This design comes from an exercise in tuning for small area, a short achievable clock period and few clock cycles on the open sky130 flow, not from production work.
In this exercise RTL edits were held to simulation tests only and were not proved equivalent to the original.
Not every run is shown, and edits may drop behaviour that the tests do not exercise.

File: flow/config.mk
export PLATFORM = sky130hd
export DESIGN_NAME = STA
export DESIGN_NICKNAME = STA
export VERILOG_FILES = /design/flow/design.v
export SDC_FILE = /design/flow/constraint.sdc
export NUM_CORES = 4
export LEC_CHECK = 0
export CAP_MARGIN = 20
export CORE_MARGIN = 2
export CORE_UTILIZATION = 25
export SLEW_MARGIN = 20
File: flow/constraint.sdc
create_clock -name core_clock -period 12.0 [get_ports {clk}]
set_input_delay 2.4000 -clock core_clock [delete_from_list [all_inputs] [get_ports {clk}]]
set_output_delay 2.4000 -clock core_clock [all_outputs]
set_load 0.01 [all_outputs]
File: flow/design.v
module STA(
	rst_n,
	clk,
	in_valid,
	delay,
	source,
	destination,
	out_valid,
	worst_delay,
	path
);
input				rst_n, clk, in_valid;
input		[3:0]	delay;
input		[3:0]	source;
input		[3:0]	destination;
output reg			out_valid;
output reg	[7:0]	worst_delay;
output reg	[3:0]	path;
localparam IDLE = 4'd0,
		   INPUT = 4'd1,
		   READ_QUEUE = 4'd2,
		   FIND_ZERO_IN_DEGREE = 4'd3,
		   FIND_WORST_DELAY = 4'd4,
		   FIND_LONGEST_PATH = 4'd5,
		   OUTPUT_STATE = 4'd6;
reg [3:0] c_state;
reg [3:0] n_state;
reg 	  no_indegree_is_0;
reg [3:0] node_delay [0:15];
reg [3:0] delay_ff;
reg [3:0] destination_ff;
reg [3:0] source_ff;
reg 	  connection [0:15][0:15];
reg [3:0] input_count;
reg 	  delay_input_done;
reg [3:0] in_degree [1:15];
reg       in_degree_is_0 [1:15];
reg [3:0] scan_count;
reg [3:0] topo_fifo [0:15];
reg [3:0] wrt_ptr;
reg [3:0] rd_ptr;
reg [3:0] wr_data;
reg [3:0] rd_data;
reg		  wr_en;
reg		  rd_en;
reg [7:0] node_value [0:15];
reg [3:0] longest_path [0:15];
reg       path_get;
reg [3:0] depth;
reg [7:0] out_temp;
reg [3:0] path_temp;
reg 	  worst_delay_out_done;
reg go_next_node;
reg [3:0] current_node;
reg can_write_to_fifo[2:15];
reg in_fifo[2:15];
genvar i, j;
integer k;
integer kk;
wire [255:0] conn_flat;                
wire [3:0]   rq_node  = topo_fifo[rd_ptr];
wire [3:0]   tq_node  = topo_fifo[input_count];
wire [15:0]  cur_row  = conn_flat[{current_node, 4'd0} +: 16];
wire [15:0]  rq_row   = conn_flat[{rq_node, 4'd0} +: 16];
wire [15:0]  tq_row   = conn_flat[{tq_node, 4'd0} +: 16];
wire [3:0]   tq_delay = node_delay[tq_node];
wire [7:0]   tq_value = node_value[tq_node];
wire [7:0]   tq_sum   = tq_delay + tq_value;
wire [3:0]   lp_cur   = longest_path[input_count];
wire [7:0]   lp_value = node_value[lp_cur];
reg          pred_found;
reg [3:0]    pred_node;
reg          fifo_sel_found;
reg [3:0]    fifo_sel_node;
generate
	for (i = 0; i < 16; i = i + 1) begin : conn_flat_row
		for (j = 0; j < 16; j = j + 1) begin : conn_flat_col
			assign conn_flat[16 * i + j] = connection[i][j];
		end
	end
endgenerate
always @(*) begin
	pred_found = 1'b0;
	pred_node = 4'd0;
	if (conn_flat[lp_cur] && (node_delay[0] == lp_value)) begin
		pred_found = 1'b1;
		pred_node = 4'd0;
	end
	else begin
		for (kk = 15; kk >= 2; kk = kk - 1) begin
			if (conn_flat[{kk[3:0], lp_cur}] && (node_value[kk] + node_delay[kk] == lp_value)) begin
				pred_found = 1'b1;
				pred_node = kk[3:0];
			end
		end
	end
end
always @(*) begin
	fifo_sel_found = 1'b0;
	fifo_sel_node = 4'd0;
	for (kk = 15; kk >= 2; kk = kk - 1) begin
		if (can_write_to_fifo[kk]) begin
			fifo_sel_found = 1'b1;
			fifo_sel_node = kk[3:0];
		end
	end
end
always @(posedge clk or negedge rst_n) begin
	if (!rst_n)
		c_state <= IDLE;
	else
		c_state <= n_state;
end
always @(*) begin
	case (c_state)
		IDLE : if (in_valid) 
			   		n_state = INPUT;
			   else
					n_state = IDLE;
		INPUT : if (!in_valid)
					n_state = READ_QUEUE;
				else
					n_state = INPUT;
		READ_QUEUE : n_state = FIND_ZERO_IN_DEGREE;
		FIND_ZERO_IN_DEGREE : if (wrt_ptr == 15)
								  n_state = FIND_WORST_DELAY;
							  else if (go_next_node)
							  	  n_state = READ_QUEUE;
							  else
							  	  n_state = FIND_ZERO_IN_DEGREE;
		FIND_WORST_DELAY :  if (input_count == 15)
							   n_state = FIND_LONGEST_PATH;
							else
								n_state = FIND_WORST_DELAY;
		FIND_LONGEST_PATH : if (path_get)
								n_state = OUTPUT_STATE;
							else
								n_state = FIND_LONGEST_PATH;
		OUTPUT_STATE	  : if (depth == 0)
								n_state = IDLE;
							else
								n_state = OUTPUT_STATE;
		default: n_state = IDLE;
	endcase
end
always @(posedge clk or negedge rst_n) begin
	if (!rst_n)
		delay_ff <= 'd0;
	else if (in_valid)
		delay_ff <= delay;
	else
		delay_ff <= 0;
end
always @(posedge clk or negedge rst_n) begin
	if (!rst_n)
		delay_input_done <= 1'b0;
	else if (c_state == IDLE)
		delay_input_done <= 'd0;
	else if ((c_state == INPUT) && (input_count == 15))
		delay_input_done <= 1'b1;
	else
		delay_input_done <= delay_input_done;
end
always @(posedge clk or negedge rst_n) begin
	if (!rst_n)
		destination_ff <= 'd0;
	else if (in_valid)
		destination_ff <= destination;
	else
		destination_ff <= 'd0;
end
always @(posedge clk or negedge rst_n) begin
	if (!rst_n)
		source_ff <= 'd0;
	else if (in_valid)
		source_ff <= source;
	else
		source_ff <= 'd0;
end
always @(posedge clk or negedge rst_n) begin
	if (!rst_n)
		input_count <= 0;
	else if (c_state == IDLE)
		input_count <= 0;
	else if ((c_state == INPUT) || (c_state == FIND_WORST_DELAY) || (c_state == FIND_LONGEST_PATH)) begin
		input_count <= input_count + 1;
	end
	else
		input_count <= input_count;	
end
generate
	for (i = 0; i < 16; i = i + 1) begin:input_loop
		always @(posedge clk or negedge rst_n) begin
			if (!rst_n)
				node_delay[i] <= 'd0;
			else if (c_state == IDLE)
				node_delay[i] <= 'd0;
			else if ((input_count == i) && (c_state == INPUT) && !delay_input_done)
				node_delay[i] <= delay_ff;
			else
				node_delay[i] <= node_delay[i];
		end
	end
endgenerate
generate
	for (i = 0; i < 16; i = i + 1) begin
		for (j = 0; j < 16; j = j + 1) begin
			always @(posedge clk or negedge rst_n) begin
				if (!rst_n)
					connection[i][j] <= 1'b0;
				else if (c_state == IDLE)
					connection[i][j] <= 1'b0;
				else if (c_state == INPUT) begin
					if ((source_ff == i) && (destination_ff == j))
						connection[i][j] <= 1'b1;
					else
						connection[i][j] <= connection[i][j];
				end
				else
					connection[i][j] <= connection[i][j];
			end
		end
	end
endgenerate
always @(posedge clk or negedge rst_n) begin
	if (!rst_n)
		rd_ptr <= 0;
	else if (c_state == IDLE)
		rd_ptr <= 0;
	else if (c_state == READ_QUEUE)
		rd_ptr <= rd_ptr + 1;
	else
		rd_ptr <= rd_ptr;
end
always @(posedge clk or negedge rst_n) begin
	if (!rst_n)
		current_node <= 0;
	else if (c_state == IDLE)
		current_node <= 0;
	else if (c_state ==READ_QUEUE)
		current_node <= rq_node;
	else 
		current_node <= current_node;
end
always @(posedge clk or negedge rst_n) begin
	if (!rst_n)
		go_next_node <= 0;
	else if (c_state == READ_QUEUE)
		go_next_node <= 0;
	else if (c_state == FIND_ZERO_IN_DEGREE) begin
		if (!can_write_to_fifo[2] && !can_write_to_fifo[3] && !can_write_to_fifo[4] && !can_write_to_fifo[5] && !can_write_to_fifo[6] && !can_write_to_fifo[7] && !can_write_to_fifo[8] && !can_write_to_fifo[9] && !can_write_to_fifo[10] && !can_write_to_fifo[11] && !can_write_to_fifo[12] && !can_write_to_fifo[13] && !can_write_to_fifo[14] && !can_write_to_fifo[15])
			go_next_node <= 1;
		else
			go_next_node <= 0;
	end
	else
		go_next_node <= 0;
end
generate
	for (i = 2; i < 16; i = i + 1) begin
		assign can_write_to_fifo[i] = cur_row[i] && (in_degree[i] == 0) && !in_fifo[i];
	end
endgenerate
always @(posedge clk or negedge rst_n) begin
	if (!rst_n) begin
		for (k = 0; k < 15; k = k + 1) begin
			topo_fifo[k] <= 0;
		end
		for (k = 2; k < 16; k = k + 1) begin
			in_fifo[k] <= 0;
		end
		topo_fifo[15] <= 1;
		wrt_ptr <= 1;
	end
	else if (c_state == IDLE) begin
		for (k = 0; k < 15; k = k + 1) begin
			topo_fifo[k] <= 0;
		end
		for (k = 2; k < 16; k = k + 1) begin
			in_fifo[k] <= 0;
		end
		topo_fifo[15] <= 1;
		wrt_ptr <= 1;
	end
	else if (c_state == FIND_ZERO_IN_DEGREE) begin
		if (fifo_sel_found) begin
			topo_fifo[wrt_ptr] <= fifo_sel_node;
			wrt_ptr <= wrt_ptr + 1;
			in_fifo[fifo_sel_node] <= 1;
		end
	end
end
generate
    for (i = 1; i < 16; i = i + 1) begin
		always @(posedge clk or negedge rst_n) begin
			if (!rst_n)
				in_degree[i] <= 'd0;
			else if (c_state == IDLE)
				in_degree[i] <= 'd0;
			else if ((c_state == INPUT) && (destination_ff == i))
				in_degree[i] <= in_degree[i] + 'd1;
			else if ((c_state == READ_QUEUE)) begin
				if (rq_row[i]) begin
					if (in_degree[i] == 0)
						in_degree[i] <= in_degree[i];
					else	
						in_degree[i] <= in_degree[i] - 'd1;
				end
				else
					in_degree[i] <= in_degree[i];
			end
			else
				in_degree[i] <= in_degree[i];
		end
	end
endgenerate
generate
	for (i = 0; i < 16; i = i + 1) begin
		always @(posedge clk or negedge rst_n) begin
			if (!rst_n)
				node_value[i] <= 'd0;
			else if (c_state == IDLE)
				node_value[i] <= 'd0;
			else if (c_state == FIND_WORST_DELAY) begin
				if (tq_row[i]) begin
					if (tq_sum > node_value[i])
						node_value[i] <= tq_sum;
					else
						node_value[i] <= node_value[i];
				end
			end 
			else
				node_value[i] <= node_value[i];
		end
	end
endgenerate
assign longest_path[0] = 'd1;
generate
	for (i = 2; i < 16; i = i + 1) begin
		always @(posedge clk or negedge rst_n) begin
			if (!rst_n)
				longest_path[i] <= 0;
			else if (c_state == IDLE)
				longest_path[i] <= 0;
			else if ((c_state == FIND_LONGEST_PATH) && (input_count == i - 1)) begin
				if (pred_found)
					longest_path[i] <= pred_node;
				else
					longest_path[i] <= longest_path[i];
			end
			else
				longest_path[i] <= longest_path[i];
		end
	end
endgenerate
always @(posedge clk or negedge rst_n) begin
	if (!rst_n)
		longest_path[1] <= 0;
	else if (c_state == IDLE)
		longest_path[1] <= 0;
	else if ((c_state == FIND_LONGEST_PATH) && (input_count == 0)) begin
		if (pred_found)
			longest_path[1] <= pred_node;
		else
			longest_path[1] <= longest_path[1];
	end
	else
		longest_path[1] <= longest_path[1];
end
always @(*) begin
	if ((c_state == FIND_LONGEST_PATH)) begin
		if (((input_count == 1) && (longest_path[1] == 0)) || ((input_count == 2) && (longest_path[2] == 0)) || ((input_count == 3) && (longest_path[3] == 0)) || ((input_count == 4) && (longest_path[4] == 0)) || ((input_count == 5) && (longest_path[5] == 0)) || ((input_count == 6) && (longest_path[6] == 0)) || ((input_count == 7) && (longest_path[7] == 0)) || ((input_count == 8) && (longest_path[8] == 0)) || ((input_count == 9) && (longest_path[9] == 0)) || ((input_count == 10) && (longest_path[10] == 0)) || ((input_count == 11) && (longest_path[11] == 0)) || ((input_count == 12) && (longest_path[12] == 0)) || ((input_count == 13) && (longest_path[13] == 0)) || ((input_count == 14) && (longest_path[14] == 0)) || ((input_count == 15) && (longest_path[15] == 0)))
			path_get <= 1'b1;
		else
			path_get <= 1'b0;
	end
	else
		path_get <= 1'b0;
end
always @(posedge clk or negedge rst_n) begin
	if (!rst_n)
		depth <= 'd0;
	else if (c_state == IDLE)
		depth <= 'd0;
	else if ((c_state == FIND_LONGEST_PATH) && path_get)
			depth <= input_count;
	else if (c_state == OUTPUT_STATE) begin
		if (depth == 0)
			depth <= depth;
		else
			depth <= depth - 1;
	end
	else
		depth <= depth; 
end
always @(posedge clk or negedge rst_n) begin
	if (!rst_n)
		worst_delay_out_done <= 1'b0;
	else if (c_state == IDLE)
		worst_delay_out_done <= 1'b0;
	else if (c_state == OUTPUT_STATE)
		worst_delay_out_done <= 1'b1;
	else
		worst_delay_out_done <= worst_delay_out_done;
end
always @(posedge clk or negedge rst_n) begin
	if (!rst_n)
		out_valid <= 1'b0;
	else if (c_state == IDLE)
		out_valid <= 1'b0;
	else if (c_state == OUTPUT_STATE)
		out_valid <= 1'b1;
	else 
		out_valid <= 1'b0; 
end
always @(posedge clk or negedge rst_n) begin
	if (!rst_n)
		path <= 'd0;
	else if (c_state == OUTPUT_STATE)
		path <= longest_path[depth];
	else
		path <= 'd0;
end
always @(posedge clk or negedge rst_n) begin
	if (!rst_n)
		worst_delay <= 'd0;
	else if (c_state == OUTPUT_STATE && !worst_delay_out_done)
		worst_delay <= node_value[1] + node_delay[1];
	else
		worst_delay <= 'd0;
end
endmodule
File: flow/run.sh
#!/bin/bash
# synth_recipe.tcl (not shown) runs the flow's synth.tcl, then flattens the netlist and writes it again
# the make line also repeats each setting of config.mk as NAME=value (left out here)
make -C /OpenROAD-flow-scripts/flow DESIGN_CONFIG=/design/flow/config.mk WORK_HOME=/design/flow/orfs CLKGATE_MAP_FILE= SYNTH_SCRIPT=/design/flow/synth_recipe.tcl finish
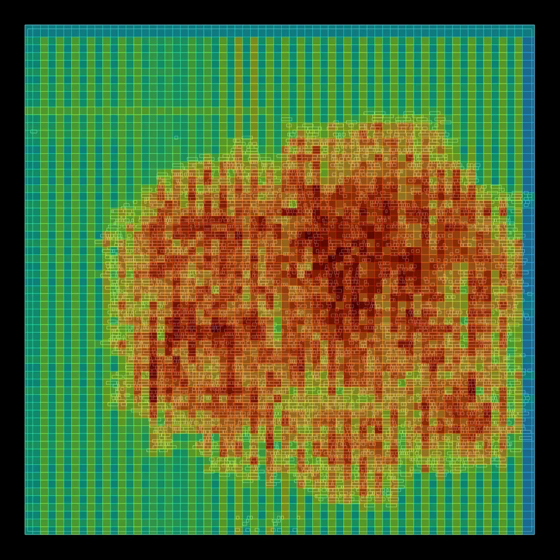
(run_1/final_congestion.png)
Finished Core Util: 28.3%
GR Layer Usage met1: 29.4%

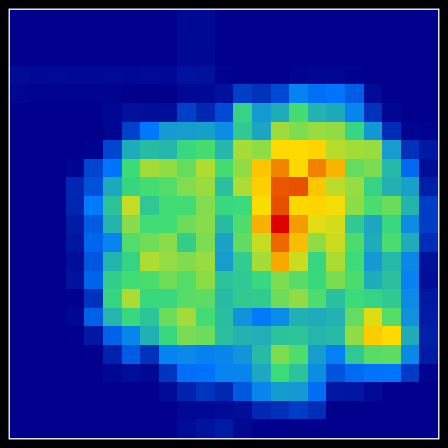
(run_1/wire_density.png)
The die is cut into 23 by 23 equal tiles; dark blue is low, red is high, scaled to the fullest tile. Values are wire area over tile area, all layers added.
fullest tile: 0.83
emptiest ninth of the die: upper left
nearly empty tiles: 41%
mean over tiles: 0.20

==> run notes, run 1 <==
outcome=no timing/DRC/antenna violations; sequential fraction of the synthesis area=34.5%; Post-Synth XOR/XNOR Area=3.10%; placed cell count=7,723; Die Area=0.205 mm^2; fin. max-slew vios=0; Max-cap violations=0; commonest non-fill, non-tap cell in the layout=dfrtp_1; die height=452 um; core footprint=0.200 mm^2; grt ovf=0; Synth Area in Adders=7.10%; TNS Setup=0 ns; H-tree depth=3; port buffer count=27; worst clock skew=0.0393 ns; RSZ-0062 raised after global routing=false; Worst-path clk slew=0.06 ns; critical path type=reg2reg; post-synthesis compound-gate area fraction=19.5%; Ys Warns=24; post-layout minimum cycle time=8.64 ns; post-route DRC violation count=0; Num CTS Buffers=83; period utilisation layout=72.0%; Yosys reg bits=693; Primary FF master, synth=dfrtp_1; CTS tree=done; Die Wd=452 um; initial antenna violation count=11; Initial Util=25.2%; Post-Synth Simple-Gate Area=14.6%; Hold Crit Class=reg2reg; share of layout cells above drive strength 1=13.8%; Syn Std Cell Area=0.0502 mm^2; clock latency on the worst-skew pair=0.73 ns; drt pass-1 iters=9; Post-synth EDFFs=0; DP HPWL=165,000 um; Syn Nets=5,560; CP Capture Type=register; fmax=0.116 GHz; max_slew headroom=17.6%; GRT Overall Usage=22.1%; final cell count without fillers=7,877; Worst Path Required=12.59 ns
Testbench counts for the RTL of run 1, summed over its fixed seeds: cycles 145,312.
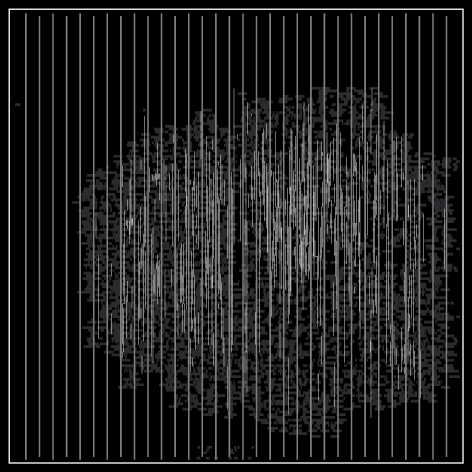
(run_1/met4.png)
(1 px per um) Supply wires on this layer in grey. Cells faint in the background.
wire length on this layer: 15,000 um
main direction: vertical
longest straight run: 180 um

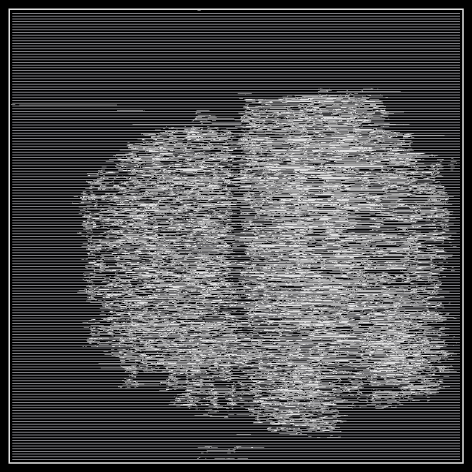
(run_1/met1.png)
(1 px per um) Supply wires on this layer in grey.
main direction: horizontal
nets with wire on the layer: 5,139
share of all routed wire: 40%
via count: 45,995
WL final: 232,000 um

[run 1: per-stage QoR]
| stage | setup slack, ns | hold WS (ns) | instance area, um^2 |
|---|---|---|---|
| finish | 3.36 | 0.484 | 56500 |
| global route | 2.95 | 0.498 | 56400 |
| CTS | 3.46 | 0.487 | 56400 |
| detailed placement | 3.50 | 0.473 | 53700 |
| global placement | 3.45 | 0.468 | 53600 |
| floorplan | 5.17 | 0.444 | 50200 |
[run 1: Yosys cell counts, drive strengths merged, types with 98 or more instances]
master | number | share of area [%]
mux4 | 154 | 6.9
mux2i | 283 | 5.6
o21ai | 157 | 1.6
a211oi | 99 | 1.5
dfrtp | 691 | 34
mux2 | 170 | 3.8
inv | 192 | 1.4
xnor2 | 134 | 2.3
buf | 127 | 1.5
nand2 | 378 | 2.8
a22oi | 98 | 1.5
ha | 237 | 5.9
a21oi | 468 | 4.7
clkbuf | 255 | 1.9
nor2b | 100 | 1.2
nand3 | 158 | 1.6
nor2 | 586 | 4.5
[run 1: kinds of logic after synthesis]
| kind of cell | count (synthesis) |
|---|---|
| AO/OA/AOI/OAI | 1389 |
| XOR/XNOR | 178 |
| adder cells (fa/ha/maj) | 267 |
| buffers and inverters | 576 |
| flip-flops | 693 |
| multiplexers | 607 |
| AND/OR/NAND/NOR | 1568 |
[run 1: per-layer routing]
metal / track usage (%) / wire length (um) / vias up
met3: 5.78 / 25300 / 725
met2: 32.7 / 98000 / 2874
met5: 0 / 93 / -
met4: 12.0 / 15000 / 14
li1: - / - / 19261
met1: 29.4 / 94000 / 23121
[run 1: worst max-delay path, stage by stage, from the launching register on]
cell,delay [ns]
dfrtp_2,0.38
buf_4,0.31
nor2_1,0.78
nand2_1,0.55
a41oi_4,0.27
buf_4,0.57
nand2_1,0.32
nor2_1,0.52
buf_4,0.25
a22o_1,0.17
a221oi_1,0.06
nand4_1,0.12
o22a_1,0.17
ha_1,0.21
fa_2,0.29
a21o_1,0.14
a21oi_1,0.16
nand3b_1,0.31
xnor2_4,0.89
ha_1,0.41
a21o_1,0.16
a21oi_1,0.18
o21ai_0,0.11
nand4_1,0.10
nand2_1,0.05
nand2_1,0.51
mux2_2,0.41
[run 1: registers in the layout, summed over array words and instances (netlist names), 3 cells and up]
signal          cells
wrt_ptr             4
source_ff           4
worst_delay         8
current_node        4
connection        256
input_count         4
destination_ff      4
node_delay         64
longest_path       60
topo_fifo          64
depth               4
in_fifo            14
node_value        128
delay_ff            4
rd_ptr              4
path                4
in_degree          56
c_state             3
[run 1: cell type report]
class	instances	area (um^2)
fill	20917	143000
multi-input combinational	4009	30800
sequential	693	17400
tap	2656	3320
clock buffer	121	2420
timing repair buffer	172	1420
inverter	194	728
clock inverter	29	347
antenna	3	7.51
[run 1: worst paths after layout]
path | depth (start not counted) | slack (ns) | start | endpoint
setup reg to reg | 26 | 3.36 | input_count[3] | node_value[1][3]
hold / removal | 1 | 0.48 | in_degree[3][3] | in_degree[3][3]
setup / recovery | 26 | 3.36 | input_count[3] | node_value[1][3]
hold reg to reg | 1 | 0.48 | in_degree[3][3] | in_degree[3][3]
min in group asynchronous | 1 | 1.81 | rst_n | connection[9]
max in group asynchronous | 3 | 7.82 | rst_n | input_count[3]
==> run 2: a larger rewrite; changed files in full <==
==> flow/design.v <==
module STA(
	rst_n,
	clk,
	in_valid,
	delay,
	source,
	destination,
	out_valid,
	worst_delay,
	path
);
input			rst_n, clk, in_valid;
input	[3:0]	delay;
input	[3:0]	source;
input	[3:0]	destination;
output reg			out_valid;
output reg	[7:0]	worst_delay;
output reg	[3:0]	path;
localparam S_IDLE = 2'd0, S_IN = 2'd1, S_COMP = 2'd2, S_OUT = 2'd3;
reg  [1:0]  state;
reg  [4:0]  cnt;
reg  [15:0] adj [0:15];
reg  [7:0]  val [0:15];
reg  [15:0] done;
reg         busy;
reg  [3:0]  cur;
reg  [15:0] rem;
reg  [7:0]  acc;
reg  [3:0]  best;
reg         wr_valid;
reg  [3:0]  wr_cur;
reg  [7:0]  wr_acc;
reg  [3:0]  wr_best;
reg  [15:0] optr;
integer u, v;
wire first = (state == S_IDLE) && in_valid;
wire [15:0] vsel = rem & (~rem + 16'd1);
reg  [7:0]  hv;
reg  [3:0]  venc;
always @(*) begin
	hv = 8'd0;
	venc = 4'd0;
	for (v = 0; v < 16; v = v + 1) begin
		hv = hv | ({8{vsel[v]}} & val[v]);
		venc = venc | ({4{vsel[v]}} & v[3:0]);
	end
end
wire        take   = (hv >= acc);
wire [7:0]  acc_n  = take ? hv : acc;
wire [3:0]  best_n = take ? venc : best;
wire [15:0] rem_n  = rem & ~vsel;
wire        last   = busy && (rem_n == 16'd0);
reg  [15:0] wr_dec;
reg  [15:0] cur_dec;
always @(*) begin
	for (u = 0; u < 16; u = u + 1) begin
		wr_dec[u]  = wr_valid && (wr_cur == u);
		cur_dec[u] = busy && (cur == u);
	end
end
wire [15:0] donex = done | wr_dec | 16'h0002;
reg  [15:0] ready;
always @(*) begin
	for (u = 0; u < 16; u = u + 1)
		ready[u] = !donex[u] && !cur_dec[u] && ((adj[u] & ~donex) == 16'd0);
end
wire [15:0] psel  = ready & (~ready + 16'd1);
wire        pick  = (state == S_COMP) && (!busy || last) && (ready != 16'd0);
reg  [3:0]  penc;
always @(*) begin
	penc = 4'd0;
	for (u = 0; u < 16; u = u + 1)
		penc = penc | ({4{psel[u]}} & u[3:0]);
end
wire [15:0] rsel = (state == S_COMP) ? psel : optr;
reg  [15:0] row;
always @(*) begin
	row = 16'd0;
	for (u = 0; u < 16; u = u + 1)
		row = row | ({16{rsel[u]}} & adj[u]);
end
reg  [3:0] dcur;
always @(*) begin
	dcur = 4'd0;
	for (u = 0; u < 16; u = u + 1)
		dcur = dcur | ({4{wr_dec[u]}} & val[u][3:0]);
end
wire [7:0] hsum = wr_acc + {4'd0, dcur};
reg  [15:0] best_dec;
always @(*) begin
	for (v = 0; v < 16; v = v + 1)
		best_dec[v] = (wr_best == v);
end
wire fin0 = wr_valid && (wr_cur == 4'd0);
always @(posedge clk or negedge rst_n) begin
	if (!rst_n) begin
		state <= S_IDLE;
		cnt <= 5'd0;
		busy <= 1'b0;
		wr_valid <= 1'b0;
		out_valid <= 1'b0;
		worst_delay <= 8'd0;
		path <= 4'd0;
	end else begin
		wr_valid <= last;
		case (state)
		S_IDLE: begin
			cnt <= 5'd0;
			if (in_valid) begin
				state <= S_IN;
				cnt <= 5'd1;
			end
		end
		S_IN: begin
			cnt <= cnt + 5'd1;
			if (cnt == 5'd31) state <= S_COMP;
		end
		S_COMP: begin
			if (pick) busy <= 1'b1;
			else if (last) busy <= 1'b0;
			if (fin0) begin
				state <= S_OUT;
				out_valid <= 1'b1;
				worst_delay <= hsum;
				path <= 4'd0;
			end
		end
		S_OUT: begin
			worst_delay <= 8'd0;
			if (path == 4'd1) begin
				out_valid <= 1'b0;
				path <= 4'd0;
				state <= S_IDLE;
			end else begin
				path <= penc_o;
			end
		end
		endcase
	end
end
reg [3:0] penc_o;
always @(*) begin
	penc_o = 4'd0;
	for (u = 0; u < 16; u = u + 1)
		penc_o = penc_o | ({4{optr[u]}} & u[3:0]);
end
always @(posedge clk) begin
	if (busy) begin
		acc <= acc_n;
		best <= best_n;
		rem <= rem_n;
	end
	if (pick) begin
		cur <= penc;
		rem <= row;
		acc <= 8'd0;
	end
	if (last) begin
		wr_cur <= cur;
		wr_acc <= acc_n;
		wr_best <= best_n;
	end
	if (fin0) optr <= best_dec;
	else if (state == S_OUT) optr <= row;
end
always @(posedge clk) begin
	for (u = 0; u < 16; u = u + 1) begin
		if (first) done[u] <= 1'b0;
		else if (wr_dec[u]) done[u] <= 1'b1;
	end
end
always @(posedge clk) begin
	for (u = 0; u < 16; u = u + 1) begin
		for (v = 0; v < 16; v = v + 1) begin
			if (u != 1 && v != 0 && u != v) begin
				if (in_valid && source == u && destination == v)
					adj[u][v] <= 1'b1;
				else if (first || (wr_dec[u] && !best_dec[v]))
					adj[u][v] <= 1'b0;
			end else
				adj[u][v] <= 1'b0;
		end
	end
end
always @(posedge clk) begin
	for (u = 0; u < 16; u = u + 1) begin
		if (in_valid && !cnt[4] && cnt[3:0] == u)
			val[u] <= {4'd0, delay};
		else if (wr_dec[u] && u != 0 && u != 1)
			val[u] <= hsum;
	end
end
endmodule
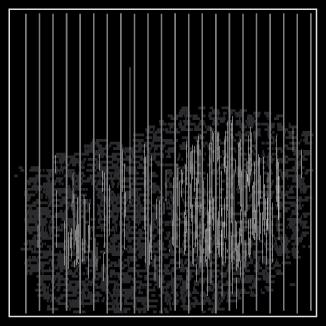
(run_2/met4.png)
(1 px per um) Supply wires on this layer in grey. Cells faint in the background.
share of all routed wire: 6.2%
longest straight run: 158 um
main direction: vertical
WL final: 111,000 um
via count: 22,525

==> run notes, run 2 <==
outcome=no timing/DRC/antenna violations; critical path type=reg2reg; initial antenna violation count=5 (-6); max reg flops=211 (-18%); worst clock skew=0.0357 ns (-0.00361 ns); FF-to-FF End=acc[0]; share of layout cells above drive strength 1=10.6% (-3.2 points); Worst Setup Slack, final=5.65 ns (+2.30 ns); fin. max-slew vios=0 (unchanged); post-route DRC violation count=0 (unchanged); max_slew headroom=17.5% (-0.15 points); drt pass-1 iters=6 (-3); Top Registers=adj (211), val (120), optr (16); Yosys top cell by area=dfxtp_1; Num CTS Buffers=45 (-46%); Syn Std Cell Area=0.0228 mm^2 (-55%); final cell count without fillers=3,601 (-54%); CTS tree=done; Syn Nets=2,494 (-55%); clock latency on the worst-skew pair=0.62 ns (-0.11 ns); Initial Util=25.3% (+0.11 points); largest register by flop count=adj; Post-Synth XOR/XNOR Area=0.231% (-2.9 points); CP Capture Type=register; Yosys reg bits=431 (-38%); placed cell count=3,513 (-55%); Post-Synth Simple-Gate Area=17.9% (+3.3 points); fill cell count=9,405 (-55%); Final Cell Area=0.0259 mm^2 (-54%); commonest non-fill, non-tap cell in the layout=nand2_1; DP Area=0.0244 mm^2 (-55%); grt ovf=0 (unchanged); FF-to-FF setup slack=5.65 ns (+2.30 ns); GRT Overall Usage=22.8% (+0.65 points); Worst Path Required=12.45 ns (-0.14 ns); synth cell count leaders=nand2_1 (388), dfxtp_1 (290), a32o_1 (214); most common cell in the netlist=nand2_1; post-layout minimum cycle time=6.35 ns (-2.30 ns); Worst-path clk slew=0.06 ns (about the same); Die Area=0.0935 mm^2 (-54%); Worst Reg-to-Reg Cells=23 (-12%); R2R Path Start=rem[1]; dpl ws=5.67 ns (+2.17 ns); Hold Crit Class=reg2reg; Primary FF master, synth=dfxtp_1; Synth Area in Adders=1.38% (-5.7 points); Synth top area share=25.5% (-8.9 points); min-delay src=val[5][4]; post-synthesis compound-gate area fraction=30.0% (+11 points); port buffer count=27 (unchanged); main combinational cell family by area after synthesis=compound AO/OA/AOI/OAI gates; period utilisation layout=52.9% (-19 points); Ys Warns=3 (-88%); hold depth=2 (+1); die height=306 um (-32%); sequential fraction of the synthesis area=43.6% (+9.1 points); post-synthesis instance total=2,457; RSZ-0062 raised after global routing=false; Synth area leaders=dfxtp_1 (25%), edfxtp_1 (16%), a32o_1 (9.4%); DP HPWL=78,900 um (-52%)
Testbench counts for the RTL of run 2, summed over its fixed seeds: cycles 94,490.
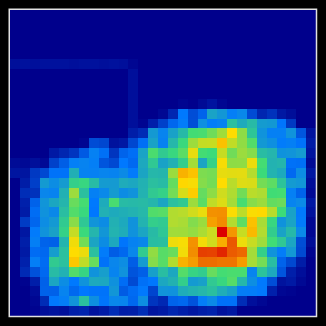
(run_2/wire_density.png)
(1 px per um) The die is cut into 31 by 31 equal tiles; dark blue is low, red is high, scaled to the fullest tile. Values are wire area over tile area, all layers added.
emptiest ninth of the die: upper left
tiles over half the peak: 16%
nearly empty tiles: 41%
fullest tile: 0.95

run 2: cell types whose count changed after synthesis, sizes merged, moves of 154 or more:
cell,previous run,this run
mux2,170,16
a21oi,468,86
dfxtp,0,290
mux2i,283,35
a32o,4,214
ha,237,21
mux4,154,0
dfrtp,691,22
nor2,586,164
run 2: how the worst max path moves through the flow:
stage                start  endpoint  slack [ns]  cells past startpoint
finish              rem[1]    acc[0]        5.65                     23
global route        rem[2]    acc[0]        5.28                     23
CTS                 rem[2]    acc[0]        5.65                     22
detailed placement  rem[1]    acc[0]        5.67                     22
global placement    rem[1]    acc[0]        5.81                     23
floorplan           rem[2]    acc[4]        6.61                     25
run 2: per-stage QoR:
step / hold slack [ns]
after floorplan: 0.454
after global placement: 0.466
after detailed placement: 0.471
after CTS: 0.478
after global routing: 0.500
final: 0.479
run 2: metal layers:
layer / global-route usage (%) / up-vias / routed length, um
li1: - / 9394 / -
met2: 33.7 / 1583 / 46200
met3: 6.14 / 373 / 13200
met4: 12.1 / 2 / 6880
met1: 30.2 / 11173 / 44300
met5: 0 / - / 36
run 2: cell type report:
class                      instances  area [um^2]  share of cell area [%]
inverter                          42          158                   0.609
antenna                            1         2.50                 0.00966
timing repair buffer              99          837                    3.23
clock buffer                      67         1290                    4.98
clock inverter                    17          165                   0.638
multi-input combinational       1768        12100                    46.5
sequential                       431         9930                    38.3
tap                             1176         1470                    5.68
run 2: cell families (layout without fill, tap and decap cells):
kind of cell,count (synthesis),in the layout
DFF,431,431
buffers and inverters,258,225
other,0,1
adders and majority gates,25,25
xor gates and xnor gates,6,6
and+or+nand+nor,842,842
AOI/OAI and AO/OA,844,844
muxes,51,51
run 2: worst max-delay path: stages (launching register included):
cell	delay (ns)
edfxtp_1	0.66
or4_1	0.69
or3_1	0.42
nand2b_4	0.20
or3_1	0.35
nor2_1	0.17
nand2_1	0.16
nor3b_2	0.62
nand2_1	0.12
nand3_1	0.14
inv_1	0.06
ha_1	0.26
nand2b_1	0.14
a21o_1	0.17
a21o_1	0.17
a21o_1	0.17
a21o_1	0.17
a21o_1	0.17
a21o_1	0.17
a21oi_1	0.15
buf_4	0.26
nand2b_1	0.48
mux2i_1	0.24
nor2_1	0.06
--- run 3 (changed files replaced; the others as in run 2) ---
==> flow/design.v <==
module STA(
	rst_n,
	clk,
	in_valid,
	delay,
	source,
	destination,
	out_valid,
	worst_delay,
	path
);
input			rst_n, clk, in_valid;
input	[3:0]	delay;
input	[3:0]	source;
input	[3:0]	destination;
output reg			out_valid;
output reg	[7:0]	worst_delay;
output reg	[3:0]	path;
localparam S_IDLE = 2'd0, S_IN = 2'd1, S_COMP = 2'd2, S_OUT = 2'd3;
integer u, v;
reg  [1:0]  state;
reg  [4:0]  cnt;		 
reg  [15:0] adj [0:15];
reg  [7:0]  val [0:15];
reg  [15:0] rdone;		 
reg  [15:0] picked;		 
reg         busy;
reg  [3:0]  cur;
reg  [15:0] rem;
reg         a_first;
reg         b_valid;
reg         b_first;
reg         b_last;
reg  [3:0]  b_cur;
reg  [3:0]  b_d;
reg  [15:0] b_lo;
reg  [15:0] b_hi;
reg  [7:0]  acc;
reg  [3:0]  best;
reg         wr_valid;
reg  [3:0]  wr_cur;
reg  [3:0]  wr_d;
reg  [7:0]  wr_acc;
reg  [3:0]  wr_best;
reg  [15:0] optr;
reg         iv_r;
reg  [3:0]  src_r;
reg  [3:0]  dst_r;
reg  [3:0]  dly_r;
always @(posedge clk or negedge rst_n) begin
	if (!rst_n) iv_r <= 1'b0;
	else        iv_r <= in_valid;
end
always @(posedge clk) begin
	src_r <= source;
	dst_r <= destination;
	dly_r <= delay;
end
wire idle = (state == S_IDLE);
reg  [15:0] rem_rev;
reg  [15:0] hi;
always @(*) begin
	for (v = 0; v < 16; v = v + 1)
		rem_rev[v] = rem[15 - v];
end
wire [15:0] hi_rev = rem_rev & (~rem_rev + 16'd1);
always @(*) begin
	for (v = 0; v < 16; v = v + 1)
		hi[v] = hi_rev[15 - v];
end
wire [15:0] lo     = rem & (~rem + 16'd1);
wire [15:0] rem_n  = rem & ~lo & ~hi;
wire        a_last = busy && (rem_n == 16'd0);
reg  [15:0] cur_dec;
reg  [3:0]  a_d;
always @(*) begin
	a_d = 4'd0;
	for (u = 0; u < 16; u = u + 1) begin
		cur_dec[u] = (cur == u);
		a_d = a_d | ({4{cur_dec[u]}} & val[u][3:0]);
	end
end
reg  [7:0]  hv1, hv2;
reg  [3:0]  e1, e2;
always @(*) begin
	hv1 = 8'd0;
	hv2 = 8'd0;
	e1 = 4'd0;
	e2 = 4'd0;
	for (v = 0; v < 16; v = v + 1) begin
		hv1 = hv1 | ({8{b_lo[v]}} & val[v]);
		hv2 = hv2 | ({8{b_hi[v]}} & val[v]);
		e1 = e1 | ({4{b_lo[v]}} & v[3:0]);
		e2 = e2 | ({4{b_hi[v]}} & v[3:0]);
	end
end
wire        c12    = (hv1 >= hv2);
wire        c1a    = b_first || (hv1 >= acc);
wire        c2a    = b_first || (hv2 >= acc);
wire        t1     = c12 && c1a;
wire        t2     = !c12 && c2a;
wire [7:0]  acc_n  = t1 ? hv1 : t2 ? hv2 : acc;
wire [3:0]  best_n = t1 ? e1 : t2 ? e2 : best;
wire        last   = b_valid && b_last;
wire [15:0] donex = rdone | 16'h0002;
reg  [15:0] ready;
always @(*) begin
	for (u = 0; u < 16; u = u + 1)
		ready[u] = (u != 1) && !picked[u] && ((adj[u] & ~donex) == 16'd0);
end
wire [15:0] psel = ready & (~ready + 16'd1);
wire        pick = (state == S_COMP) && (!busy || a_last) && (ready != 16'd0);
reg  [3:0]  penc;
always @(*) begin
	penc = 4'd0;
	for (u = 0; u < 16; u = u + 1)
		penc = penc | ({4{psel[u]}} & u[3:0]);
end
wire [15:0] rsel = (state == S_COMP) ? psel : optr;
reg  [15:0] row;
always @(*) begin
	row = 16'd0;
	for (u = 0; u < 16; u = u + 1)
		row = row | ({16{rsel[u]}} & adj[u]);
end
reg  [3:0] row_enc;
always @(*) begin
	row_enc = 4'd0;
	for (u = 0; u < 16; u = u + 1)
		row_enc = row_enc | ({4{row[u]}} & u[3:0]);
end
wire [7:0]  hsum = wr_acc + {4'd0, wr_d};
reg  [15:0] wr_dec;
reg  [15:0] best_dec;
always @(*) begin
	for (u = 0; u < 16; u = u + 1) begin
		wr_dec[u]   = wr_valid && (wr_cur == u);
		best_dec[u] = (wr_best == u);
	end
end
wire fin0 = wr_valid && (wr_cur == 4'd0);
always @(posedge clk or negedge rst_n) begin
	if (!rst_n) begin
		state <= S_IDLE;
		cnt <= 5'd0;
		busy <= 1'b0;
		b_valid <= 1'b0;
		wr_valid <= 1'b0;
		out_valid <= 1'b0;
		worst_delay <= 8'd0;
		path <= 4'd0;
	end else begin
		b_valid <= busy;
		wr_valid <= last;
		case (state)
		S_IDLE: begin
			cnt <= 5'd0;
			if (iv_r) begin
				state <= S_IN;
				cnt <= 5'd1;
			end
		end
		S_IN: begin
			cnt <= cnt + 5'd1;
			if (cnt == 5'd31) state <= S_COMP;
		end
		S_COMP: begin
			if (pick) busy <= 1'b1;
			else if (a_last) busy <= 1'b0;
			if (fin0) begin
				state <= S_OUT;
				out_valid <= 1'b1;
				worst_delay <= hsum;
				path <= 4'd0;
			end
		end
		S_OUT: begin
			worst_delay <= 8'd0;
			if (path == 4'd1) begin
				out_valid <= 1'b0;
				path <= 4'd0;
				state <= S_IDLE;
			end else begin
				path <= row_enc;
			end
		end
		endcase
	end
end
always @(posedge clk) begin
	rem <= pick ? row : rem_n;
	b_lo <= lo;
	b_hi <= hi;
	b_last <= a_last;
	b_cur <= cur;
	b_d <= a_d;
	b_first <= a_first;
	a_first <= pick;
	if (pick) cur <= penc;
	acc <= acc_n;
	best <= best_n;
	wr_cur <= b_cur;
	wr_d <= b_d;
	wr_acc <= acc_n;
	wr_best <= best_n;
	if (fin0) optr <= 16'd1;
	else if (state == S_OUT) optr <= row;
end
always @(posedge clk) begin
	for (u = 0; u < 16; u = u + 1) begin
		if (idle) begin
			rdone[u] <= 1'b0;
			picked[u] <= 1'b0;
		end else begin
			if (a_last && cur_dec[u]) rdone[u] <= 1'b1;
			if (pick && psel[u]) picked[u] <= 1'b1;
		end
	end
end
always @(posedge clk) begin
	for (u = 0; u < 16; u = u + 1) begin
		for (v = 0; v < 16; v = v + 1) begin
			if (u != 1 && v != 0 && u != v) begin
				if (iv_r && src_r == u && dst_r == v)
					adj[u][v] <= 1'b1;
				else if (idle || (wr_dec[u] && !best_dec[v]))
					adj[u][v] <= 1'b0;
			end else
				adj[u][v] <= 1'b0;
		end
	end
end
always @(posedge clk) begin
	for (u = 0; u < 16; u = u + 1) begin
		if ((idle && u == 0) || (state == S_IN && !cnt[4] && cnt[3:0] == u))
			val[u] <= {4'd0, dly_r};
		else if (wr_dec[u] && u != 0 && u != 1)
			val[u] <= hsum;
	end
end
endmodule
==> flow/config.mk <==
export PLATFORM = sky130hd
export DESIGN_NAME = STA
export DESIGN_NICKNAME = STA
export VERILOG_FILES = /design/flow/design.v
export SDC_FILE = /design/flow/constraint.sdc
export NUM_CORES = 4
export LEC_CHECK = 0
export ABC_AREA = 1
export CAP_MARGIN = 20
export CORE_MARGIN = 2
export CORE_UTILIZATION = 40
export SLEW_MARGIN = 20
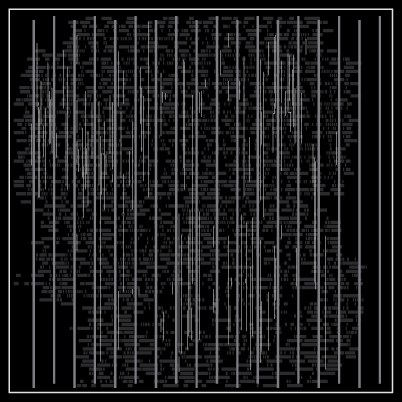
(run_3/met4.png)
(1.5 px per um) Supply wires on this layer in grey. Cells faint in the background.
WL final: 107,000 um
via count: 25,095

==> run notes, run 3 <==
outcome=no timing/DRC/antenna violations; worst clock skew=0.0343 ns (-0.00138 ns); Top Registers=adj (211), val (120); Num CTS Buffers=54 (+20%); Syn Std Cell Area=0.0251 mm^2 (+10%); period utilisation layout=36.3% (-17 points); TritonCTS Sinks=491; sequential fraction of the synthesis area=42.9% (-0.74 points); DP HPWL=77,300 um (-1.9%); port buffer count=27 (unchanged); Antenna diodes=0 (-1); TNS Setup=0 ns; pin count of the biggest net entering global routing=127; post-layout minimum cycle time=4.36 ns (-1.99 ns); grt ovf=0 (unchanged); vias in the first global route=22,892; critical path type=reg2reg; Synth async-reset ratio=4.89%; Initial Util=40.6% (+15 points); CP max FO=20; Synth top area share=30.9% (+5.4 points); commonest non-fill, non-tap cells in the layout=nand2_1 (999), dfxtp_1 (387), inv_1 (300), nor2_1 (296), a32o_1 (211); area grow syn2layout=11.0%; Syn Nets=3,418 (+37%); slew of the pin with the lowest slew margin=1.19 ns; Primary FF master, synth=dfxtp_1; post-synthesis instance total=3,365 (+37%); Post-CTS Hold Buffers=0; std cell rows=91; CTS tree=done; core footprint=0.0618 mm^2; H-tree depth=2; max_slew headroom=20.4% (+2.9 points); Worst setup SP type=register; Hold Crit Class=reg2reg; Die Wd=254 um; post-synthesis compound-gate area fraction=19.1% (-11 points); clock latency on the worst-skew pair=0.65 ns (+0.03 ns); fill cell count=6,268 (-33%); syn avg cell area=7.45 um^2; Yosys cell types=65; Post-Synth Simple-Gate Area=27.8% (+9.9 points); post-route DRC violation count=0 (unchanged); synth cell count leaders=nand2_1 (999), dfxtp_1 (387), nor2_1 (316); Synth area leaders=dfxtp_1 (31%), nand2_1 (15%), edfxtp_1 (9.6%); fmax=0.229 GHz; vias per inst=5.99; largest register by flop count=adj; RSZ-0062 raised after global routing=false; number of DRC markers in iteration 0=3,463; die height=254 um (-17%); Max-cap violations=0; most common cell in the netlist=nand2_1; Yosys reg bits=491 (+14%); first-pass GRT wire length=155,000 um; gpl congestion=1.00; Yosys top cell by area=dfxtp_1; commonest non-fill, non-tap cell in the layout=nand2_1; Worst Path Required=12.33 ns (-0.12 ns); initial antenna violation count=2 (-3); main combinational cell family by area after synthesis=simple AND/OR/NAND/NOR gates; Root Driver=clkbuf_16; Final Setup Violations=0; post-synthesis mux area share=0%; postcts setup bufs=0; Routed Antenna Nets=0; Ys Warns=3 (unchanged); max reg flops=211 (unchanged); # resized after CTS=0; CP Capture Type=register; endpoints failing hold=0; Ports=28; hold depth=0 (-2); Bufs on Longest Clock Path=3; share of layout cells above drive strength 1=8.05% (-2.5 points); nets=3,359; crit path DAT=4.69 ns; Die Area=0.0647 mm^2 (-31%); fin. max-slew vios=0 (unchanged); Worst Reg-to-Reg Cells=18 (-22%); Worst-path clk slew=0.06 ns (about the same); GRT Overall Usage=32.6% (+9.8 points); Synth Area in Adders=1.93% (+0.55 points); drt pass-1 iters=8 (+2); Post-synth EDFFs=80; Post-Synth XOR/XNOR Area=0.175% (-0.056 points); FF-to-FF setup slack=7.64 ns (+1.99 ns)
Testbench counts for the RTL of run 3, summed over its fixed seeds: cycles 83,426.
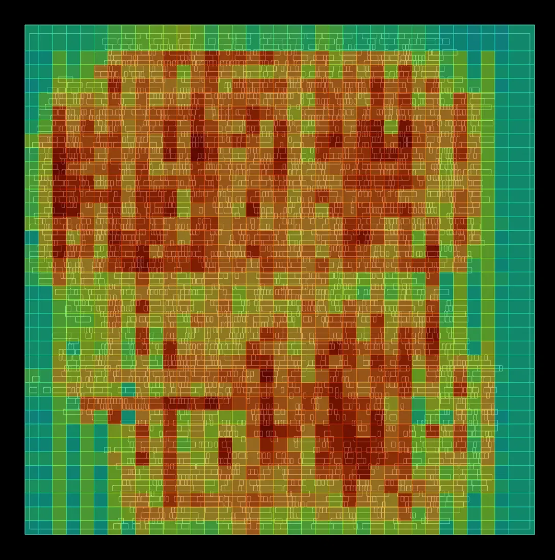
(run_3/final_congestion.png)
Avg WL per Cell: 25.5 um
met2 Usage GRT: 45.6%
Finished Core Util: 45.0%

-- run 3: cell count changes in the layout (fill, tap and decap cells not counted), moves of 97 or more --
cell     change
nand2_1    +612
nor2_1     +158
inv_1      +258
dfxtp_1     +97
nand3_1    +162
a22oi_1    -129
-- run 3: path summary, 6_finish.rpt --
check | start | to
min reg2reg | b_cur[0] | wr_cur[0]
max | b_hi[3] | best[0]
max in group asynchronous | rst_n | b_valid
max reg2reg | b_hi[3] | best[0]
min | b_cur[0] | wr_cur[0]
min in group asynchronous | rst_n | worst_delay[0]
-- run 3: routing by layer --
layer  vias to the layer above  global-route usage (%)  part of all wire [%]  routed length, um
met5                         -                       0                0.0075                  8
met4                         2                    13.1                   4.3               4600
met3                       264                    7.97                    12              12700
met2                      1594                    45.6                    40              43200
met1                     11945                    47.5                    43              46200
li1                      11290                       -                     -                  -
-- run 3: critical path, cell delays in order (launching register included) --
cell       delay (ns)
dfxtp_1          0.34
inv_1            0.27
o22ai_1          0.15
a2111oi_0        0.95
buf_4            0.25
and2_1           0.18
ha_1             0.24
a21boi_0         0.12
o21a_1           0.16
o21ai_0          0.14
nand2_1          0.08
nand3_1          0.07
nand2_1          0.05
a21oi_1          0.13
o21bai_1         0.10
nand2_1          0.21
inv_1            0.31
nor3_1           0.24
a31oi_1          0.08
-- run 3: logic make-up after synthesis --
logic type,Yosys count
compound gates,661
xor+xnor,5
fa+ha+maj,38
buf+inv,512
flops,491
simple gates,1658
-- run 3: layout make-up --
cell class	count	area, um^2	area share, %
Clock buffer	69	1520	5.45
Sequential cell	491	10800	38.6
Timing Repair Buffer	65	559	2.01
Inverter	332	1250	4.49
Multi-Input combinational cell	2362	12400	44.4
Tap cell	837	1050	3.76
Clock inverter	33	367	1.32
-- run 3: through the flow --
| stage | hold WS [ns] | std cells | setup WS [ns] | area (um^2) |
|---|---|---|---|---|
| 2_1_floorplan | 0.310 | 3365 | 8.27 | 25100 |
| 3_3_place_gp | 0.310 | 4086 | 7.71 | 25900 |
| 3_5_place_dp | 0.312 | 4087 | 7.67 | 25900 |
| 4_1_cts | 0.327 | 4189 | 7.65 | 27800 |
| 5_1_grt | 0.331 | 4189 | 7.46 | 27800 |
| 6_report | 0.327 | 4189 | 7.64 | 27800 |
==> run 4: changes to the inputs <==
--- a/flow/design.v
+++ b/flow/design.v
@@ -25,3 +25,2 @@
 reg  [15:0] rdone;		 
-reg  [15:0] picked;		 
 reg         busy;
@@ -44,3 +43,2 @@
 reg  [3:0]  wr_best;
-reg  [15:0] optr;
 reg         iv_r;
@@ -108,3 +106,3 @@
 	for (u = 0; u < 16; u = u + 1)
-		ready[u] = (u != 1) && !picked[u] && ((adj[u] & ~donex) == 16'd0);
+		ready[u] = (u != 1) && !rdone[u] && !(busy && cur_dec[u]) && ((adj[u] & ~donex) == 16'd0);
 end
@@ -118,3 +116,3 @@
 end
-wire [15:0] rsel = (state == S_COMP) ? psel : optr;
+wire [15:0] rsel = (state == S_COMP) ? psel : rem;
 reg  [15:0] row;
@@ -190,3 +188,3 @@
 always @(posedge clk) begin
-	rem <= pick ? row : rem_n;
+	rem <= (pick || state == S_OUT) ? row : fin0 ? 16'd1 : rem_n;
 	b_lo <= lo;
@@ -205,14 +203,7 @@
 	wr_best <= best_n;
-	if (fin0) optr <= 16'd1;
-	else if (state == S_OUT) optr <= row;
-end
-always @(posedge clk) begin
-	for (u = 0; u < 16; u = u + 1) begin
-		if (idle) begin
-			rdone[u] <= 1'b0;
-			picked[u] <= 1'b0;
-		end else begin
-			if (a_last && cur_dec[u]) rdone[u] <= 1'b1;
-			if (pick && psel[u]) picked[u] <= 1'b1;
-		end
+end
+always @(posedge clk) begin
+	for (u = 0; u < 16; u = u + 1) begin
+		if (idle) rdone[u] <= 1'b0;
+		else if (a_last && cur_dec[u]) rdone[u] <= 1'b1;
 	end
==> flow/flow/run.sh (new file) <==
#!/bin/bash
# Standard layout (standard.sh, unchanged synthesis and flow), with
# ORFS's timing repair asked to leave more setup slack than the 12 ns clock
# needs, so that it sizes up the critical paths. Constraints are unchanged.
set -euo pipefail
bash standard.sh SETUP_SLACK_MARGIN=8.4 finish > standard_flow.log 2>&1
==> flow/standard.sh (new file) <==
#!/bin/bash
# synth_recipe.tcl (not shown) runs the flow's synth.tcl, then flattens the netlist and writes it again
# the make line also repeats each setting of config.mk as NAME=value (left out here)
make -C /OpenROAD-flow-scripts/flow DESIGN_CONFIG=/design/flow/config.mk WORK_HOME=/design/flow/orfs CLKGATE_MAP_FILE= SYNTH_SCRIPT=/design/flow/synth_recipe.tcl "${@:-finish}"
removed: flow/run.sh
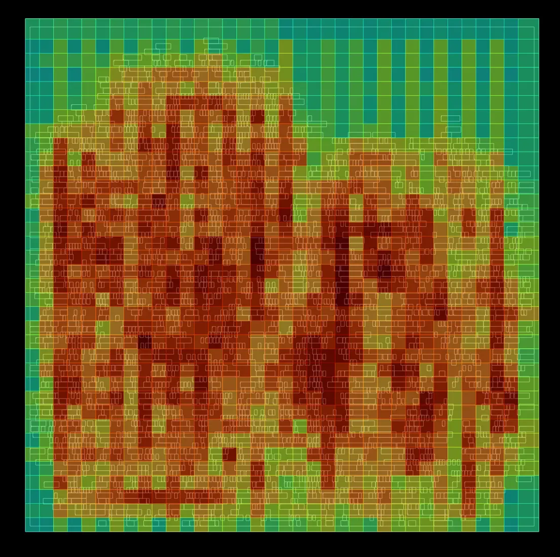
(run_4/final_congestion.png)
most used routing layer: met2
GR Layer Usage met1: 44.2%
Avg WL per Cell: 27.0 um

==> run notes, run 4 <==
area grow syn2layout=12.8%; final cell count without fillers=4,167 (-0.53%); post-synthesis instance total=3,338 (-0.80%); nets=3,397 (+1.1%); Yosys cell types=54 (-17%); Finished Core Util=45.7% (+0.71 points); pin count of the biggest net entering global routing=81 (-36%); Die Area=0.0633 mm^2 (-2.2%); critical path type=reg2out; TritonCTS Sinks=465 (-5.3%); gpl congestion=1.03 (+3.4%); first-pass GRT wire length=162,000 um (+4.1%); Bufs on Longest Clock Path=3 (unchanged); vias in the first global route=23,629 (+3.2%); core footprint=0.0605 mm^2 (-2.2%); commonest non-fill, non-tap cell in the layout=nand2_1; std cell rows=90 (-1.1%); synth cell count leaders=nand2_1 (996), dfxtp_1 (361), nor2_1 (345); Syn Std Cell Area=0.0245 mm^2 (-2.2%); Worst path max stage delay=0.41 ns (-0.54 ns); Initial Util=40.6% (about the same); die height=252 um (-1.1%); Top Registers=adj (211), val (120); RSZ-0062 raised after global routing=true; endpoints failing hold=0 (unchanged); CTS tree=done; DP HPWL=79,900 um (+3.3%); share of layout cells above drive strength 1=10.7% (+2.7 points); placed cell count=4,027 (-1.5%); sequential fraction of the synthesis area=41.7% (-1.2 points); clock latency on the worst-skew pair=0.64 ns (about the same); GRT Overall Usage=34.6% (+2.0 points); Primary FF master, synth=dfxtp_1; CP Depth=1 (-17); Max stage delay cell, worst path=dfrtp_1; outcome=no timing/DRC/antenna violations; Hold Crit Class=reg2reg; H-tree depth=2 (unchanged); Synth async-reset ratio=5.16% (+0.27 points); fmax=0.278 GHz (+21%); Routed Antenna Nets=0 (unchanged); dpl ws=8.06 ns (+0.393 ns); hold_ws=0.326 ns (-0.00140 ns); Root Driver=clkbuf_16; Ports=28 (unchanged); largest register by flop count=adj; syn avg cell area=7.35 um^2 (-1.4%); max reg flops=211 (unchanged); max_slew headroom=17.3% (-3.1 points); worst clock skew=0.0458 ns (+0.0115 ns); port buffer count=27 (unchanged); hold depth=0 (unchanged); period utilisation layout=29.9% (-6.4 points); Num CTS Buffers=52 (-3.7%); CP max FO=2 (-90%); Final Setup Violations=0 (unchanged); Yosys reg bits=465 (-5.3%); crit path cell chain=buf_2; Max-cap violations=0 (unchanged); Synth top area share=29.5% (-1.4 points); Crit path max-delay family=flip-flops; Worst Setup Slack, final=8.41 ns (+0.767 ns); commonest non-fill, non-tap cells in the layout=nand2_1 (989), dfxtp_1 (356), nor2_1 (324), inv_1 (272), nand3_1 (257); vias per inst=6.12 (+2.1%); Worst Path Required=9.60 ns (-2.73 ns); most common cell in the netlist=nand2_1
Testbench counts for the RTL of run 4, summed over its fixed seeds: cycles 83,426.
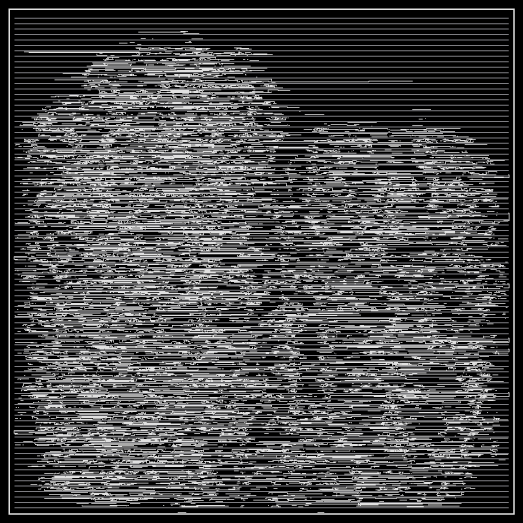
(run_4/met1.png)
(2 px per um) Supply wires on this layer in grey.
WL final: 112,000 um
via count: 25,485

==> run 4: cell type report <==
class,instances,area (um^2)
flip-flops and latches,465,10200
well taps,782,978
inverters,306,1190
fillers,6139,32800
clock inverters,26,200
multi-input cells,2402,12600
repair buffers,115,910
repair inverters,2,12.5
clock buffers,69,1500
==> run 4: path summary, 6_finish.rpt <==
| check | startpoint | endpoint | slack (ns) |
|---|---|---|---|
| min in group asynchronous | rst_n | busy | 2.17 |
| setup / recovery | path[1] | path[1] | 8.41 |
| max in group asynchronous | rst_n | wr_valid | 9.52 |
| setup reg to reg | cur[0] | path[0] | 8.42 |
| hold reg to reg | b_cur[3] | wr_cur[3] | 0.33 |
| hold / removal | b_cur[3] | wr_cur[3] | 0.33 |
==> run 4: per-layer routing <==
metal / global-route usage (%) / wire length [um]
met2: 53.3 / 48600
met1: 44.2 / 43200
met5: 0 / 0
met3: 6.05 / 11300
met4: 23.9 / 9220
==> run 4: logic make-up (layout without fill, tap and decap cells) <==
group                    after synthesis  in the layout  share of synthesized area (%)
flip-flops                           465            465                           41.7
AO/OA/AOI/OAI                        614            614                           18.4
adder cells (fa/ha/maj)               38             38                           1.97
AND/OR/NAND/NOR                     1746           1746                           30.0
XOR/XNOR                               4              4                          0.143
buffers and inverters                471            518                           7.77
==> run 4: timing repair <==
item,4_1_cts,5_1_grt
endpoints found under the setup margin,39,36
cloned,1,1
hold buffers,0,0
pin swaps,4,16
hold endpoints to repair,0,0
gates resized for setup,76,72
setup buffers,25,16
==> run 5: changes to the inputs <==
--- a/flow/flow/run.sh
+++ b/flow/flow/run.sh
@@ -5,2 +5,2 @@
 set -euo pipefail
-bash standard.sh SETUP_SLACK_MARGIN=8.4 finish > standard_flow.log 2>&1
+bash standard.sh SETUP_SLACK_MARGIN=8.8 finish > standard_flow.log 2>&1
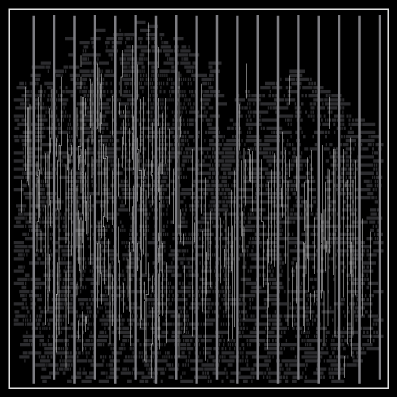
(run_5/met4.png)
(1.5 px per um) Supply wires on this layer in grey. Cells faint in the background.
wire length on this layer: 9,160 um
main direction: vertical
share of all routed wire: 8.0%
nets with wire on the layer: 152
WL final: 115,000 um
via count: 25,838

==> run notes, run 5 <==
CTS tree=done; critical path type=reg2out; period utilisation layout=30.2% (+0.29 points); Met3 Routed Length=12,500 um (+11%); Num CTS Buffers=54 (+3.8%); Routed Antenna Nets=0 (unchanged); Hold Crit Class=reg2reg; crit path cell chain=buf_2; Post-CTS Hold Buffers=0 (unchanged); Max stage delay cell, worst path=dfrtp_1; Synth async-reset ratio=5.16% (unchanged); std cell rows=90 (unchanged); TritonCTS Sinks=465 (unchanged); clock latency on the worst-skew pair=0.64 ns (about the same); vias per inst=6.12 (about the same); Initial Util=40.6% (unchanged); GRT Overall Usage=35.3% (+0.66 points); Yosys cell types=54 (unchanged); top sig layer=met4; commonest non-fill, non-tap cell in the layout=nand2_1; share of layout cells above drive strength 1=14.9% (+4.2 points); die height=252 um (unchanged); Syn Std Cell Area=0.0245 mm^2 (unchanged); area grow syn2layout=17.7%; Met2 Wirelength=50,300 um (+3.5%); gpl congestion=1.07 (+3.1%); Top Registers=adj (211), val (120); most common cell in the netlist=nand2_1; CP max FO=2 (unchanged); largest register by flop count=adj; worst clock skew=0.0265 ns (-0.0193 ns); outcome=no timing/DRC/antenna violations; Yosys reg bits=465 (unchanged); final cell count without fillers=4,221 (+1.3%); Max-cap violations=0 (unchanged); fmax=0.276 GHz (-0.97%); Final Setup Violations=0 (unchanged); nets=3,446 (+1.4%); max reg flops=211 (unchanged); Avg WL per Cell=27.2 um (+0.83%); RSZ-0062 raised after global routing=true; post-synthesis instance total=3,338 (unchanged); commonest non-fill, non-tap cells in the layout=nand2_1 (973), dfxtp_1 (347), nor2_1 (290), inv_1 (266), nand3_1 (242); placed cell count=4,028 (+0.025%); syn avg cell area=7.35 um^2 (unchanged); sequential fraction of the synthesis area=41.7% (unchanged); core footprint=0.0605 mm^2 (unchanged); Worst path max stage delay=0.43 ns (+0.02 ns); Primary FF master, synth=dfxtp_1; Synth top area share=29.5% (unchanged); Ys Warns=3; Bufs on Longest Clock Path=3 (unchanged); DP HPWL=81,100 um (+1.6%); fill cell count=6,085 (-0.88%); endpoints failing hold=0 (unchanged); hold_ws=0.326 ns (+0.000794 ns); first-pass GRT wire length=164,000 um (+1.8%)
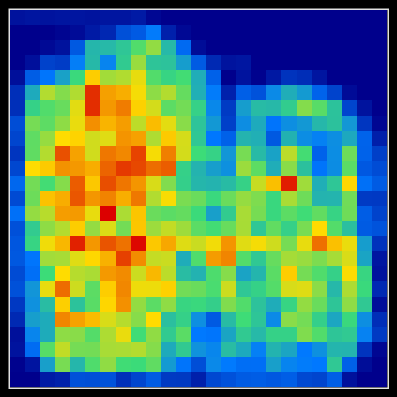
(run_5/wire_density.png)
(1.5 px per um) The die is cut into 25 by 25 equal tiles; dark blue is low, red is high, scaled to the fullest tile. Values are wire area over tile area, all layers added.
nearly empty tiles: 12%
fullest tile: 0.76
densest ninth of the die: middle left
emptiest ninth of the die: upper right
mean over tiles: 0.32

-- run 5: cell types whose count changed in the layout (fill, tap and decap cells not counted), sizes merged --
cell      previous run  this run
inv                299       301
clkbuf              70        72
clkinvlp            10        11
nand2             1028      1029
bufinv               2         6
clkinv              23        20
diode                0         1
buf                100       146
-- run 5: repair_timing --
action	in CTS	in global routing
buffers inserted	38	47
endpoints found under the hold margin	0	0
pin swaps	26	40
cloned	4	2
endpoints found under the setup margin	63	83
gates resized for setup	164	154
-- run 5: final cells by class --
class,count,area [um^2],area share (%)
multi-input cells,2403,13200,45.7
flip-flops and latches,465,10300,35.5
clock buffers,71,1520,5.25
repair buffers,161,1370,4.73
inverters,306,1200,4.16
well taps,782,978,3.39
clock inverters,30,353,1.22
repair inverters,2,15.0,0.0520
diodes,1,2.50,0.00867
-- run 5: worst paths after layout --
kind,from,endpoint,slack [ns],cells past startpoint
min in group asynchronous,rst_n,cnt[0],2.15,2
min,b_cur[2],wr_cur[2],0.33,0
min reg2reg,b_cur[2],wr_cur[2],0.33,0
max,path[2],path[2],8.37,1
max in group asynchronous,rst_n,busy,9.54,2
max reg2reg,val[12][0],acc[6],8.55,16
-- run 5: cells by family after synthesis --
| kind of cell | Yosys count | synth area share, % |
|---|---|---|
| and+or+nand+nor | 1746 | 30.0 |
| adders and majority gates | 38 | 1.97 |
| DFF | 465 | 41.7 |
| AOI/OAI and AO/OA | 614 | 18.4 |
| buffers and inverters | 471 | 7.77 |
| xor gates and xnor gates | 4 | 0.143 |
-- run 5: stage by stage --
step                      utilization (%)  setup WS (ns)
after global routing                 47.7           8.36
after floorplan                         -           8.82
after CTS                            46.2           8.36
after detailed placement             42.1           8.16
after global placement               42.0           8.20
final                                47.8           8.37
-- run 5: layer usage --
| metal | track usage [%] | up-vias |
|---|---|---|
| met2 | 55.1 | 1721 |
| met3 | 7.23 | 473 |
| met5 | 0 | - |
| met4 | 24.2 | 0 |
| met1 | 43.7 | 12110 |
| li1 | - | 11534 |
==> run 6: changes to the inputs <==
--- a/flow/design.v
+++ b/flow/design.v
@@ -33,12 +33,8 @@
 reg  [3:0]  b_cur;
-reg  [3:0]  b_d;
-reg  [15:0] b_lo;
-reg  [15:0] b_hi;
+reg  [7:0]  b_h1;
+reg  [7:0]  b_h2;
+reg  [3:0]  b_e1;
+reg  [3:0]  b_e2;
 reg  [7:0]  acc;
 reg  [3:0]  best;
-reg         wr_valid;
-reg  [3:0]  wr_cur;
-reg  [3:0]  wr_d;
-reg  [7:0]  wr_acc;
-reg  [3:0]  wr_best;
 reg         iv_r;
@@ -73,4 +69,10 @@
 reg  [3:0]  a_d;
+reg  [7:0]  h1, h2;
+reg  [3:0]  e1, e2;
 always @(*) begin
 	a_d = 4'd0;
+	h1 = 8'd0;
+	h2 = 8'd0;
+	e1 = 4'd0;
+	e2 = 4'd0;
 	for (u = 0; u < 16; u = u + 1) begin
@@ -78,26 +80,30 @@
 		a_d = a_d | ({4{cur_dec[u]}} & val[u][3:0]);
-	end
-end
-reg  [7:0]  hv1, hv2;
-reg  [3:0]  e1, e2;
-always @(*) begin
-	hv1 = 8'd0;
-	hv2 = 8'd0;
-	e1 = 4'd0;
-	e2 = 4'd0;
-	for (v = 0; v < 16; v = v + 1) begin
-		hv1 = hv1 | ({8{b_lo[v]}} & val[v]);
-		hv2 = hv2 | ({8{b_hi[v]}} & val[v]);
-		e1 = e1 | ({4{b_lo[v]}} & v[3:0]);
-		e2 = e2 | ({4{b_hi[v]}} & v[3:0]);
-	end
-end
-wire        c12    = (hv1 >= hv2);
-wire        c1a    = b_first || (hv1 >= acc);
-wire        c2a    = b_first || (hv2 >= acc);
+		h1 = h1 | ({8{lo[u]}} & val[u]);
+		h2 = h2 | ({8{hi[u]}} & val[u]);
+	end
+	h1 = h1 + {4'd0, a_d};
+	h2 = h2 + {4'd0, a_d};
+	for (u = 0; u < 16; u = u + 1) begin
+		e1 = e1 | ({4{lo[u]}} & u[3:0]);
+		e2 = e2 | ({4{hi[u]}} & u[3:0]);
+	end
+end
+wire        c12    = (b_h1 >= b_h2);
+wire        c1a    = b_first || (b_h1 >= acc);
+wire        c2a    = b_first || (b_h2 >= acc);
 wire        t1     = c12 && c1a;
 wire        t2     = !c12 && c2a;
-wire [7:0]  acc_n  = t1 ? hv1 : t2 ? hv2 : acc;
-wire [3:0]  best_n = t1 ? e1 : t2 ? e2 : best;
+wire [7:0]  acc_n  = t1 ? b_h1 : t2 ? b_h2 : acc;
+wire [3:0]  best_n = t1 ? b_e1 : t2 ? b_e2 : best;
 wire        last   = b_valid && b_last;
+wire [7:0]  hsum   = acc_n;
+reg  [15:0] wr_dec;
+reg  [15:0] best_dec;
+always @(*) begin
+	for (u = 0; u < 16; u = u + 1) begin
+		wr_dec[u]   = last && (b_cur == u);
+		best_dec[u] = (best_n == u);
+	end
+end
+wire fin0 = last && (b_cur == 4'd0);
 wire [15:0] donex = rdone | 16'h0002;
@@ -129,12 +135,2 @@
 end
-wire [7:0]  hsum = wr_acc + {4'd0, wr_d};
-reg  [15:0] wr_dec;
-reg  [15:0] best_dec;
-always @(*) begin
-	for (u = 0; u < 16; u = u + 1) begin
-		wr_dec[u]   = wr_valid && (wr_cur == u);
-		best_dec[u] = (wr_best == u);
-	end
-end
-wire fin0 = wr_valid && (wr_cur == 4'd0);
 always @(posedge clk or negedge rst_n) begin
@@ -145,3 +141,2 @@
 		b_valid <= 1'b0;
-		wr_valid <= 1'b0;
 		out_valid <= 1'b0;
@@ -151,3 +146,2 @@
 		b_valid <= busy;
-		wr_valid <= last;
 		case (state)
@@ -189,7 +183,8 @@
 	rem <= (pick || state == S_OUT) ? row : fin0 ? 16'd1 : rem_n;
-	b_lo <= lo;
-	b_hi <= hi;
+	b_h1 <= h1;
+	b_h2 <= h2;
+	b_e1 <= e1;
+	b_e2 <= e2;
 	b_last <= a_last;
 	b_cur <= cur;
-	b_d <= a_d;
 	b_first <= a_first;
@@ -199,6 +194,2 @@
 	best <= best_n;
-	wr_cur <= b_cur;
-	wr_d <= b_d;
-	wr_acc <= acc_n;
-	wr_best <= best_n;
 end
--- a/flow/flow/run.sh
+++ b/flow/flow/run.sh
@@ -5,2 +5,2 @@
 set -euo pipefail
-bash standard.sh SETUP_SLACK_MARGIN=8.8 finish > standard_flow.log 2>&1
+bash standard.sh SETUP_SLACK_MARGIN=8.4 finish > standard_flow.log 2>&1
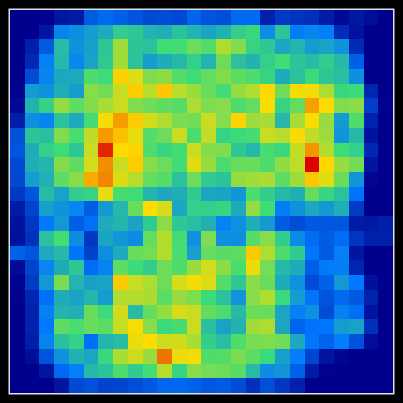
(run_6/wire_density.png)
(1.5 px per um) The die is cut into 26 by 26 equal tiles; dark blue is low, red is high, scaled to the fullest tile. Values are wire area over tile area, all layers added.
GRT Overall Usage: 33.6%
WL final: 113,000 um
Avg WL per Cell: 23.5 um
via count: 26,667

==> run notes, run 6 <==
CP max FO=3 (+1); Final Setup Violations=0 (unchanged); drt pass-1 iters=6; final cell count without fillers=4,808 (+14%); Initial Util=40.3% (-0.27 points); sequential fraction of the synthesis area=38.3% (-3.4 points); area grow syn2layout=14.0%; Die Area=0.0652 mm^2; most used routing layer=met1; placed cell count=4,672 (+16%); critical path type=reg2out; met3 Use GR=6.63% (-0.61 points); largest register by flop count=adj; clock latency on the worst-skew pair=0.62 ns (-0.02 ns); Antenna diodes=0 (-1); Ys Warns=3 (unchanged); std cell rows=92 (+2.2%); crit path cell chain=buf_2; post-synthesis instance total=3,893 (+17%); vias per inst=5.55 (-9.4%); number of DRC markers in iteration 0=3,314; fin. max-slew vios=0; endpoints failing hold=0 (unchanged); H-tree depth=2; nets=3,979 (+15%); WP buf/inv=1; Yosys cell types=56 (+3.7%); period utilisation layout=30.0% (-0.27 points); grt ovf=0; max reg flops=211 (unchanged); Crit path max-delay family=flip-flops; Max-cap violations=0 (unchanged); CP Capture Type=output pin; Bufs on Longest Clock Path=3 (unchanged); GR Layer Usage met1=50.8% (+7.1 points); die height=255 um (+1.5%); Routed Antenna Nets=0 (unchanged); pin count of the biggest net entering global routing=80; Syn Nets=3,951; initial antenna violation count=2; Post-synth EDFFs=68; Worst-path clk slew=0.06 ns; crit path DAT=1.20 ns; TNS Setup=0 ns; DP Area=0.0263 mm^2; Worst Path Required=9.60 ns; RSZ-0062 raised after global routing=true; Ports=28; first-pass GRT wire length=164,000 um (about the same); port buffer count=27; Synth top area share=28.0% (-1.5 points); Worst path max stage delay=0.42 ns (about the same); commonest non-fill, non-tap cell in the layout=nand2_1; Root Driver=clkbuf_16; slew of the pin with the lowest slew margin=1.22 ns; core footprint=0.0627 mm^2 (+3.7%); TritonCTS Sinks=444 (-4.5%); Primary FF master, synth=dfxtp_1; CTS tree=done; share of layout cells above drive strength 1=9.97% (-4.9 points); post-route DRC violation count=0; met2 Usage GRT=47.8% (-7.3 points); gpl congestion=1.02 (-4.4%); Yosys reg bits=444 (-4.5%); worst clock skew=0.0208 ns (-0.00570 ns); synth cell count leaders=nand2_1 (1,409), nor2_1 (469), inv_1 (414); Top Registers=adj (211), val (120), rem (16); syn avg cell area=6.49 um^2 (-12%); post-layout minimum cycle time=3.60 ns; Final Cell Area=0.0288 mm^2; outcome=no timing/DRC/antenna violations; Post-CTS Hold Buffers=0 (unchanged); max_slew headroom=16.7%; Syn Std Cell Area=0.0253 mm^2 (+3.1%); vias in the first global route=24,133; Die Wd=255 um; Synth async-reset ratio=5.18% (+0.019 points); DP HPWL=85,400 um (+5.3%); Synth area leaders=dfxtp_1 (28%), nand2_1 (21%), edfxtp_1 (8.1%); Num CTS Buffers=52 (-3.7%); Finished Core Util=45.9% (-1.8 points); Worst setup SP type=register; Hold Crit Class=reg2reg; fmax=0.278 GHz (+0.90%); Max stage delay cell, worst path=dfrtp_1; commonest non-fill, non-tap cells in the layout=nand2_1 (1,392), nor2_1 (435), inv_1 (406), dfxtp_1 (343), nand3_1 (335); Yosys top cell by area=dfxtp_1; most common cell in the netlist=nand2_1
Testbench counts for the RTL of run 6, summed over its fixed seeds: cycles 82,226.
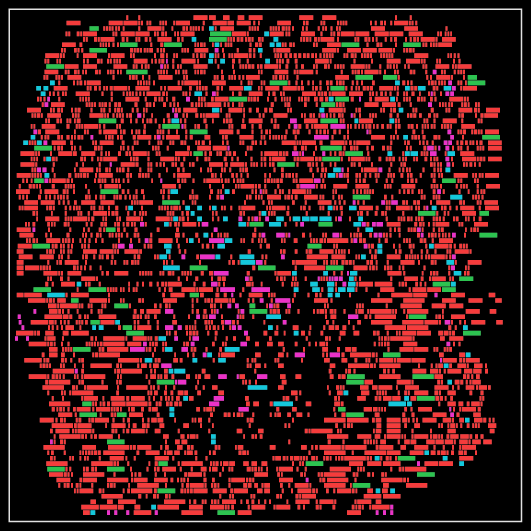
(run_6/drive_strength.png)
(2 px per um)
| colour | size | cells | share |
|---|---|---|---|
| cyan | drive 3 to 4 | 142 | 3.6% |
| red | drive 1 or less | 3,567 | 90% |
| magenta | drive 2 | 170 | 4.3% |
| green | drive 6 and up | 83 | 2.1% |

[run 6: changes by cell type in the layout (fill, tap and decap cells not counted), sizes merged, moves of 17 or more]
| cell | delta |
|---|---|
| nor2 | +120 |
| a32o | -211 |
| inv | +137 |
| nand2 | +414 |
| o22ai | -31 |
| nand3 | +83 |
| a21oi | -17 |
| buf | -45 |
| o21ai | +59 |
[run 6: cell families (layout without fill, tap and decap cells)]
logic type,after synthesis,in the layout,synth area share (%)
simple gates,2359,2359,39.1
flops,444,444,38.3
buf+inv,593,662,9.45
compound gates,444,444,10.6
xor+xnor,10,10,0.346
fa+ha+maj,43,43,2.19
[run 6: timing repair]
item                       4_1_cts  5_1_grt
setup buffers                   12       28
gates cloned                     0        1
setup endpoints to repair      175      229
pin swaps                        0       10
resized for setup               77       92
[run 6: final cells by class]
| cell class | count | area [um^2] |
|---|---|---|
| fillers | 6584 | 33900 |
| multi-input cells | 2856 | 13600 |
| flip-flops and latches | 444 | 9700 |
| inverters | 451 | 1730 |
| clock buffers | 72 | 1520 |
| well taps | 846 | 1060 |
| repair buffers | 115 | 982 |
| clock inverters | 23 | 231 |
| repair inverters | 1 | 7.51 |
[run 6: path summary, 6_finish.rpt]
path                                 from             end  slack (ns)  depth (start not counted)
min in group asynchronous           rst_n  worst_delay[2]        2.20                          2
worst min-delay path              a_first         b_first        0.33                          0
worst max register to register  rdone[13]         path[2]        8.50                         20
max in group asynchronous           rst_n            busy        9.43                          2
worst max-delay path              path[1]         path[1]        8.40                          1
worst min register to register    a_first         b_first        0.33                          0
[run 6: through the flow]
step	setup slack [ns]	hold WS [ns]
after global routing	8.31	0.342
final	8.40	0.333
after global placement	7.86	0.314
after detailed placement	7.83	0.320
after CTS	8.27	0.334
after floorplan	9.03	0.310
[run 6: metal layers]
metal / share of wire (%) / wire [um]
met2: 40 / 45700
met3: 12 / 13200
met4: 2.9 / 3260
met1: 45 / 50700
met5: 0 / 0
==> run 7: changes to the inputs <==
--- a/flow/design.v
+++ b/flow/design.v
@@ -201,2 +201,10 @@
 end
+reg  [15:0] rw_sel, cl_sel, rw_keep;
+always @(*) begin
+	for (u = 0; u < 16; u = u + 1) begin
+		rw_sel[u]  = (state == S_COMP) ? wr_dec[u] : (iv_r && src_r == u);
+		cl_sel[u]  = (state == S_COMP) ? best_dec[u] : (dst_r == u);
+		rw_keep[u] = !idle && !wr_dec[u];
+	end
+end
 always @(posedge clk) begin
@@ -204,8 +212,5 @@
 		for (v = 0; v < 16; v = v + 1) begin
-			if (u != 1 && v != 0 && u != v) begin
-				if (iv_r && src_r == u && dst_r == v)
-					adj[u][v] <= 1'b1;
-				else if (idle || (wr_dec[u] && !best_dec[v]))
-					adj[u][v] <= 1'b0;
-			end else
+			if (u != 1 && v != 0 && u != v)
+				adj[u][v] <= (rw_sel[u] && cl_sel[v]) || (rw_keep[u] && adj[u][v]);
+			else
 				adj[u][v] <= 1'b0;
@@ -214,9 +219,12 @@
 end
-always @(posedge clk) begin
-	for (u = 0; u < 16; u = u + 1) begin
-		if ((idle && u == 0) || (state == S_IN && !cnt[4] && cnt[3:0] == u))
-			val[u] <= {4'd0, dly_r};
-		else if (wr_dec[u] && u != 0 && u != 1)
-			val[u] <= hsum;
-	end
+wire [7:0]  vw_data = (state == S_COMP) ? hsum : {4'd0, dly_r};
+reg  [15:0] vw_en;
+always @(*) begin
+	for (u = 0; u < 16; u = u + 1)
+		vw_en[u] = (state == S_COMP) ? (wr_dec[u] && u != 0 && u != 1)
+		                             : ((idle && u == 0) || (state == S_IN && !cnt[4] && cnt[3:0] == u));
+end
+always @(posedge clk) begin
+	for (u = 0; u < 16; u = u + 1)
+		if (vw_en[u]) val[u] <= vw_data;
 end
--- a/flow/config.mk
+++ b/flow/config.mk
@@ -11,2 +11,4 @@
 export CORE_UTILIZATION = 40
+export CTS_CLUSTER_DIAMETER = 100
+export CTS_CLUSTER_SIZE = 20
 export SLEW_MARGIN = 20
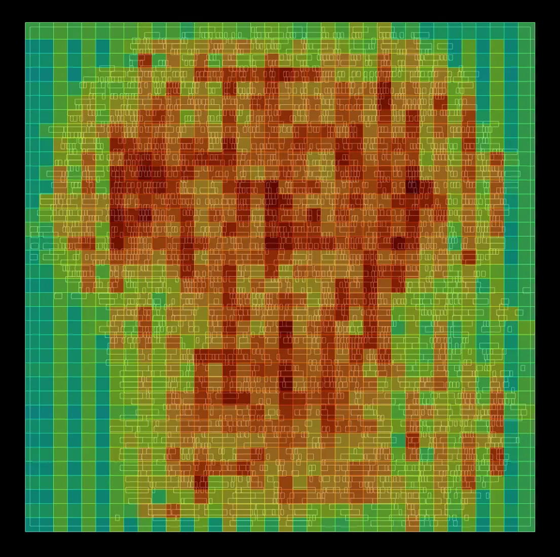
(run_7/final_congestion.png)
met3 Use GR: 5.54%
most used routing layer: met1

==> run notes, run 7 <==
outcome=no timing/DRC/antenna violations; Die Wd=250 um (-2.2%); WP buf/inv=1 (unchanged); Primary FF master, synth=dfxtp_1; synth cell count leaders=nand2_1 (1,130), nand3_1 (489), inv_1 (330); nets=3,426 (-14%); FF-to-FF End=b_h1[7]; std cell rows=90 (-2.2%); Worst-path clk slew=0.09 ns (+0.03 ns); Num CTS Buffers=27 (-48%); worst clock skew=0.0551 ns (+0.0343 ns); crit path DAT=1.22 ns (+0.02 ns); R2R Path Start=rem[7]; Avg WL per Cell=23.5 um (+0.13%); Max stage delay cell, worst path=dfrtp_1; vias per inst=5.77 (+4.0%); slew of the pin with the lowest slew margin=1.21 ns (-0.00405 ns); clock latency on the worst-skew pair=0.63 ns (about the same); crit path cell chain=buf_6; Critical path origin=path[0]; endpoints failing hold=0 (unchanged); initial antenna violation count=1 (-1); gpl congestion=1.01 (-0.56%); H-tree depth=1 (-1); critical path type=reg2out; Yosys cell types=61 (+8.9%); Routed Antenna Nets=0 (unchanged); period utilisation layout=30.2% (+0.23 points); final cell count without fillers=4,163 (-13%); sequential fraction of the synthesis area=43.4% (+5.1 points); Synth async-reset ratio=5.09% (-0.092 points); post-route DRC violation count=0 (unchanged); CP Depth=1 (unchanged); post-synthesis instance total=3,393 (-13%); vias in the first global route=21,547 (-11%); placed cell count=4,105 (-12%); TritonCTS Sinks=452 (+1.8%); syn avg cell area=7.12 um^2 (+9.6%); Root Driver=clkbuf_16; Post-CTS Hold Buffers=0 (unchanged); Die Area=0.0624 mm^2 (-4.4%); share of layout cells above drive strength 1=7.90% (-2.1 points); Max-cap violations=0 (unchanged); max reg flops=211 (unchanged); Hold Crit Class=reg2reg
Testbench counts for the RTL of run 7, summed over its fixed seeds: cycles 82,226.
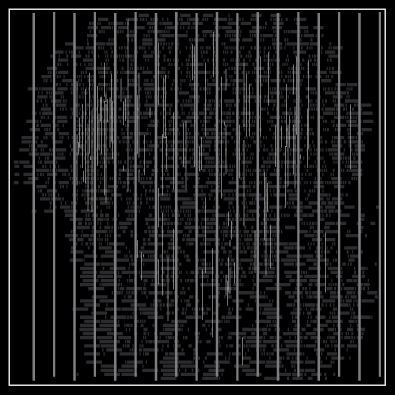
(run_7/met4.png)
(1.5 px per um) Supply wires on this layer in grey. Cells faint in the background.
via count: 24,019
WL final: 97,800 um

## run 7: routing by layer
layer	vias up	GRT usage, %	share of wire (%)
li1	11043	-	-
met1	11250	45.7	44
met2	1506	43.8	41
met3	218	5.54	12
met4	2	9.19	3.3
met5	-	0	0.011
## run 7: timing repair
item                       4_1_cts  5_1_grt
setup endpoints to repair      235      302
pin swaps                        0        2
gates resized for setup         70       58
setup buffers                    5       11
## run 7: final cells by class
type / instances / area (um^2)
multi-input cells: 2452 / 11800
flip-flops and latches: 452 / 10500
well taps: 782 / 978
repair buffers: 80 / 687
clock inverters: 5 / 47.5
fillers: 6242 / 33900
inverters: 355 / 1350
clock buffers: 37 / 733
## run 7: cell families (layout without fill, tap and decap cells)
kind of cell	Yosys count	in the layout	share of synthesized area (%)
and+or+nand+nor	2084	2084	37.1
buffers and inverters	489	477	8.62
DFF	452	452	43.4
AOI/OAI and AO/OA	314	314	8.17
adders and majority gates	43	43	2.29
xor gates and xnor gates	11	11	0.399
## run 7: worst min path at each step
stage             from       to  slack (ns)  depth (start not counted)
4_1_cts        a_first  b_first        0.34                          0
5_1_grt        a_first  b_first        0.35                          0
6_report       a_first  b_first        0.34                          0
2_1_floorplan  a_first  b_first        0.31                          0
3_3_place_gp   a_first  b_first        0.32                          0
3_5_place_dp   a_first  b_first        0.32                          0
## run 7: stage by stage
stage	setup WS, ns	hold slack [ns]	area [um^2]	utilization, %
3_5_place_dp	8.13	0.318	25000	41.7
2_1_floorplan	8.96	0.310	24100	-
6_report	8.38	0.344	26100	43.5
4_1_cts	8.23	0.343	25900	43.1
3_3_place_gp	8.19	0.321	25000	41.7
5_1_grt	8.36	0.354	26100	43.5
==> run 8: changes to the inputs <==
--- a/flow/flow/run.sh
+++ b/flow/flow/run.sh
@@ -5,2 +5,2 @@
 set -euo pipefail
-bash standard.sh SETUP_SLACK_MARGIN=8.4 finish > standard_flow.log 2>&1
+bash standard.sh SETUP_SLACK_MARGIN=8.0 finish > standard_flow.log 2>&1
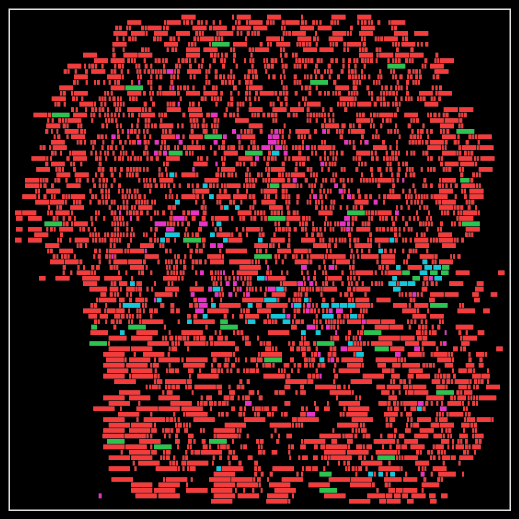
(run_8/drive_strength.png)
(2 px per um)
| colour | size | cells | share |
|---|---|---|---|
| green | drive 6 and up | 39 | 1.2% |
| cyan | drive 3 to 4 | 59 | 1.8% |
| red | drive 1 or less | 3,162 | 94% |
| magenta | drive 2 | 106 | 3.1% |

==> run notes, run 8 <==
CTS tree=done; crit path cell chain=clkdlybuf4s50_1; Routed Antenna Nets=0 (unchanged); Syn Std Cell Area=0.0241 mm^2; endpoints failing hold=0 (unchanged); vias per inst=5.79 (+0.36%); Finished Core Util=43.1% (-0.41 points); most common cell in the netlist=nand2_1; post-route DRC violation count=0 (unchanged); Max-cap violations=0 (unchanged); Final Setup Violations=0; RSZ-0062 raised after global routing=true; final cell count without fillers=4,148 (-0.36%); Ports=28; Antenna diodes=0; Worst Setup Slack, final=8.03 ns (-0.349 ns); gpl congestion=1.01 (unchanged); slew of the pin with the lowest slew margin=1.18 ns (-0.0357 ns); CP Capture Type=output pin; Top Registers=adj (211), val (128), rem (16); DP Area=0.0250 mm^2 (unchanged); Post-CTS Hold Buffers=0 (unchanged); max reg flops=211 (unchanged); Critical path origin=worst_delay[3]; std cell rows=90 (unchanged); Worst-path clk slew=0.09 ns (about the same); Post-synth EDFFs=132; Worst setup endpoint=worst_delay[3]; WL final=97,600 um (-0.24%); Crit path max-delay family=buffers and inverters; vias in the first global route=21,489 (-0.27%); Num CTS Buffers=27 (unchanged); Hold Crit Class=reg2reg; Yosys reg bits=452; FF-to-FF End=b_h1[6]; Primary FF master, synth=dfxtp_1; clock latency on the worst-skew pair=0.63 ns (about the same); Multi-input gate area=0.0117 mm^2 (-0.80%); post-synthesis instance total=3,393 (unchanged); TNS Setup=0 ns; DP HPWL=70,800 um; Synth top area share=24.6%; initial antenna violation count=1 (unchanged); crit path DAT=1.57 ns (+0.35 ns); Die Wd=250 um (unchanged); CP max FO=2; H-tree depth=1 (unchanged); TritonCTS Sinks=452 (unchanged); critical path type=reg2out; largest register by flop count=adj; Synth area leaders=dfxtp_1 (25%), nand2_1 (18%), edfxtp_1 (16%); dpl ws=8.13 ns (unchanged); grt ovf=0; commonest non-fill, non-tap cell in the layout=nand2_1; Bufs on Longest Clock Path=3; fill cell count=6,277 (+0.56%); worst clock skew=0.0496 ns (-0.00554 ns); syn avg cell area=7.12 um^2 (unchanged); area grow syn2layout=7.21%; Max stage delay cell, worst path=clkdlybuf4s50_1; drt pass-1 iters=6; WP buf/inv=1 (unchanged); Root Driver=clkbuf_16; Yosys top cell by area=dfxtp_1; fin. max-slew vios=0; Final Cell Area=0.0259 mm^2 (-0.94%); outcome=no timing/DRC/antenna violations; FF-to-FF setup slack=8.11 ns; port buffer count=27; most used routing layer=met1; commonest non-fill, non-tap cells in the layout=nand2_1 (1,130), nand3_1 (489), inv_1 (329), nor2_1 (312), dfxtp_1 (297); R2R Path Start=rem[2]; share of layout cells above drive strength 1=6.06% (-1.8 points); placed cell count=4,105 (unchanged); Syn Nets=3,451; post-layout minimum cycle time=3.97 ns; Worst setup SP type=register; Worst path max stage delay=0.58 ns; nets=3,411 (-0.44%); Yosys cell types=61 (unchanged); synth cell count leaders=nand2_1 (1,130), nand3_1 (489), inv_1 (330); die height=250 um; Synth async-reset ratio=5.09% (unchanged); sequential fraction of the synthesis area=43.4% (unchanged); hold_ws=0.345 ns (+0.00127 ns); register area=0.0105 mm^2 (-0.11%); number of DRC markers in iteration 0=3,573; via count=24,018 (-0.0042%); period utilisation layout=33.1% (+2.9 points); pin count of the biggest net entering global routing=61; Die Area=0.0624 mm^2 (unchanged); CP Depth=1 (unchanged)
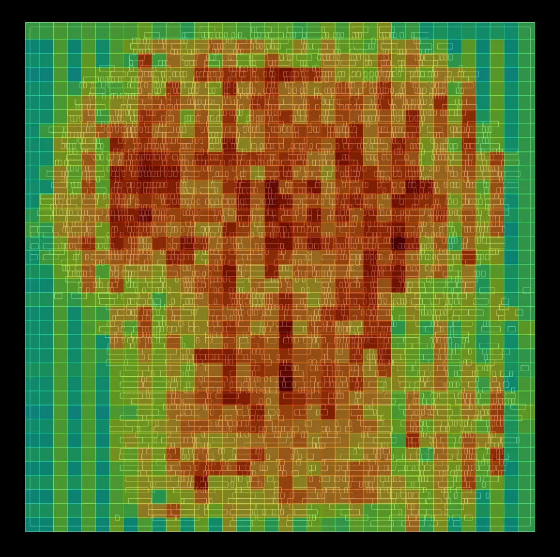
(run_8/final_congestion.png)
Avg WL per Cell: 23.5 um
met3 Use GR: 5.43%
GR Layer Usage met1: 45.6%
met2 Usage GRT: 43.9%
GRT Overall Usage: 30.3%

[run 8: final cells by class]
type                       count  share of cell area (%)
inverter                     355                    5.15
sequential                   452                    40.5
clock buffer                  37                    2.83
multi-input combinational   2452                    45.4
clock inverter                 5                   0.184
timing repair buffer          65                    2.19
tap                          782                    3.78
[run 8: how the worst min path moves through the flow]
stage,depth (start not counted),from,slack [ns],end
6_report,0,a_first,0.35,b_first
5_1_grt,0,a_first,0.35,b_first
4_1_cts,0,a_first,0.34,b_first
3_5_place_dp,0,a_first,0.32,b_first
3_3_place_gp,0,a_first,0.32,b_first
2_1_floorplan,0,a_first,0.31,b_first
[run 8: cell families (layout without fill, tap and decap cells)]
kind of cell,after synthesis,count (layout),share of synthesized area (%)
fa+ha+maj,43,43,2.29
compound gates,314,314,8.17
simple gates,2084,2084,37.1
xor+xnor,11,11,0.399
buf+inv,489,462,8.62
flops,452,452,43.4
[run 8: metal layers]
layer | vias up | share of wire (%)
li1 | 11012 | -
met1 | 11326 | 44
met2 | 1478 | 41
met3 | 200 | 12
met4 | 2 | 3.2
met5 | - | 0.011
[run 8: worst register-to-register path: stages (launching register included)]
cell and delay [ns]:
dfxtp_1 0.47, nor2_4 0.25, nand2_2 0.12, nor2_1 0.14, inv_1 0.07, nor2_1 0.52, inv_1 0.26, o211ai_1 0.37
nor4_1 0.09, nand4_1 0.15, ha_1 0.21, inv_1 0.07, fa_1 0.45, o21ai_0 0.28, nand2_1 0.09, nor2_1 0.13
xor2_1 0.14
[run 8: what timing repair did]
item | 4_1_cts | 5_1_grt
setup endpoints to repair | 5 | 138
buffers inserted | 1 | 0
resized for setup | 4 | 9
## Run 9: files that changed since run 8, shown whole
==> flow/design.v <==
module STA(
	rst_n,
	clk,
	in_valid,
	delay,
	source,
	destination,
	out_valid,
	worst_delay,
	path
);
input			rst_n, clk, in_valid;
input	[3:0]	delay;
input	[3:0]	source;
input	[3:0]	destination;
output reg			out_valid;
output reg	[7:0]	worst_delay;
output reg	[3:0]	path;
localparam S_IDLE = 2'd0, S_IN = 2'd1, S_COMP = 2'd2, S_OUT = 2'd3;
integer u, v;
reg  [1:0]  state;
reg  [4:0]  cnt;		 
reg  [15:0] adj [0:15];
reg  [7:0]  val [0:15];
reg  [15:0] rdone;		 
reg         busy;
reg  [3:0]  cur;
reg  [15:0] rem;
reg         a_first;
reg         b_valid;
reg         b_first;
reg         b_last;
reg  [3:0]  b_cur;
reg  [3:0]  b_d;
reg  [15:0] b_lo;
reg  [15:0] b_hi;
reg         b_fw1;		 
reg         b_fw2;
reg  [7:0]  acc;
reg  [3:0]  best;
reg         wr_valid;
reg  [3:0]  wr_cur;
reg  [3:0]  wr_d;
reg  [7:0]  wr_acc;
reg  [3:0]  wr_best;
reg         iv_r;
reg  [3:0]  src_r;
reg  [3:0]  dst_r;
reg  [3:0]  dly_r;
always @(posedge clk or negedge rst_n) begin
	if (!rst_n) iv_r <= 1'b0;
	else        iv_r <= in_valid;
end
always @(posedge clk) begin
	src_r <= source;
	dst_r <= destination;
	dly_r <= delay;
end
wire idle = (state == S_IDLE);
wire        last   = b_valid && b_last;
reg  [15:0] bl_dec;		 
always @(*) begin
	for (u = 0; u < 16; u = u + 1)
		bl_dec[u] = last && (b_cur == u);
end
wire [15:0] eff    = rem;
wire        issue  = busy;
reg  [15:0] rem_rev;
reg  [15:0] hi;
always @(*) begin
	for (v = 0; v < 16; v = v + 1)
		rem_rev[v] = eff[15 - v];
end
wire [15:0] hi_rev = rem_rev & (~rem_rev + 16'd1);
always @(*) begin
	for (v = 0; v < 16; v = v + 1)
		hi[v] = hi_rev[15 - v];
end
wire [15:0] lo     = eff & (~eff + 16'd1);
wire [15:0] rem_n  = rem & ~lo & ~hi;
wire        a_last = busy && (rem_n == 16'd0);
reg  [15:0] cur_dec;
reg  [3:0]  a_d;
always @(*) begin
	a_d = 4'd0;
	for (u = 0; u < 16; u = u + 1) begin
		cur_dec[u] = (cur == u);
		a_d = a_d | ({4{cur_dec[u]}} & val[u][3:0]);
	end
end
wire [4:0]  hs_lo  = {1'b0, wr_acc[3:0]} + {1'b0, wr_d};
wire [3:0]  hs_hi1 = wr_acc[7:4] + 4'd1;
wire [7:0]  hsum   = {hs_lo[4] ? hs_hi1 : wr_acc[7:4], hs_lo[3:0]};
reg  [7:0]  hv1, hv2;
reg  [3:0]  e1, e2;
always @(*) begin
	hv1 = 8'd0;
	hv2 = 8'd0;
	e1 = 4'd0;
	e2 = 4'd0;
	for (v = 0; v < 16; v = v + 1) begin
		hv1 = hv1 | ({8{b_lo[v]}} & val[v]);
		hv2 = hv2 | ({8{b_hi[v]}} & val[v]);
		e1 = e1 | ({4{b_lo[v]}} & v[3:0]);
		e2 = e2 | ({4{b_hi[v]}} & v[3:0]);
	end
end
wire [7:0]  hx1    = b_fw1 ? hsum : hv1;
wire [7:0]  hx2    = b_fw2 ? hsum : hv2;
wire        c12    = (hx1 >= hx2);
wire        c1a    = b_first || (hx1 >= acc);
wire        c2a    = b_first || (hx2 >= acc);
wire        t1     = c12 && c1a;
wire        t2     = !c12 && c2a;
wire [7:0]  acc_n  = t1 ? hx1 : t2 ? hx2 : acc;
wire [3:0]  best_n = t1 ? e1 : t2 ? e2 : best;
wire [15:0] donex = rdone | 16'h0002;
reg  [15:0] ready;
always @(*) begin
	for (u = 0; u < 16; u = u + 1)
		ready[u] = (u != 1) && !rdone[u] && ((adj[u] & ~donex) == 16'd0);
end
wire [15:0] psel = ready & (~ready + 16'd1);
wire        pick = (state == S_COMP) && (!busy || a_last) && (ready != 16'd0);
reg  [3:0]  penc;
always @(*) begin
	penc = 4'd0;
	for (u = 0; u < 16; u = u + 1)
		penc = penc | ({4{psel[u]}} & u[3:0]);
end
wire [15:0] rsel = (state == S_COMP) ? psel : rem;
reg  [15:0] row;
always @(*) begin
	row = 16'd0;
	for (u = 0; u < 16; u = u + 1)
		row = row | ({16{rsel[u]}} & adj[u]);
end
reg  [3:0] row_enc;
always @(*) begin
	row_enc = 4'd0;
	for (u = 0; u < 16; u = u + 1)
		row_enc = row_enc | ({4{row[u]}} & u[3:0]);
end
reg  [15:0] wr_dec;
reg  [15:0] best_dec;
always @(*) begin
	for (u = 0; u < 16; u = u + 1) begin
		wr_dec[u]   = wr_valid && (wr_cur == u);
		best_dec[u] = (wr_best == u);
	end
end
wire fin0 = wr_valid && (wr_cur == 4'd0);
always @(posedge clk or negedge rst_n) begin
	if (!rst_n) begin
		state <= S_IDLE;
		cnt <= 5'd0;
		busy <= 1'b0;
		b_valid <= 1'b0;
		wr_valid <= 1'b0;
		out_valid <= 1'b0;
		worst_delay <= 8'd0;
		path <= 4'd0;
	end else begin
		b_valid <= issue;
		wr_valid <= last;
		case (state)
		S_IDLE: begin
			cnt <= 5'd0;
			if (iv_r) begin
				state <= S_IN;
				cnt <= 5'd1;
			end
		end
		S_IN: begin
			cnt <= cnt + 5'd1;
			if (cnt == 5'd31) state <= S_COMP;
		end
		S_COMP: begin
			if (pick) busy <= 1'b1;
			else if (a_last) busy <= 1'b0;
			if (fin0) begin
				state <= S_OUT;
				out_valid <= 1'b1;
				worst_delay <= hsum;
				path <= 4'd0;
			end
		end
		S_OUT: begin
			worst_delay <= 8'd0;
			if (path == 4'd1) begin
				out_valid <= 1'b0;
				path <= 4'd0;
				state <= S_IDLE;
			end else begin
				path <= row_enc;
			end
		end
		endcase
	end
end
always @(posedge clk) begin
	rem <= (pick || state == S_OUT) ? row : fin0 ? 16'd1 : rem_n;
	b_lo <= lo;
	b_hi <= hi;
	b_fw1 <= ((lo & bl_dec) != 16'd0);
	b_fw2 <= ((hi & bl_dec) != 16'd0);
	b_last <= a_last;
	b_cur <= cur;
	b_d <= a_d;
	b_first <= a_first;
	if (pick) a_first <= 1'b1;
	else if (issue) a_first <= 1'b0;
	if (pick) cur <= penc;
	acc <= acc_n;
	best <= best_n;
	wr_cur <= b_cur;
	wr_d <= b_d;
	wr_acc <= acc_n;
	wr_best <= best_n;
end
always @(posedge clk) begin
	for (u = 0; u < 16; u = u + 1) begin
		if (idle) rdone[u] <= 1'b0;
		else if (pick && psel[u]) rdone[u] <= 1'b1;
	end
end
reg  [15:0] rw_sel, cl_sel, rw_keep;
always @(*) begin
	for (u = 0; u < 16; u = u + 1) begin
		rw_sel[u]  = (state == S_COMP) ? wr_dec[u] : (iv_r && src_r == u);
		cl_sel[u]  = (state == S_COMP) ? best_dec[u] : (dst_r == u);
		rw_keep[u] = !idle && !wr_dec[u];
	end
end
always @(posedge clk) begin
	for (u = 0; u < 16; u = u + 1) begin
		for (v = 0; v < 16; v = v + 1) begin
			if (u != 1 && v != 0 && u != v)
				adj[u][v] <= (rw_sel[u] && cl_sel[v]) || (rw_keep[u] && adj[u][v]);
			else
				adj[u][v] <= 1'b0;
		end
	end
end
wire [7:0]  vw_data = (state == S_COMP) ? hsum : {4'd0, dly_r};
reg  [15:0] vw_en;
always @(*) begin
	for (u = 0; u < 16; u = u + 1)
		vw_en[u] = (state == S_COMP) ? (wr_dec[u] && u != 0 && u != 1)
		                             : ((idle && u == 0) || (state == S_IN && !cnt[4] && cnt[3:0] == u));
end
always @(posedge clk) begin
	for (u = 0; u < 16; u = u + 1)
		if (vw_en[u]) val[u] <= vw_data;
end
endmodule
==> flow/flow/run.sh <==
#!/bin/bash
# Standard layout (standard.sh, unchanged synthesis and flow), with
# ORFS's timing repair asked to leave more setup slack than the 12 ns clock
# needs, so that it sizes up the critical paths. Constraints are unchanged.
set -euo pipefail
bash standard.sh SETUP_SLACK_MARGIN=8.4 finish > standard_flow.log 2>&1
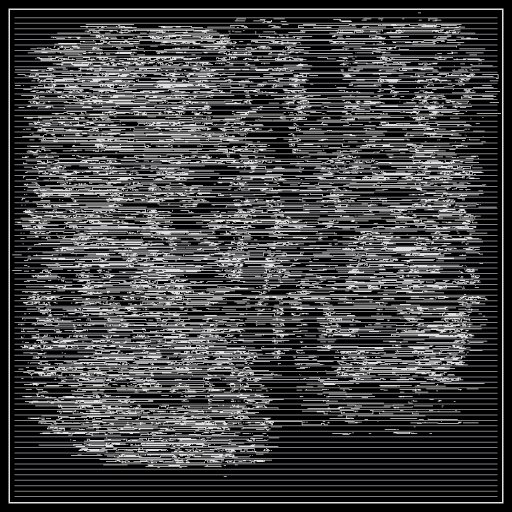
(run_9/met1.png)
(2 px per um) Supply wires on this layer in grey.
WL final: 98,100 um
GR Layer Usage met1: 38.4%
via count: 22,507

==> run notes, run 9 <==
GRT Overall Usage=31.9% (+1.6 points); fin. max-slew vios=0 (unchanged); R2R Path Start=val[13][2]; H-tree depth=1 (unchanged); area grow syn2layout=8.70%; min-delay src=b_d[2]; slew of the pin with the lowest slew margin=1.14 ns (-0.0342 ns); most common cell in the netlist=nand2_1; Initial Util=40.5%; Yosys reg bits=475 (+5.1%); share of layout cells above drive strength 1=10.0% (+4.0 points); worst clock skew=0.0518 ns (+0.00225 ns); Worst-path clk slew=0.09 ns (about the same); sequential fraction of the synthesis area=47.3% (+3.8 points); nets=3,065 (-10%); placed cell count=3,726 (-9.2%); Top Registers=adj (211), val (128); initial antenna violation count=1 (unchanged); Synth area leaders=dfxtp_1 (26%), edfxtp_1 (18%), nand2_1 (11%); gpl congestion=1.03 (+1.7%); Ys Warns=3; Hold Crit Class=reg2reg; Post-synth EDFFs=144 (+9.1%); Root Driver=clkbuf_16; outcome=no timing/DRC/antenna violations; period utilisation layout=29.7% (-3.4 points); CTS tree=done; pin count of the biggest net entering global routing=71 (+16%); clock latency on the worst-skew pair=0.64 ns (about the same); fill cell count=5,881 (-6.3%); CP Capture Type=register; RSZ-0062 raised after global routing=true; FF-to-FF End=best[3]; Num CTS Buffers=27 (unchanged); critical path type=reg2reg; Worst Path Required=12.33 ns; Ports=28 (unchanged); DP HPWL=70,700 um (about the same); max reg flops=211 (unchanged); Die Wd=246 um (-1.5%); CP max FO=5 (+3); Die Area=0.0605 mm^2 (-2.9%); Multi-input gate area=0.0108 mm^2 (-7.8%); fmax=0.281 GHz; drt pass-1 iters=6 (unchanged); Syn Nets=3,109 (-9.9%); port buffer count=27 (unchanged); crit path DAT=3.89 ns (+2.32 ns); final cell count without fillers=3,791 (-8.6%); post-synthesis instance total=3,055 (-10%); Primary FF master, synth=dfxtp_1; max_slew headroom=23.8%; number of DRC markers in iteration 0=2,699 (-24%); Worst setup SP type=register; largest register by flop count=adj; post-layout minimum cycle time=3.56 ns (-0.414 ns); FF-to-FF setup slack=8.44 ns (+0.33 ns); Yosys top cell by area=dfxtp_1; commonest non-fill, non-tap cells in the layout=nand2_1 (685), nand3_1 (373), inv_1 (282), dfxtp_1 (282), nor2_1 (274); Worst Reg-to-Reg Cells=17; synth cell count leaders=nand2_1 (707), nand3_1 (375), dfxtp_1 (307); commonest non-fill, non-tap cell in the layout=nand2_1; post-route DRC violation count=0 (unchanged); core footprint=0.0578 mm^2; vias in the first global route=21,637 (+0.69%); first-pass GRT wire length=142,000 um; grt ovf=0 (unchanged); Worst Hold Path EP=wr_d[2]; die height=246 um (-1.5%); Syn Std Cell Area=0.0234 mm^2 (-3.0%); Max-cap violations=0 (unchanged); Yosys cell types=55 (-9.8%); Synth top area share=26.2% (+1.6 points); syn avg cell area=7.67 um^2 (+7.7%); register area=0.0111 mm^2 (+6.0%); hold depth=0 (unchanged); TritonCTS Sinks=475 (+5.1%); std cell rows=88 (-2.2%); Routed Antenna Nets=0 (unchanged); vias per inst=5.94 (+2.5%); Bufs on Longest Clock Path=3 (unchanged); Final Setup Violations=0 (unchanged); endpoints failing hold=0 (unchanged); Synth async-reset ratio=5.05% (-0.036 points); TNS Setup=0 ns (unchanged)
Testbench counts for the RTL of run 9, summed over its fixed seeds: cycles 77,816.
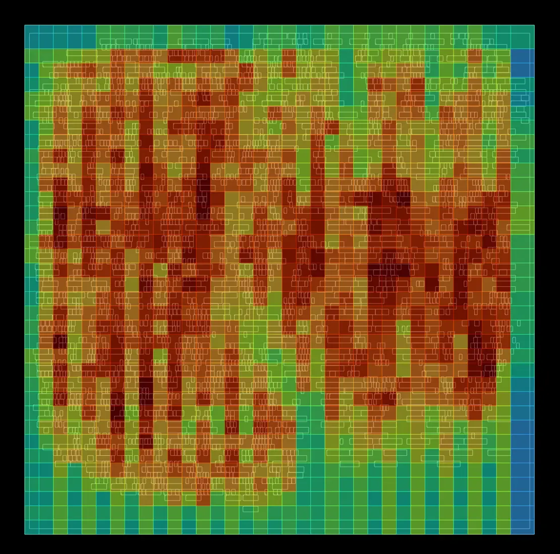
(run_9/final_congestion.png)
most used routing layer: met2
met3 Use GR: 4.36%
met2 Usage GRT: 52.8%
Finished Core Util: 44.1%
Avg WL per Cell: 25.9 um

==> run 9: changes by cell type in the layout (fill, tap and decap cells not counted), sizes merged, moves of 10 or more <==
cell / previous run / this run
a21oi: 62 / 78
a22o: 2 / 23
buf: 39 / 58
dfxtp: 297 / 307
edfxtp: 132 / 144
inv: 355 / 317
nand2: 1160 / 732
nand3: 497 / 384
nand4: 29 / 42
nor2: 351 / 318
o2111ai: 11 / 0
o21ai: 95 / 256
o22ai: 70 / 96
==> run 9: cells by family after synthesis <==
group	Yosys count	synth area share [%]
adder cells (fa/ha/maj)	39	2.12
flip-flops	475	47.3
AND/OR/NAND/NOR	1523	28.3
AO/OA/AOI/OAI	549	13.9
buffers and inverters	464	8.16
XOR/XNOR	5	0.187
==> run 9: through the flow <==
step | util (%) | instance area (um^2) | hold WS, ns | setup slack (ns)
floorplan | - | 23400 | 0.310 | 8.43
global placement | 41.7 | 24100 | 0.311 | 7.60
global route | 44.0 | 25500 | 0.352 | 8.24
finish | 44.1 | 25500 | 0.335 | 8.44
CTS | 43.3 | 25000 | 0.336 | 8.37
detailed placement | 41.8 | 24100 | 0.316 | 7.61
==> run 9: worst max-delay path by stage <==
stage          startpoint         end  slack [ns]  cells past startpoint
6_report       val[13][2]     best[3]        8.44                     17
5_1_grt          state[0]  adj[9][13]        8.24                     11
4_1_cts            acc[1]     best[3]        8.37                     17
3_5_place_dp       acc[0]     best[3]        7.61                     18
3_3_place_gp       acc[0]     best[3]        7.60                     18
2_1_floorplan      acc[0]      acc[0]        8.43                     17
==> run 9: metal layers <==
layer	track usage (%)	vias to the layer above	routed length [um]
met3	4.36	358	7750
met4	22.4	0	8280
met1	38.4	10692	36700
met2	52.8	1265	45300
li1	-	10192	-
met5	0	-	0
==> run 9: area by class of cell <==
type,instances,area share [%]
Tap cell,765,3.76
Antenna cell,1,0.00983
Inverter,319,4.83
Clock inverter,2,0.0639
Timing Repair Buffer,72,2.28
Multi-Input combinational cell,2116,42.6
Clock buffer,41,2.86
Sequential cell,475,43.6
==> run 9: worst max-delay path: stages (launching register included) <==
cell        delay [ns]
edfxtp_1          0.46
nand2_1           0.24
o21ai_0           0.14
a21oi_1           0.34
nand4_1           0.24
o21ai_0           0.23
ha_1              0.30
o21a_1            0.10
o21a_1            0.16
o211ai_1          0.16
nand2_1           0.12
a21oi_2           0.17
o21bai_2          0.11
nand2_4           0.12
clkinvlp_4        0.11
buf_6             0.13
o31ai_1           0.05
o21ai_0           0.11
==> run 9: what timing repair did <==
item                                    4_1_cts  5_1_grt
pin swaps                                     3       15
hold buffers                                  0        0
cloned                                        0        0
endpoints found under the setup margin      197      176
resized for setup                            88      106
setup buffers                                12        9
==> run 10: changes to the inputs <==
--- a/flow/flow/run.sh
+++ b/flow/flow/run.sh
@@ -5,2 +5,2 @@
 set -euo pipefail
-bash standard.sh SETUP_SLACK_MARGIN=8.4 finish > standard_flow.log 2>&1
+bash standard.sh SETUP_SLACK_MARGIN=8.6 finish > standard_flow.log 2>&1
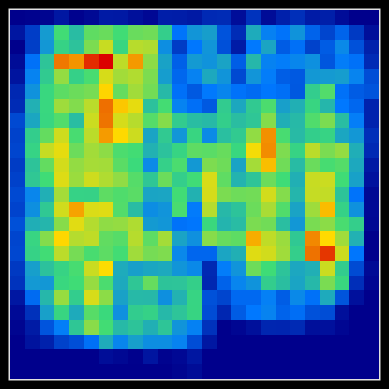
(run_10/wire_density.png)
(1.5 px per um) The die is cut into 25 by 25 equal tiles; dark blue is low, red is high, scaled to the fullest tile. Values are wire area over tile area, all layers added.
mean over tiles: 0.28
emptiest ninth of the die: lower right
tiles over half the peak: 31%

==> run notes, run 10 <==
Worst path max stage delay=0.39 ns (-0.07 ns); main combinational cell family by area after synthesis=simple AND/OR/NAND/NOR gates; CP Capture Type=output pin; Synth area leaders=dfxtp_1 (26%), edfxtp_1 (18%), nand2_1 (11%); Worst setup SP type=register; post-route DRC violation count=0 (unchanged); GRT Overall Usage=31.7% (-0.21 points); period utilisation layout=29.6% (about the same); post-synthesis instance total=3,055 (unchanged); Ports=28 (unchanged); sequential fraction of the synthesis area=47.3% (unchanged); commonest non-fill, non-tap cells in the layout=nand2_1 (692), nand3_1 (371), inv_1 (279), dfxtp_1 (278), nor2_1 (269); fin. max-slew vios=0 (unchanged); Worst-path clk slew=0.09 ns (about the same); Yosys cell types=55 (unchanged); Routed Antenna Nets=0 (unchanged); Max stage delay cell, worst path=dfrtp_1; number of DRC markers in iteration 0=2,453 (-9.1%); nets=3,089 (+0.78%); Ys Warns=3 (unchanged); gpl congestion=1.04 (+1.4%); Primary FF master, synth=dfxtp_1; Post-Synth XOR/XNOR Area=0.187% (unchanged); crit path cell chain=buf_2; Root Driver=clkbuf_16; max reg flops=211 (unchanged); Post-Synth Simple-Gate Area=28.3% (unchanged); Top Registers=adj (211), val (128); Worst Path Required=9.60 ns (-2.73 ns); synth cell count leaders=nand2_1 (707), nand3_1 (375), dfxtp_1 (307); outcome=no timing/DRC/antenna violations; grt ovf=0 (unchanged); Antenna diodes=0 (-1); Bufs on Longest Clock Path=3 (unchanged); pin count of the biggest net entering global routing=91 (+28%); die height=246 um (unchanged); R2R Path Start=acc[0]; initial antenna violation count=0 (-1); Synth top area share=26.2% (unchanged); FF-to-FF setup slack=8.48 ns (+0.04 ns); Avg WL per Cell=25.7 um (-0.87%); post-layout minimum cycle time=3.56 ns (-0.00239 ns); Synth Area in Adders=2.12% (unchanged); clock latency on the worst-skew pair=0.62 ns (-0.02 ns); worst clock skew=0.0305 ns (-0.0213 ns); port buffer count=27 (unchanged); CTS tree=done; post-synthesis mux area share=0% (unchanged); Die Area=0.0605 mm^2 (unchanged); WP buf/inv=1 (-1); crit path DAT=1.16 ns (-2.73 ns); RSZ-0062 raised after global routing=true; hold_ws=0.335 ns (+0.0000590 ns); Synth async-reset ratio=5.05% (unchanged); Post-synth EDFFs=144 (unchanged); most common cell in the netlist=nand2_1; post-synthesis compound-gate area fraction=13.9% (unchanged); Syn Nets=3,109 (unchanged); Worst Setup Slack, final=8.44 ns (+0.00239 ns); Yosys top cell by area=dfxtp_1; commonest non-fill, non-tap cell in the layout=nand2_1; std cell rows=88 (unchanged); vias in the first global route=21,930 (+1.4%); Final Setup Violations=0 (unchanged); Syn Std Cell Area=0.0234 mm^2 (unchanged); slew of the pin with the lowest slew margin=1.23 ns (+0.0858 ns); Max-cap violations=0 (unchanged); via count=22,608 (+0.45%); area grow syn2layout=10.6%; dpl ws=7.52 ns (-0.0908 ns); critical path type=reg2out; Worst Reg-to-Reg Cells=20 (+3); CP max FO=2 (-3); hold depth=0 (unchanged); DP HPWL=71,300 um (+0.83%); TNS Setup=0 ns (unchanged); Num CTS Buffers=28 (+3.7%); vias per inst=5.92 (-0.21%); met3 Use GR=4.51% (+0.15 points); Die Wd=246 um (unchanged); max_slew headroom=18.0% (-5.7 points); fmax=0.281 GHz (about the same); met2 Usage GRT=52.8% (about the same); Hold Crit Class=reg2reg; H-tree depth=1 (unchanged); share of layout cells above drive strength 1=11.0% (+0.96 points)
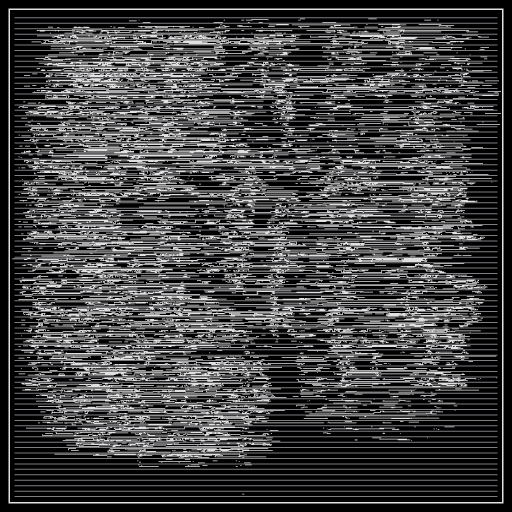
(run_10/met1.png)
(2 px per um) Supply wires on this layer in grey.
wire length on this layer: 36.9 mm
nets with wire on the layer: 2,915
WL final: 97,900 um
GR Layer Usage met1: 37.8%

## run 10: cell counts after synthesis
No cell type changed its count.
## run 10: how the worst max path moves through the flow
stage               endpoint  startpoint  cells past startpoint
floorplan             acc[0]      acc[0]                     17
global placement     best[3]   val[4][3]                     16
detailed placement   best[3]      acc[0]                     18
CTS                  path[2]     path[2]                      1
global route          acc[3]      acc[0]                     19
finish               path[2]     path[2]                      1
## run 10: cell type report
| cell class | instances | area [um^2] |
|---|---|---|
| tap | 765 | 957 |
| multi-input combinational | 2116 | 10900 |
| fill | 5836 | 31900 |
| timing repair buffer | 95 | 812 |
| clock inverter | 3 | 71.3 |
| inverter | 319 | 1240 |
| sequential | 475 | 11100 |
| clock buffer | 43 | 821 |
## run 10: cell families (layout without fill, tap and decap cells)
logic type	Yosys count	count (layout)
and+or+nand+nor	1523	1523
AOI/OAI and AO/OA	549	549
DFF	475	475
buffers and inverters	464	460
adders and majority gates	39	39
xor gates and xnor gates	5	5
## run 10: routing by layer
metal / vias up / wire length [um]
li1: 10237 / -
met1: 10821 / 36900
met2: 1221 / 45600
met3: 329 / 7330
met4: 0 / 8040
met5: - / 0
## run 10: stage by stage
stage / instance area, um^2 / cells / utilization, %
6_report: 25900 / 3816 / 44.8
5_1_grt: 25900 / 3816 / 44.8
4_1_cts: 25600 / 3807 / 44.4
3_5_place_dp: 24200 / 3729 / 41.8
3_3_place_gp: 24100 / 3727 / 41.8
2_1_floorplan: 23400 / 3055 / -
## run 10: repair_timing
item,in CTS,in global routing
buffers inserted,32,9
pin swaps,19,7
resized for setup,168,65
gates cloned,0,0
endpoints found under the setup margin,102,86
## run 10: worst reg2reg max path: stages (launching register included)
cell	delay [ns]
edfxtp_1	0.45
ha_4	0.20
fa_2	0.36
nand2_2	0.08
nand2_2	0.06
a21oi_4	0.22
xor2_2	0.17
buf_6	0.15
nand2_1	0.06
o21a_4	0.14
inv_1	0.08
ha_1	0.23
o211ai_1	0.09
nand2_1	0.11
a21oi_2	0.19
o21bai_4	0.09
nand2_4	0.14
clkinvlp_4	0.17
buf_12	0.17
nand2_2	0.05
o21ai_1	0.06
==> run 11: changes to the inputs <==
--- a/flow/design.v
+++ b/flow/design.v
@@ -90,2 +90,7 @@
 end
+reg  [7:0]  hrd [0:15];
+always @(*) begin
+	for (v = 0; v < 16; v = v + 1)
+		hrd[v] = (v == 0) ? 8'd0 : (v == 1) ? {4'd0, val[1][3:0]} : val[v];
+end
 wire [4:0]  hs_lo  = {1'b0, wr_acc[3:0]} + {1'b0, wr_d};
@@ -101,4 +106,4 @@
 	for (v = 0; v < 16; v = v + 1) begin
-		hv1 = hv1 | ({8{b_lo[v]}} & val[v]);
-		hv2 = hv2 | ({8{b_hi[v]}} & val[v]);
+		hv1 = hv1 | ({8{b_lo[v]}} & hrd[v]);
+		hv2 = hv2 | ({8{b_hi[v]}} & hrd[v]);
 		e1 = e1 | ({4{b_lo[v]}} & v[3:0]);
@@ -117,2 +122,8 @@
 wire [15:0] donex = rdone | 16'h0002;
+wire        scan = (state == S_COMP) || (state == S_IN && cnt == 5'd31);
+reg  [15:0] esrc;
+always @(*) begin
+	for (u = 0; u < 16; u = u + 1)
+		esrc[u] = iv_r && (src_r == u);
+end
 reg  [15:0] ready;
@@ -120,6 +131,6 @@
 	for (u = 0; u < 16; u = u + 1)
-		ready[u] = (u != 1) && !rdone[u] && ((adj[u] & ~donex) == 16'd0);
+		ready[u] = (u != 1) && !rdone[u] && !esrc[u] && ((adj[u] & ~donex) == 16'd0);
 end
 wire [15:0] psel = ready & (~ready + 16'd1);
-wire        pick = (state == S_COMP) && (!busy || a_last) && (ready != 16'd0);
+wire        pick = scan && (!busy || a_last) && (ready != 16'd0);
 reg  [3:0]  penc;
@@ -130,3 +141,3 @@
 end
-wire [15:0] rsel = (state == S_COMP) ? psel : rem;
+wire [15:0] rsel = scan ? psel : rem;
 reg  [15:0] row;
@@ -165,2 +176,4 @@
 		wr_valid <= last;
+		if (pick) busy <= 1'b1;
+		else if (a_last) busy <= 1'b0;
 		case (state)
@@ -178,4 +191,2 @@
 		S_COMP: begin
-			if (pick) busy <= 1'b1;
-			else if (a_last) busy <= 1'b0;
 			if (fin0) begin
@@ -229,3 +240,3 @@
 	for (u = 0; u < 16; u = u + 1) begin
-		rw_sel[u]  = (state == S_COMP) ? wr_dec[u] : (iv_r && src_r == u);
+		rw_sel[u]  = (state == S_COMP) ? wr_dec[u] : esrc[u];
 		cl_sel[u]  = (state == S_COMP) ? best_dec[u] : (dst_r == u);
@@ -253,3 +264,6 @@
 	for (u = 0; u < 16; u = u + 1)
-		if (vw_en[u]) val[u] <= vw_data;
+		if (vw_en[u]) begin
+			if (u < 2) val[u][3:0] <= vw_data[3:0];
+			else val[u] <= vw_data;
+		end
 end
--- a/flow/flow/run.sh
+++ b/flow/flow/run.sh
@@ -5,2 +5,2 @@
 set -euo pipefail
-bash standard.sh SETUP_SLACK_MARGIN=8.6 finish > standard_flow.log 2>&1
+bash standard.sh SETUP_SLACK_MARGIN=8.4 finish > standard_flow.log 2>&1
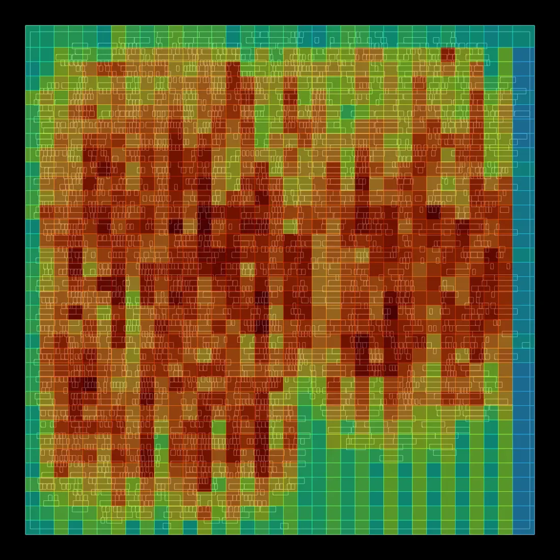
(run_11/final_congestion.png)
GR Layer Usage met1: 38.2%
GRT Overall Usage: 33.1%
met3 Use GR: 4.06%
Avg WL per Cell: 26.3 um
met2 Usage GRT: 55.6%

==> run notes, run 11 <==
port buffer count=27 (unchanged); most common cell in the netlist=nand2_1; Root Driver=clkbuf_16; Multi-input gate area=0.0111 mm^2 (+2.1%); number of DRC markers in iteration 0=2,602 (+6.1%); critical path type=reg2reg; Max stage delay cell, worst path=nand2_1; Syn Nets=3,144 (+1.1%); Primary FF master, synth=dfxtp_1; grt ovf=0 (unchanged); commonest non-fill, non-tap cell in the layout=nand2_1; Worst-path clk slew=0.10 ns (about the same); Final Cell Area=0.0258 mm^2 (-0.31%); CTS tree=done; max_slew headroom=19.9% (+1.9 points); sequential fraction of the synthesis area=46.4% (-0.87 points); vias per inst=5.98 (+1.0%); CP max FO=35 (+33); Yosys top cell by area=dfxtp_1; DP Area=0.0240 mm^2 (-0.51%); outcome=no timing/DRC/antenna violations; Yosys cell types=61 (+11%); Worst path max stage delay=0.80 ns (+0.41 ns); post-synthesis instance total=3,090 (+1.1%); slew of the pin with the lowest slew margin=1.20 ns (-0.0311 ns); RSZ-0062 raised after global routing=true; Synth async-reset ratio=5.16% (+0.11 points); Ports=28 (unchanged); die height=245 um (-0.35%); vias in the first global route=22,293 (+1.7%); Routed Antenna Nets=0 (unchanged); Post-synth EDFFs=136 (-5.6%); initial antenna violation count=2 (+2); std cell rows=88 (unchanged); share of layout cells above drive strength 1=10.4% (-0.56 points); Num CTS Buffers=28 (unchanged); H-tree depth=1 (unchanged); pin count of the biggest net entering global routing=69 (-24%); worst clock skew=0.0421 ns (+0.0116 ns); register area=0.0108 mm^2 (-2.7%); Die Wd=245 um (-0.35%); Worst Setup Slack, final=8.22 ns (-0.229 ns); post-layout minimum cycle time=3.78 ns (+0.229 ns); nets=3,139 (+1.6%); Hold Crit Class=reg2reg; TNS Setup=0 ns (unchanged); DP HPWL=73,700 um (+3.4%); fmax=0.264 GHz (-6.0%); Synth top area share=26.3% (about the same); crit path DAT=4.28 ns (+3.12 ns); fill cell count=5,802 (-0.58%); Max-cap violations=0 (unchanged); WP buf/inv=4 (+3); Ys Warns=4 (+1); Final Setup Violations=0 (unchanged); clock latency on the worst-skew pair=0.63 ns (about the same); fin. max-slew vios=0 (unchanged)
Testbench counts for the RTL of run 11, summed over its fixed seeds: cycles 76,625.
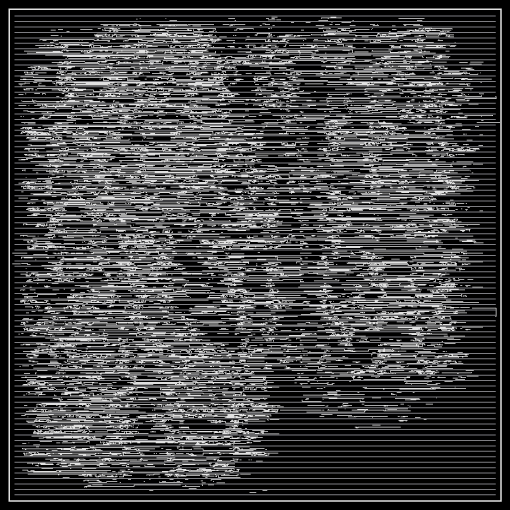
(run_11/met1.png)
(2 px per um) Supply wires on this layer in grey.
share of all routed wire: 37%
nets with wire on the layer: 2,998
wire length on this layer: 37.3 mm
longest straight run: 79.1 um
main direction: horizontal
WL final: 102,000 um
via count: 23,141

run 11: cell type report:
type / instances / share of cell area (%)
timing repair inverter: 2 / 0.0485
multi-input combinational: 2182 / 43.0
antenna: 1 / 0.00969
sequential: 465 / 41.9
inverter: 301 / 4.59
tap: 765 / 3.71
clock buffer: 42 / 3.12
clock inverter: 4 / 0.145
timing repair buffer: 105 / 3.49
run 11: cell families after synthesis:
group | share of synthesized area (%)
compound gates | 12.7
xor+xnor | 0.226
flops | 46.4
buf+inv | 7.91
fa+ha+maj | 2.13
simple gates | 30.6
run 11: timing repair:
action,in CTS,in global routing
hold buffers,0,0
setup endpoints to repair,60,181
pin swaps,5,24
gates resized for setup,103,106
cloned,0,2
setup buffers,26,23
run 11: path summary, 6_finish.rpt:
path / slack (ns) / startpoint / end / cells past startpoint
max: 8.22 / state[0] / adj[4][5] / 10
min in group asynchronous: 2.15 / rst_n / worst_delay[7] / 2
min reg2reg: 0.33 / b_d[1] / wr_d[1] / 0
min: 0.33 / b_d[1] / wr_d[1] / 0
max in group asynchronous: 9.55 / rst_n / iv_r / 2
max reg2reg: 8.22 / state[0] / adj[4][5] / 10
run 11: routing by layer:
| metal | wire length (um) | part of all wire [%] | up-vias |
|---|---|---|---|
| met4 | 9350 | 9.2 | 2 |
| met2 | 47600 | 47 | 1252 |
| met5 | 13 | 0.013 | - |
| li1 | - | - | 10426 |
| met1 | 37300 | 37 | 11047 |
| met3 | 7440 | 7.3 | 414 |
run 11: per-stage QoR:
stage	cells	hold slack, ns	util, %
floorplan	3090	0.310	-
global placement	3765	0.313	41.6
detailed placement	3767	0.315	41.7
CTS	3839	0.335	43.9
global route	3866	0.343	44.8
finish	3867	0.335	44.8

==> layout pictures side by side <==
Congestion heat map.
picture 1
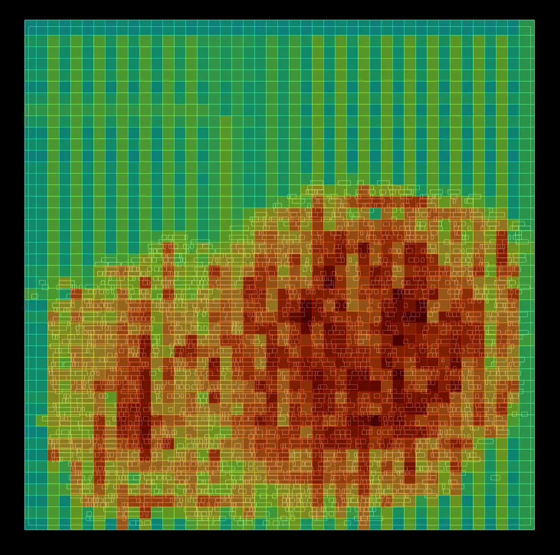
picture 2
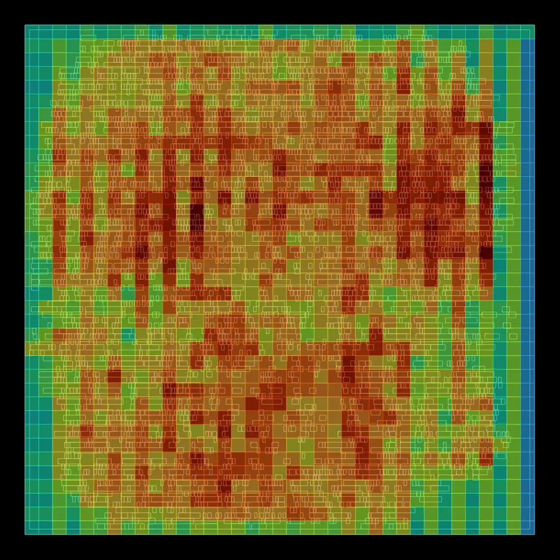
picture 3
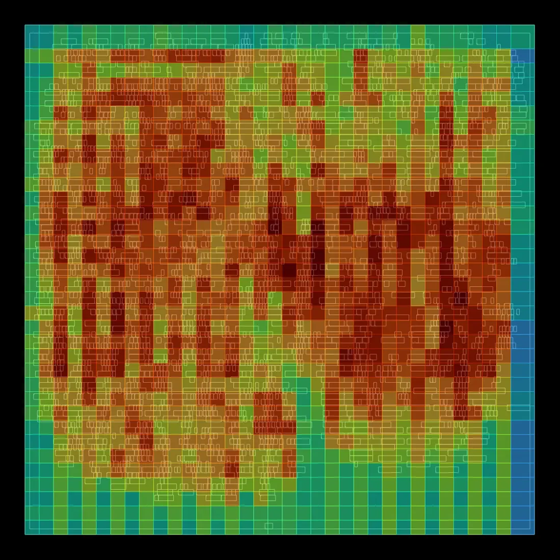
picture 4
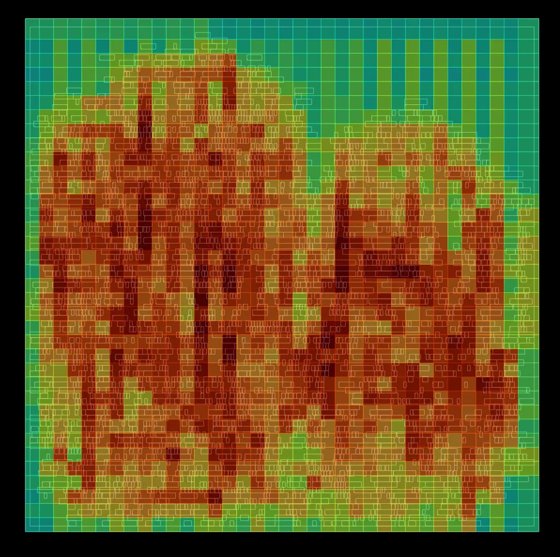
| picture | from |
|---|---|
| picture 2 | run 6 |
| picture 4 | run 5 |
| picture 3 | run 10 |
| picture 1 | run 2 |
- lowest utilization: picture 1
- lowest track usage: picture 1


==> gallery <==
Metal 1.
(2 px per um) Supply wires on this layer in grey.
shot_01.png
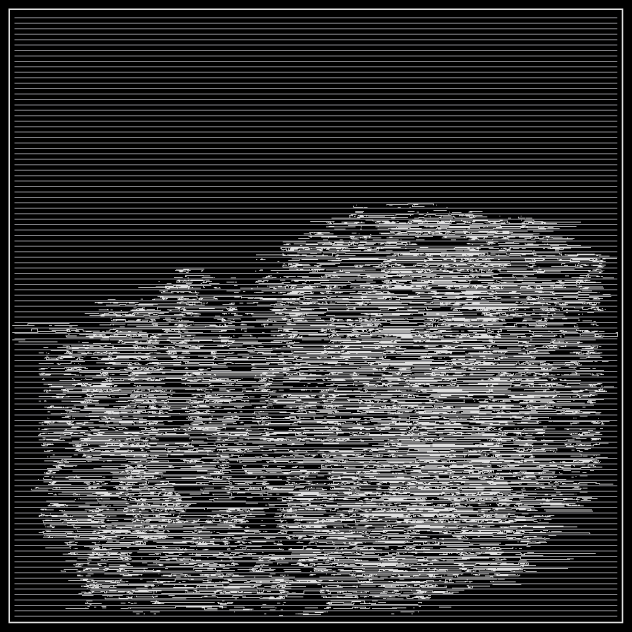
shot_02.png
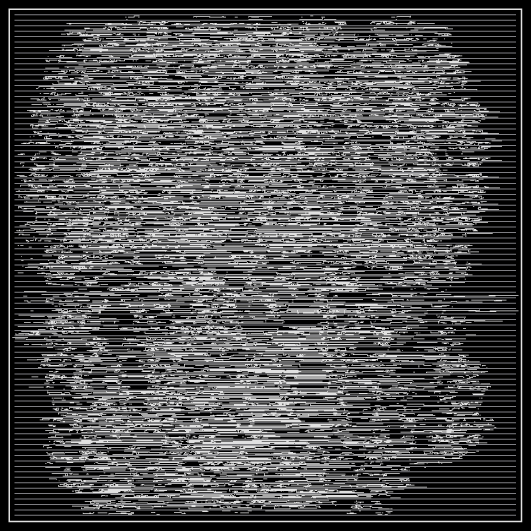
shot_03.png
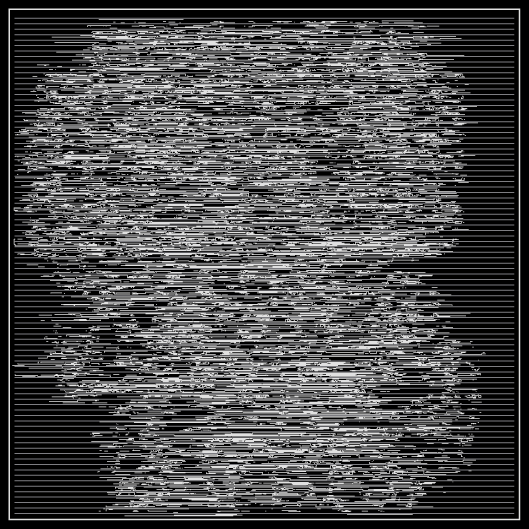
shot_04.png
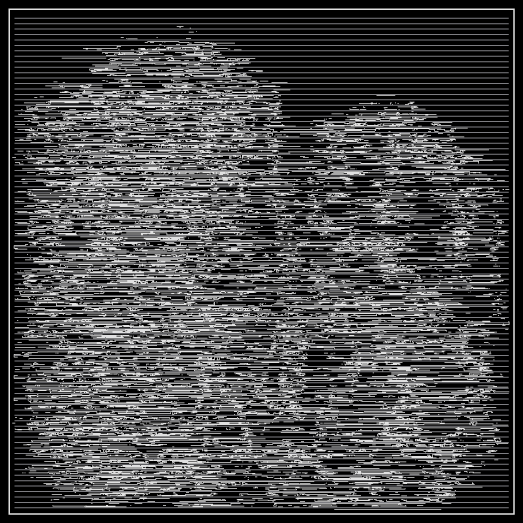
Of these, largest die: shot_01.png
- run 2 = shot_01.png
- run 3 = shot_03.png
- run 6 = shot_02.png
- run 5 = shot_04.png

Key to shot_04.png:
nets with wire on the layer: 3,265
share of all routed wire: 37%
longest straight run: 75.4 um
wire length on this layer: 42.7 mm

static timing again, ports no longer ideal:
The results above use ideal ports. As a check the final layouts listed here were re-extracted and re-timed, cells and wires unchanged. Step 1: set_driving_cell puts a clkbuf_16 on clk and a buf_2 on each other input, an assumption about the parent block. Step 2 also shifts input and output timing later by t, the mid clock arrival at the registers, as if the neighbouring blocks saw the same clock. a / b / c = ideal / step 1 / step 2; a / b = the first two.
| run | shift t [ns] | slack for setup (ns) | latest minus earliest clock arrival (ns) | pins driven straight from the clock port |
|---|---|---|---|---|
| run 1 | 0.799 | 3.359 / 3.359 / 3.359 | 0.040 / 0.040 | 1 |
| run 2 | 0.673 | 5.655 / 5.655 / 5.655 | 0.036 / 0.036 | 1 |
| run 3 | 0.694 | 7.640 / 7.640 / 7.640 | 0.034 / 0.035 | 1 |
| run 4 | 0.680 | 8.407 / 8.346 / 8.423 | 0.046 / 0.046 | 1 |
| run 5 | 0.692 | 8.372 / 8.311 / 8.548 | 0.026 / 0.027 | 1 |
| run 6 | 0.677 | 8.404 / 8.336 / 8.496 | 0.021 / 0.020 | 1 |
| run 7 | 0.666 | 8.377 / 8.314 / 8.492 | 0.056 / 0.056 | 1 |
| run 8 | 0.664 | 8.028 / 7.965 / 8.112 | 0.050 / 0.050 | 1 |
| run 9 | 0.674 | 8.441 / 8.379 / 8.441 | 0.054 / 0.055 | 1 |
| run 10 | 0.669 | 8.444 / 8.379 / 8.480 | 0.034 / 0.035 | 1 |
| run 11 | 0.675 | 8.215 / 8.215 / 8.215 | 0.043 / 0.043 | 1 |
After both steps setup and hold are still met in every run listed.
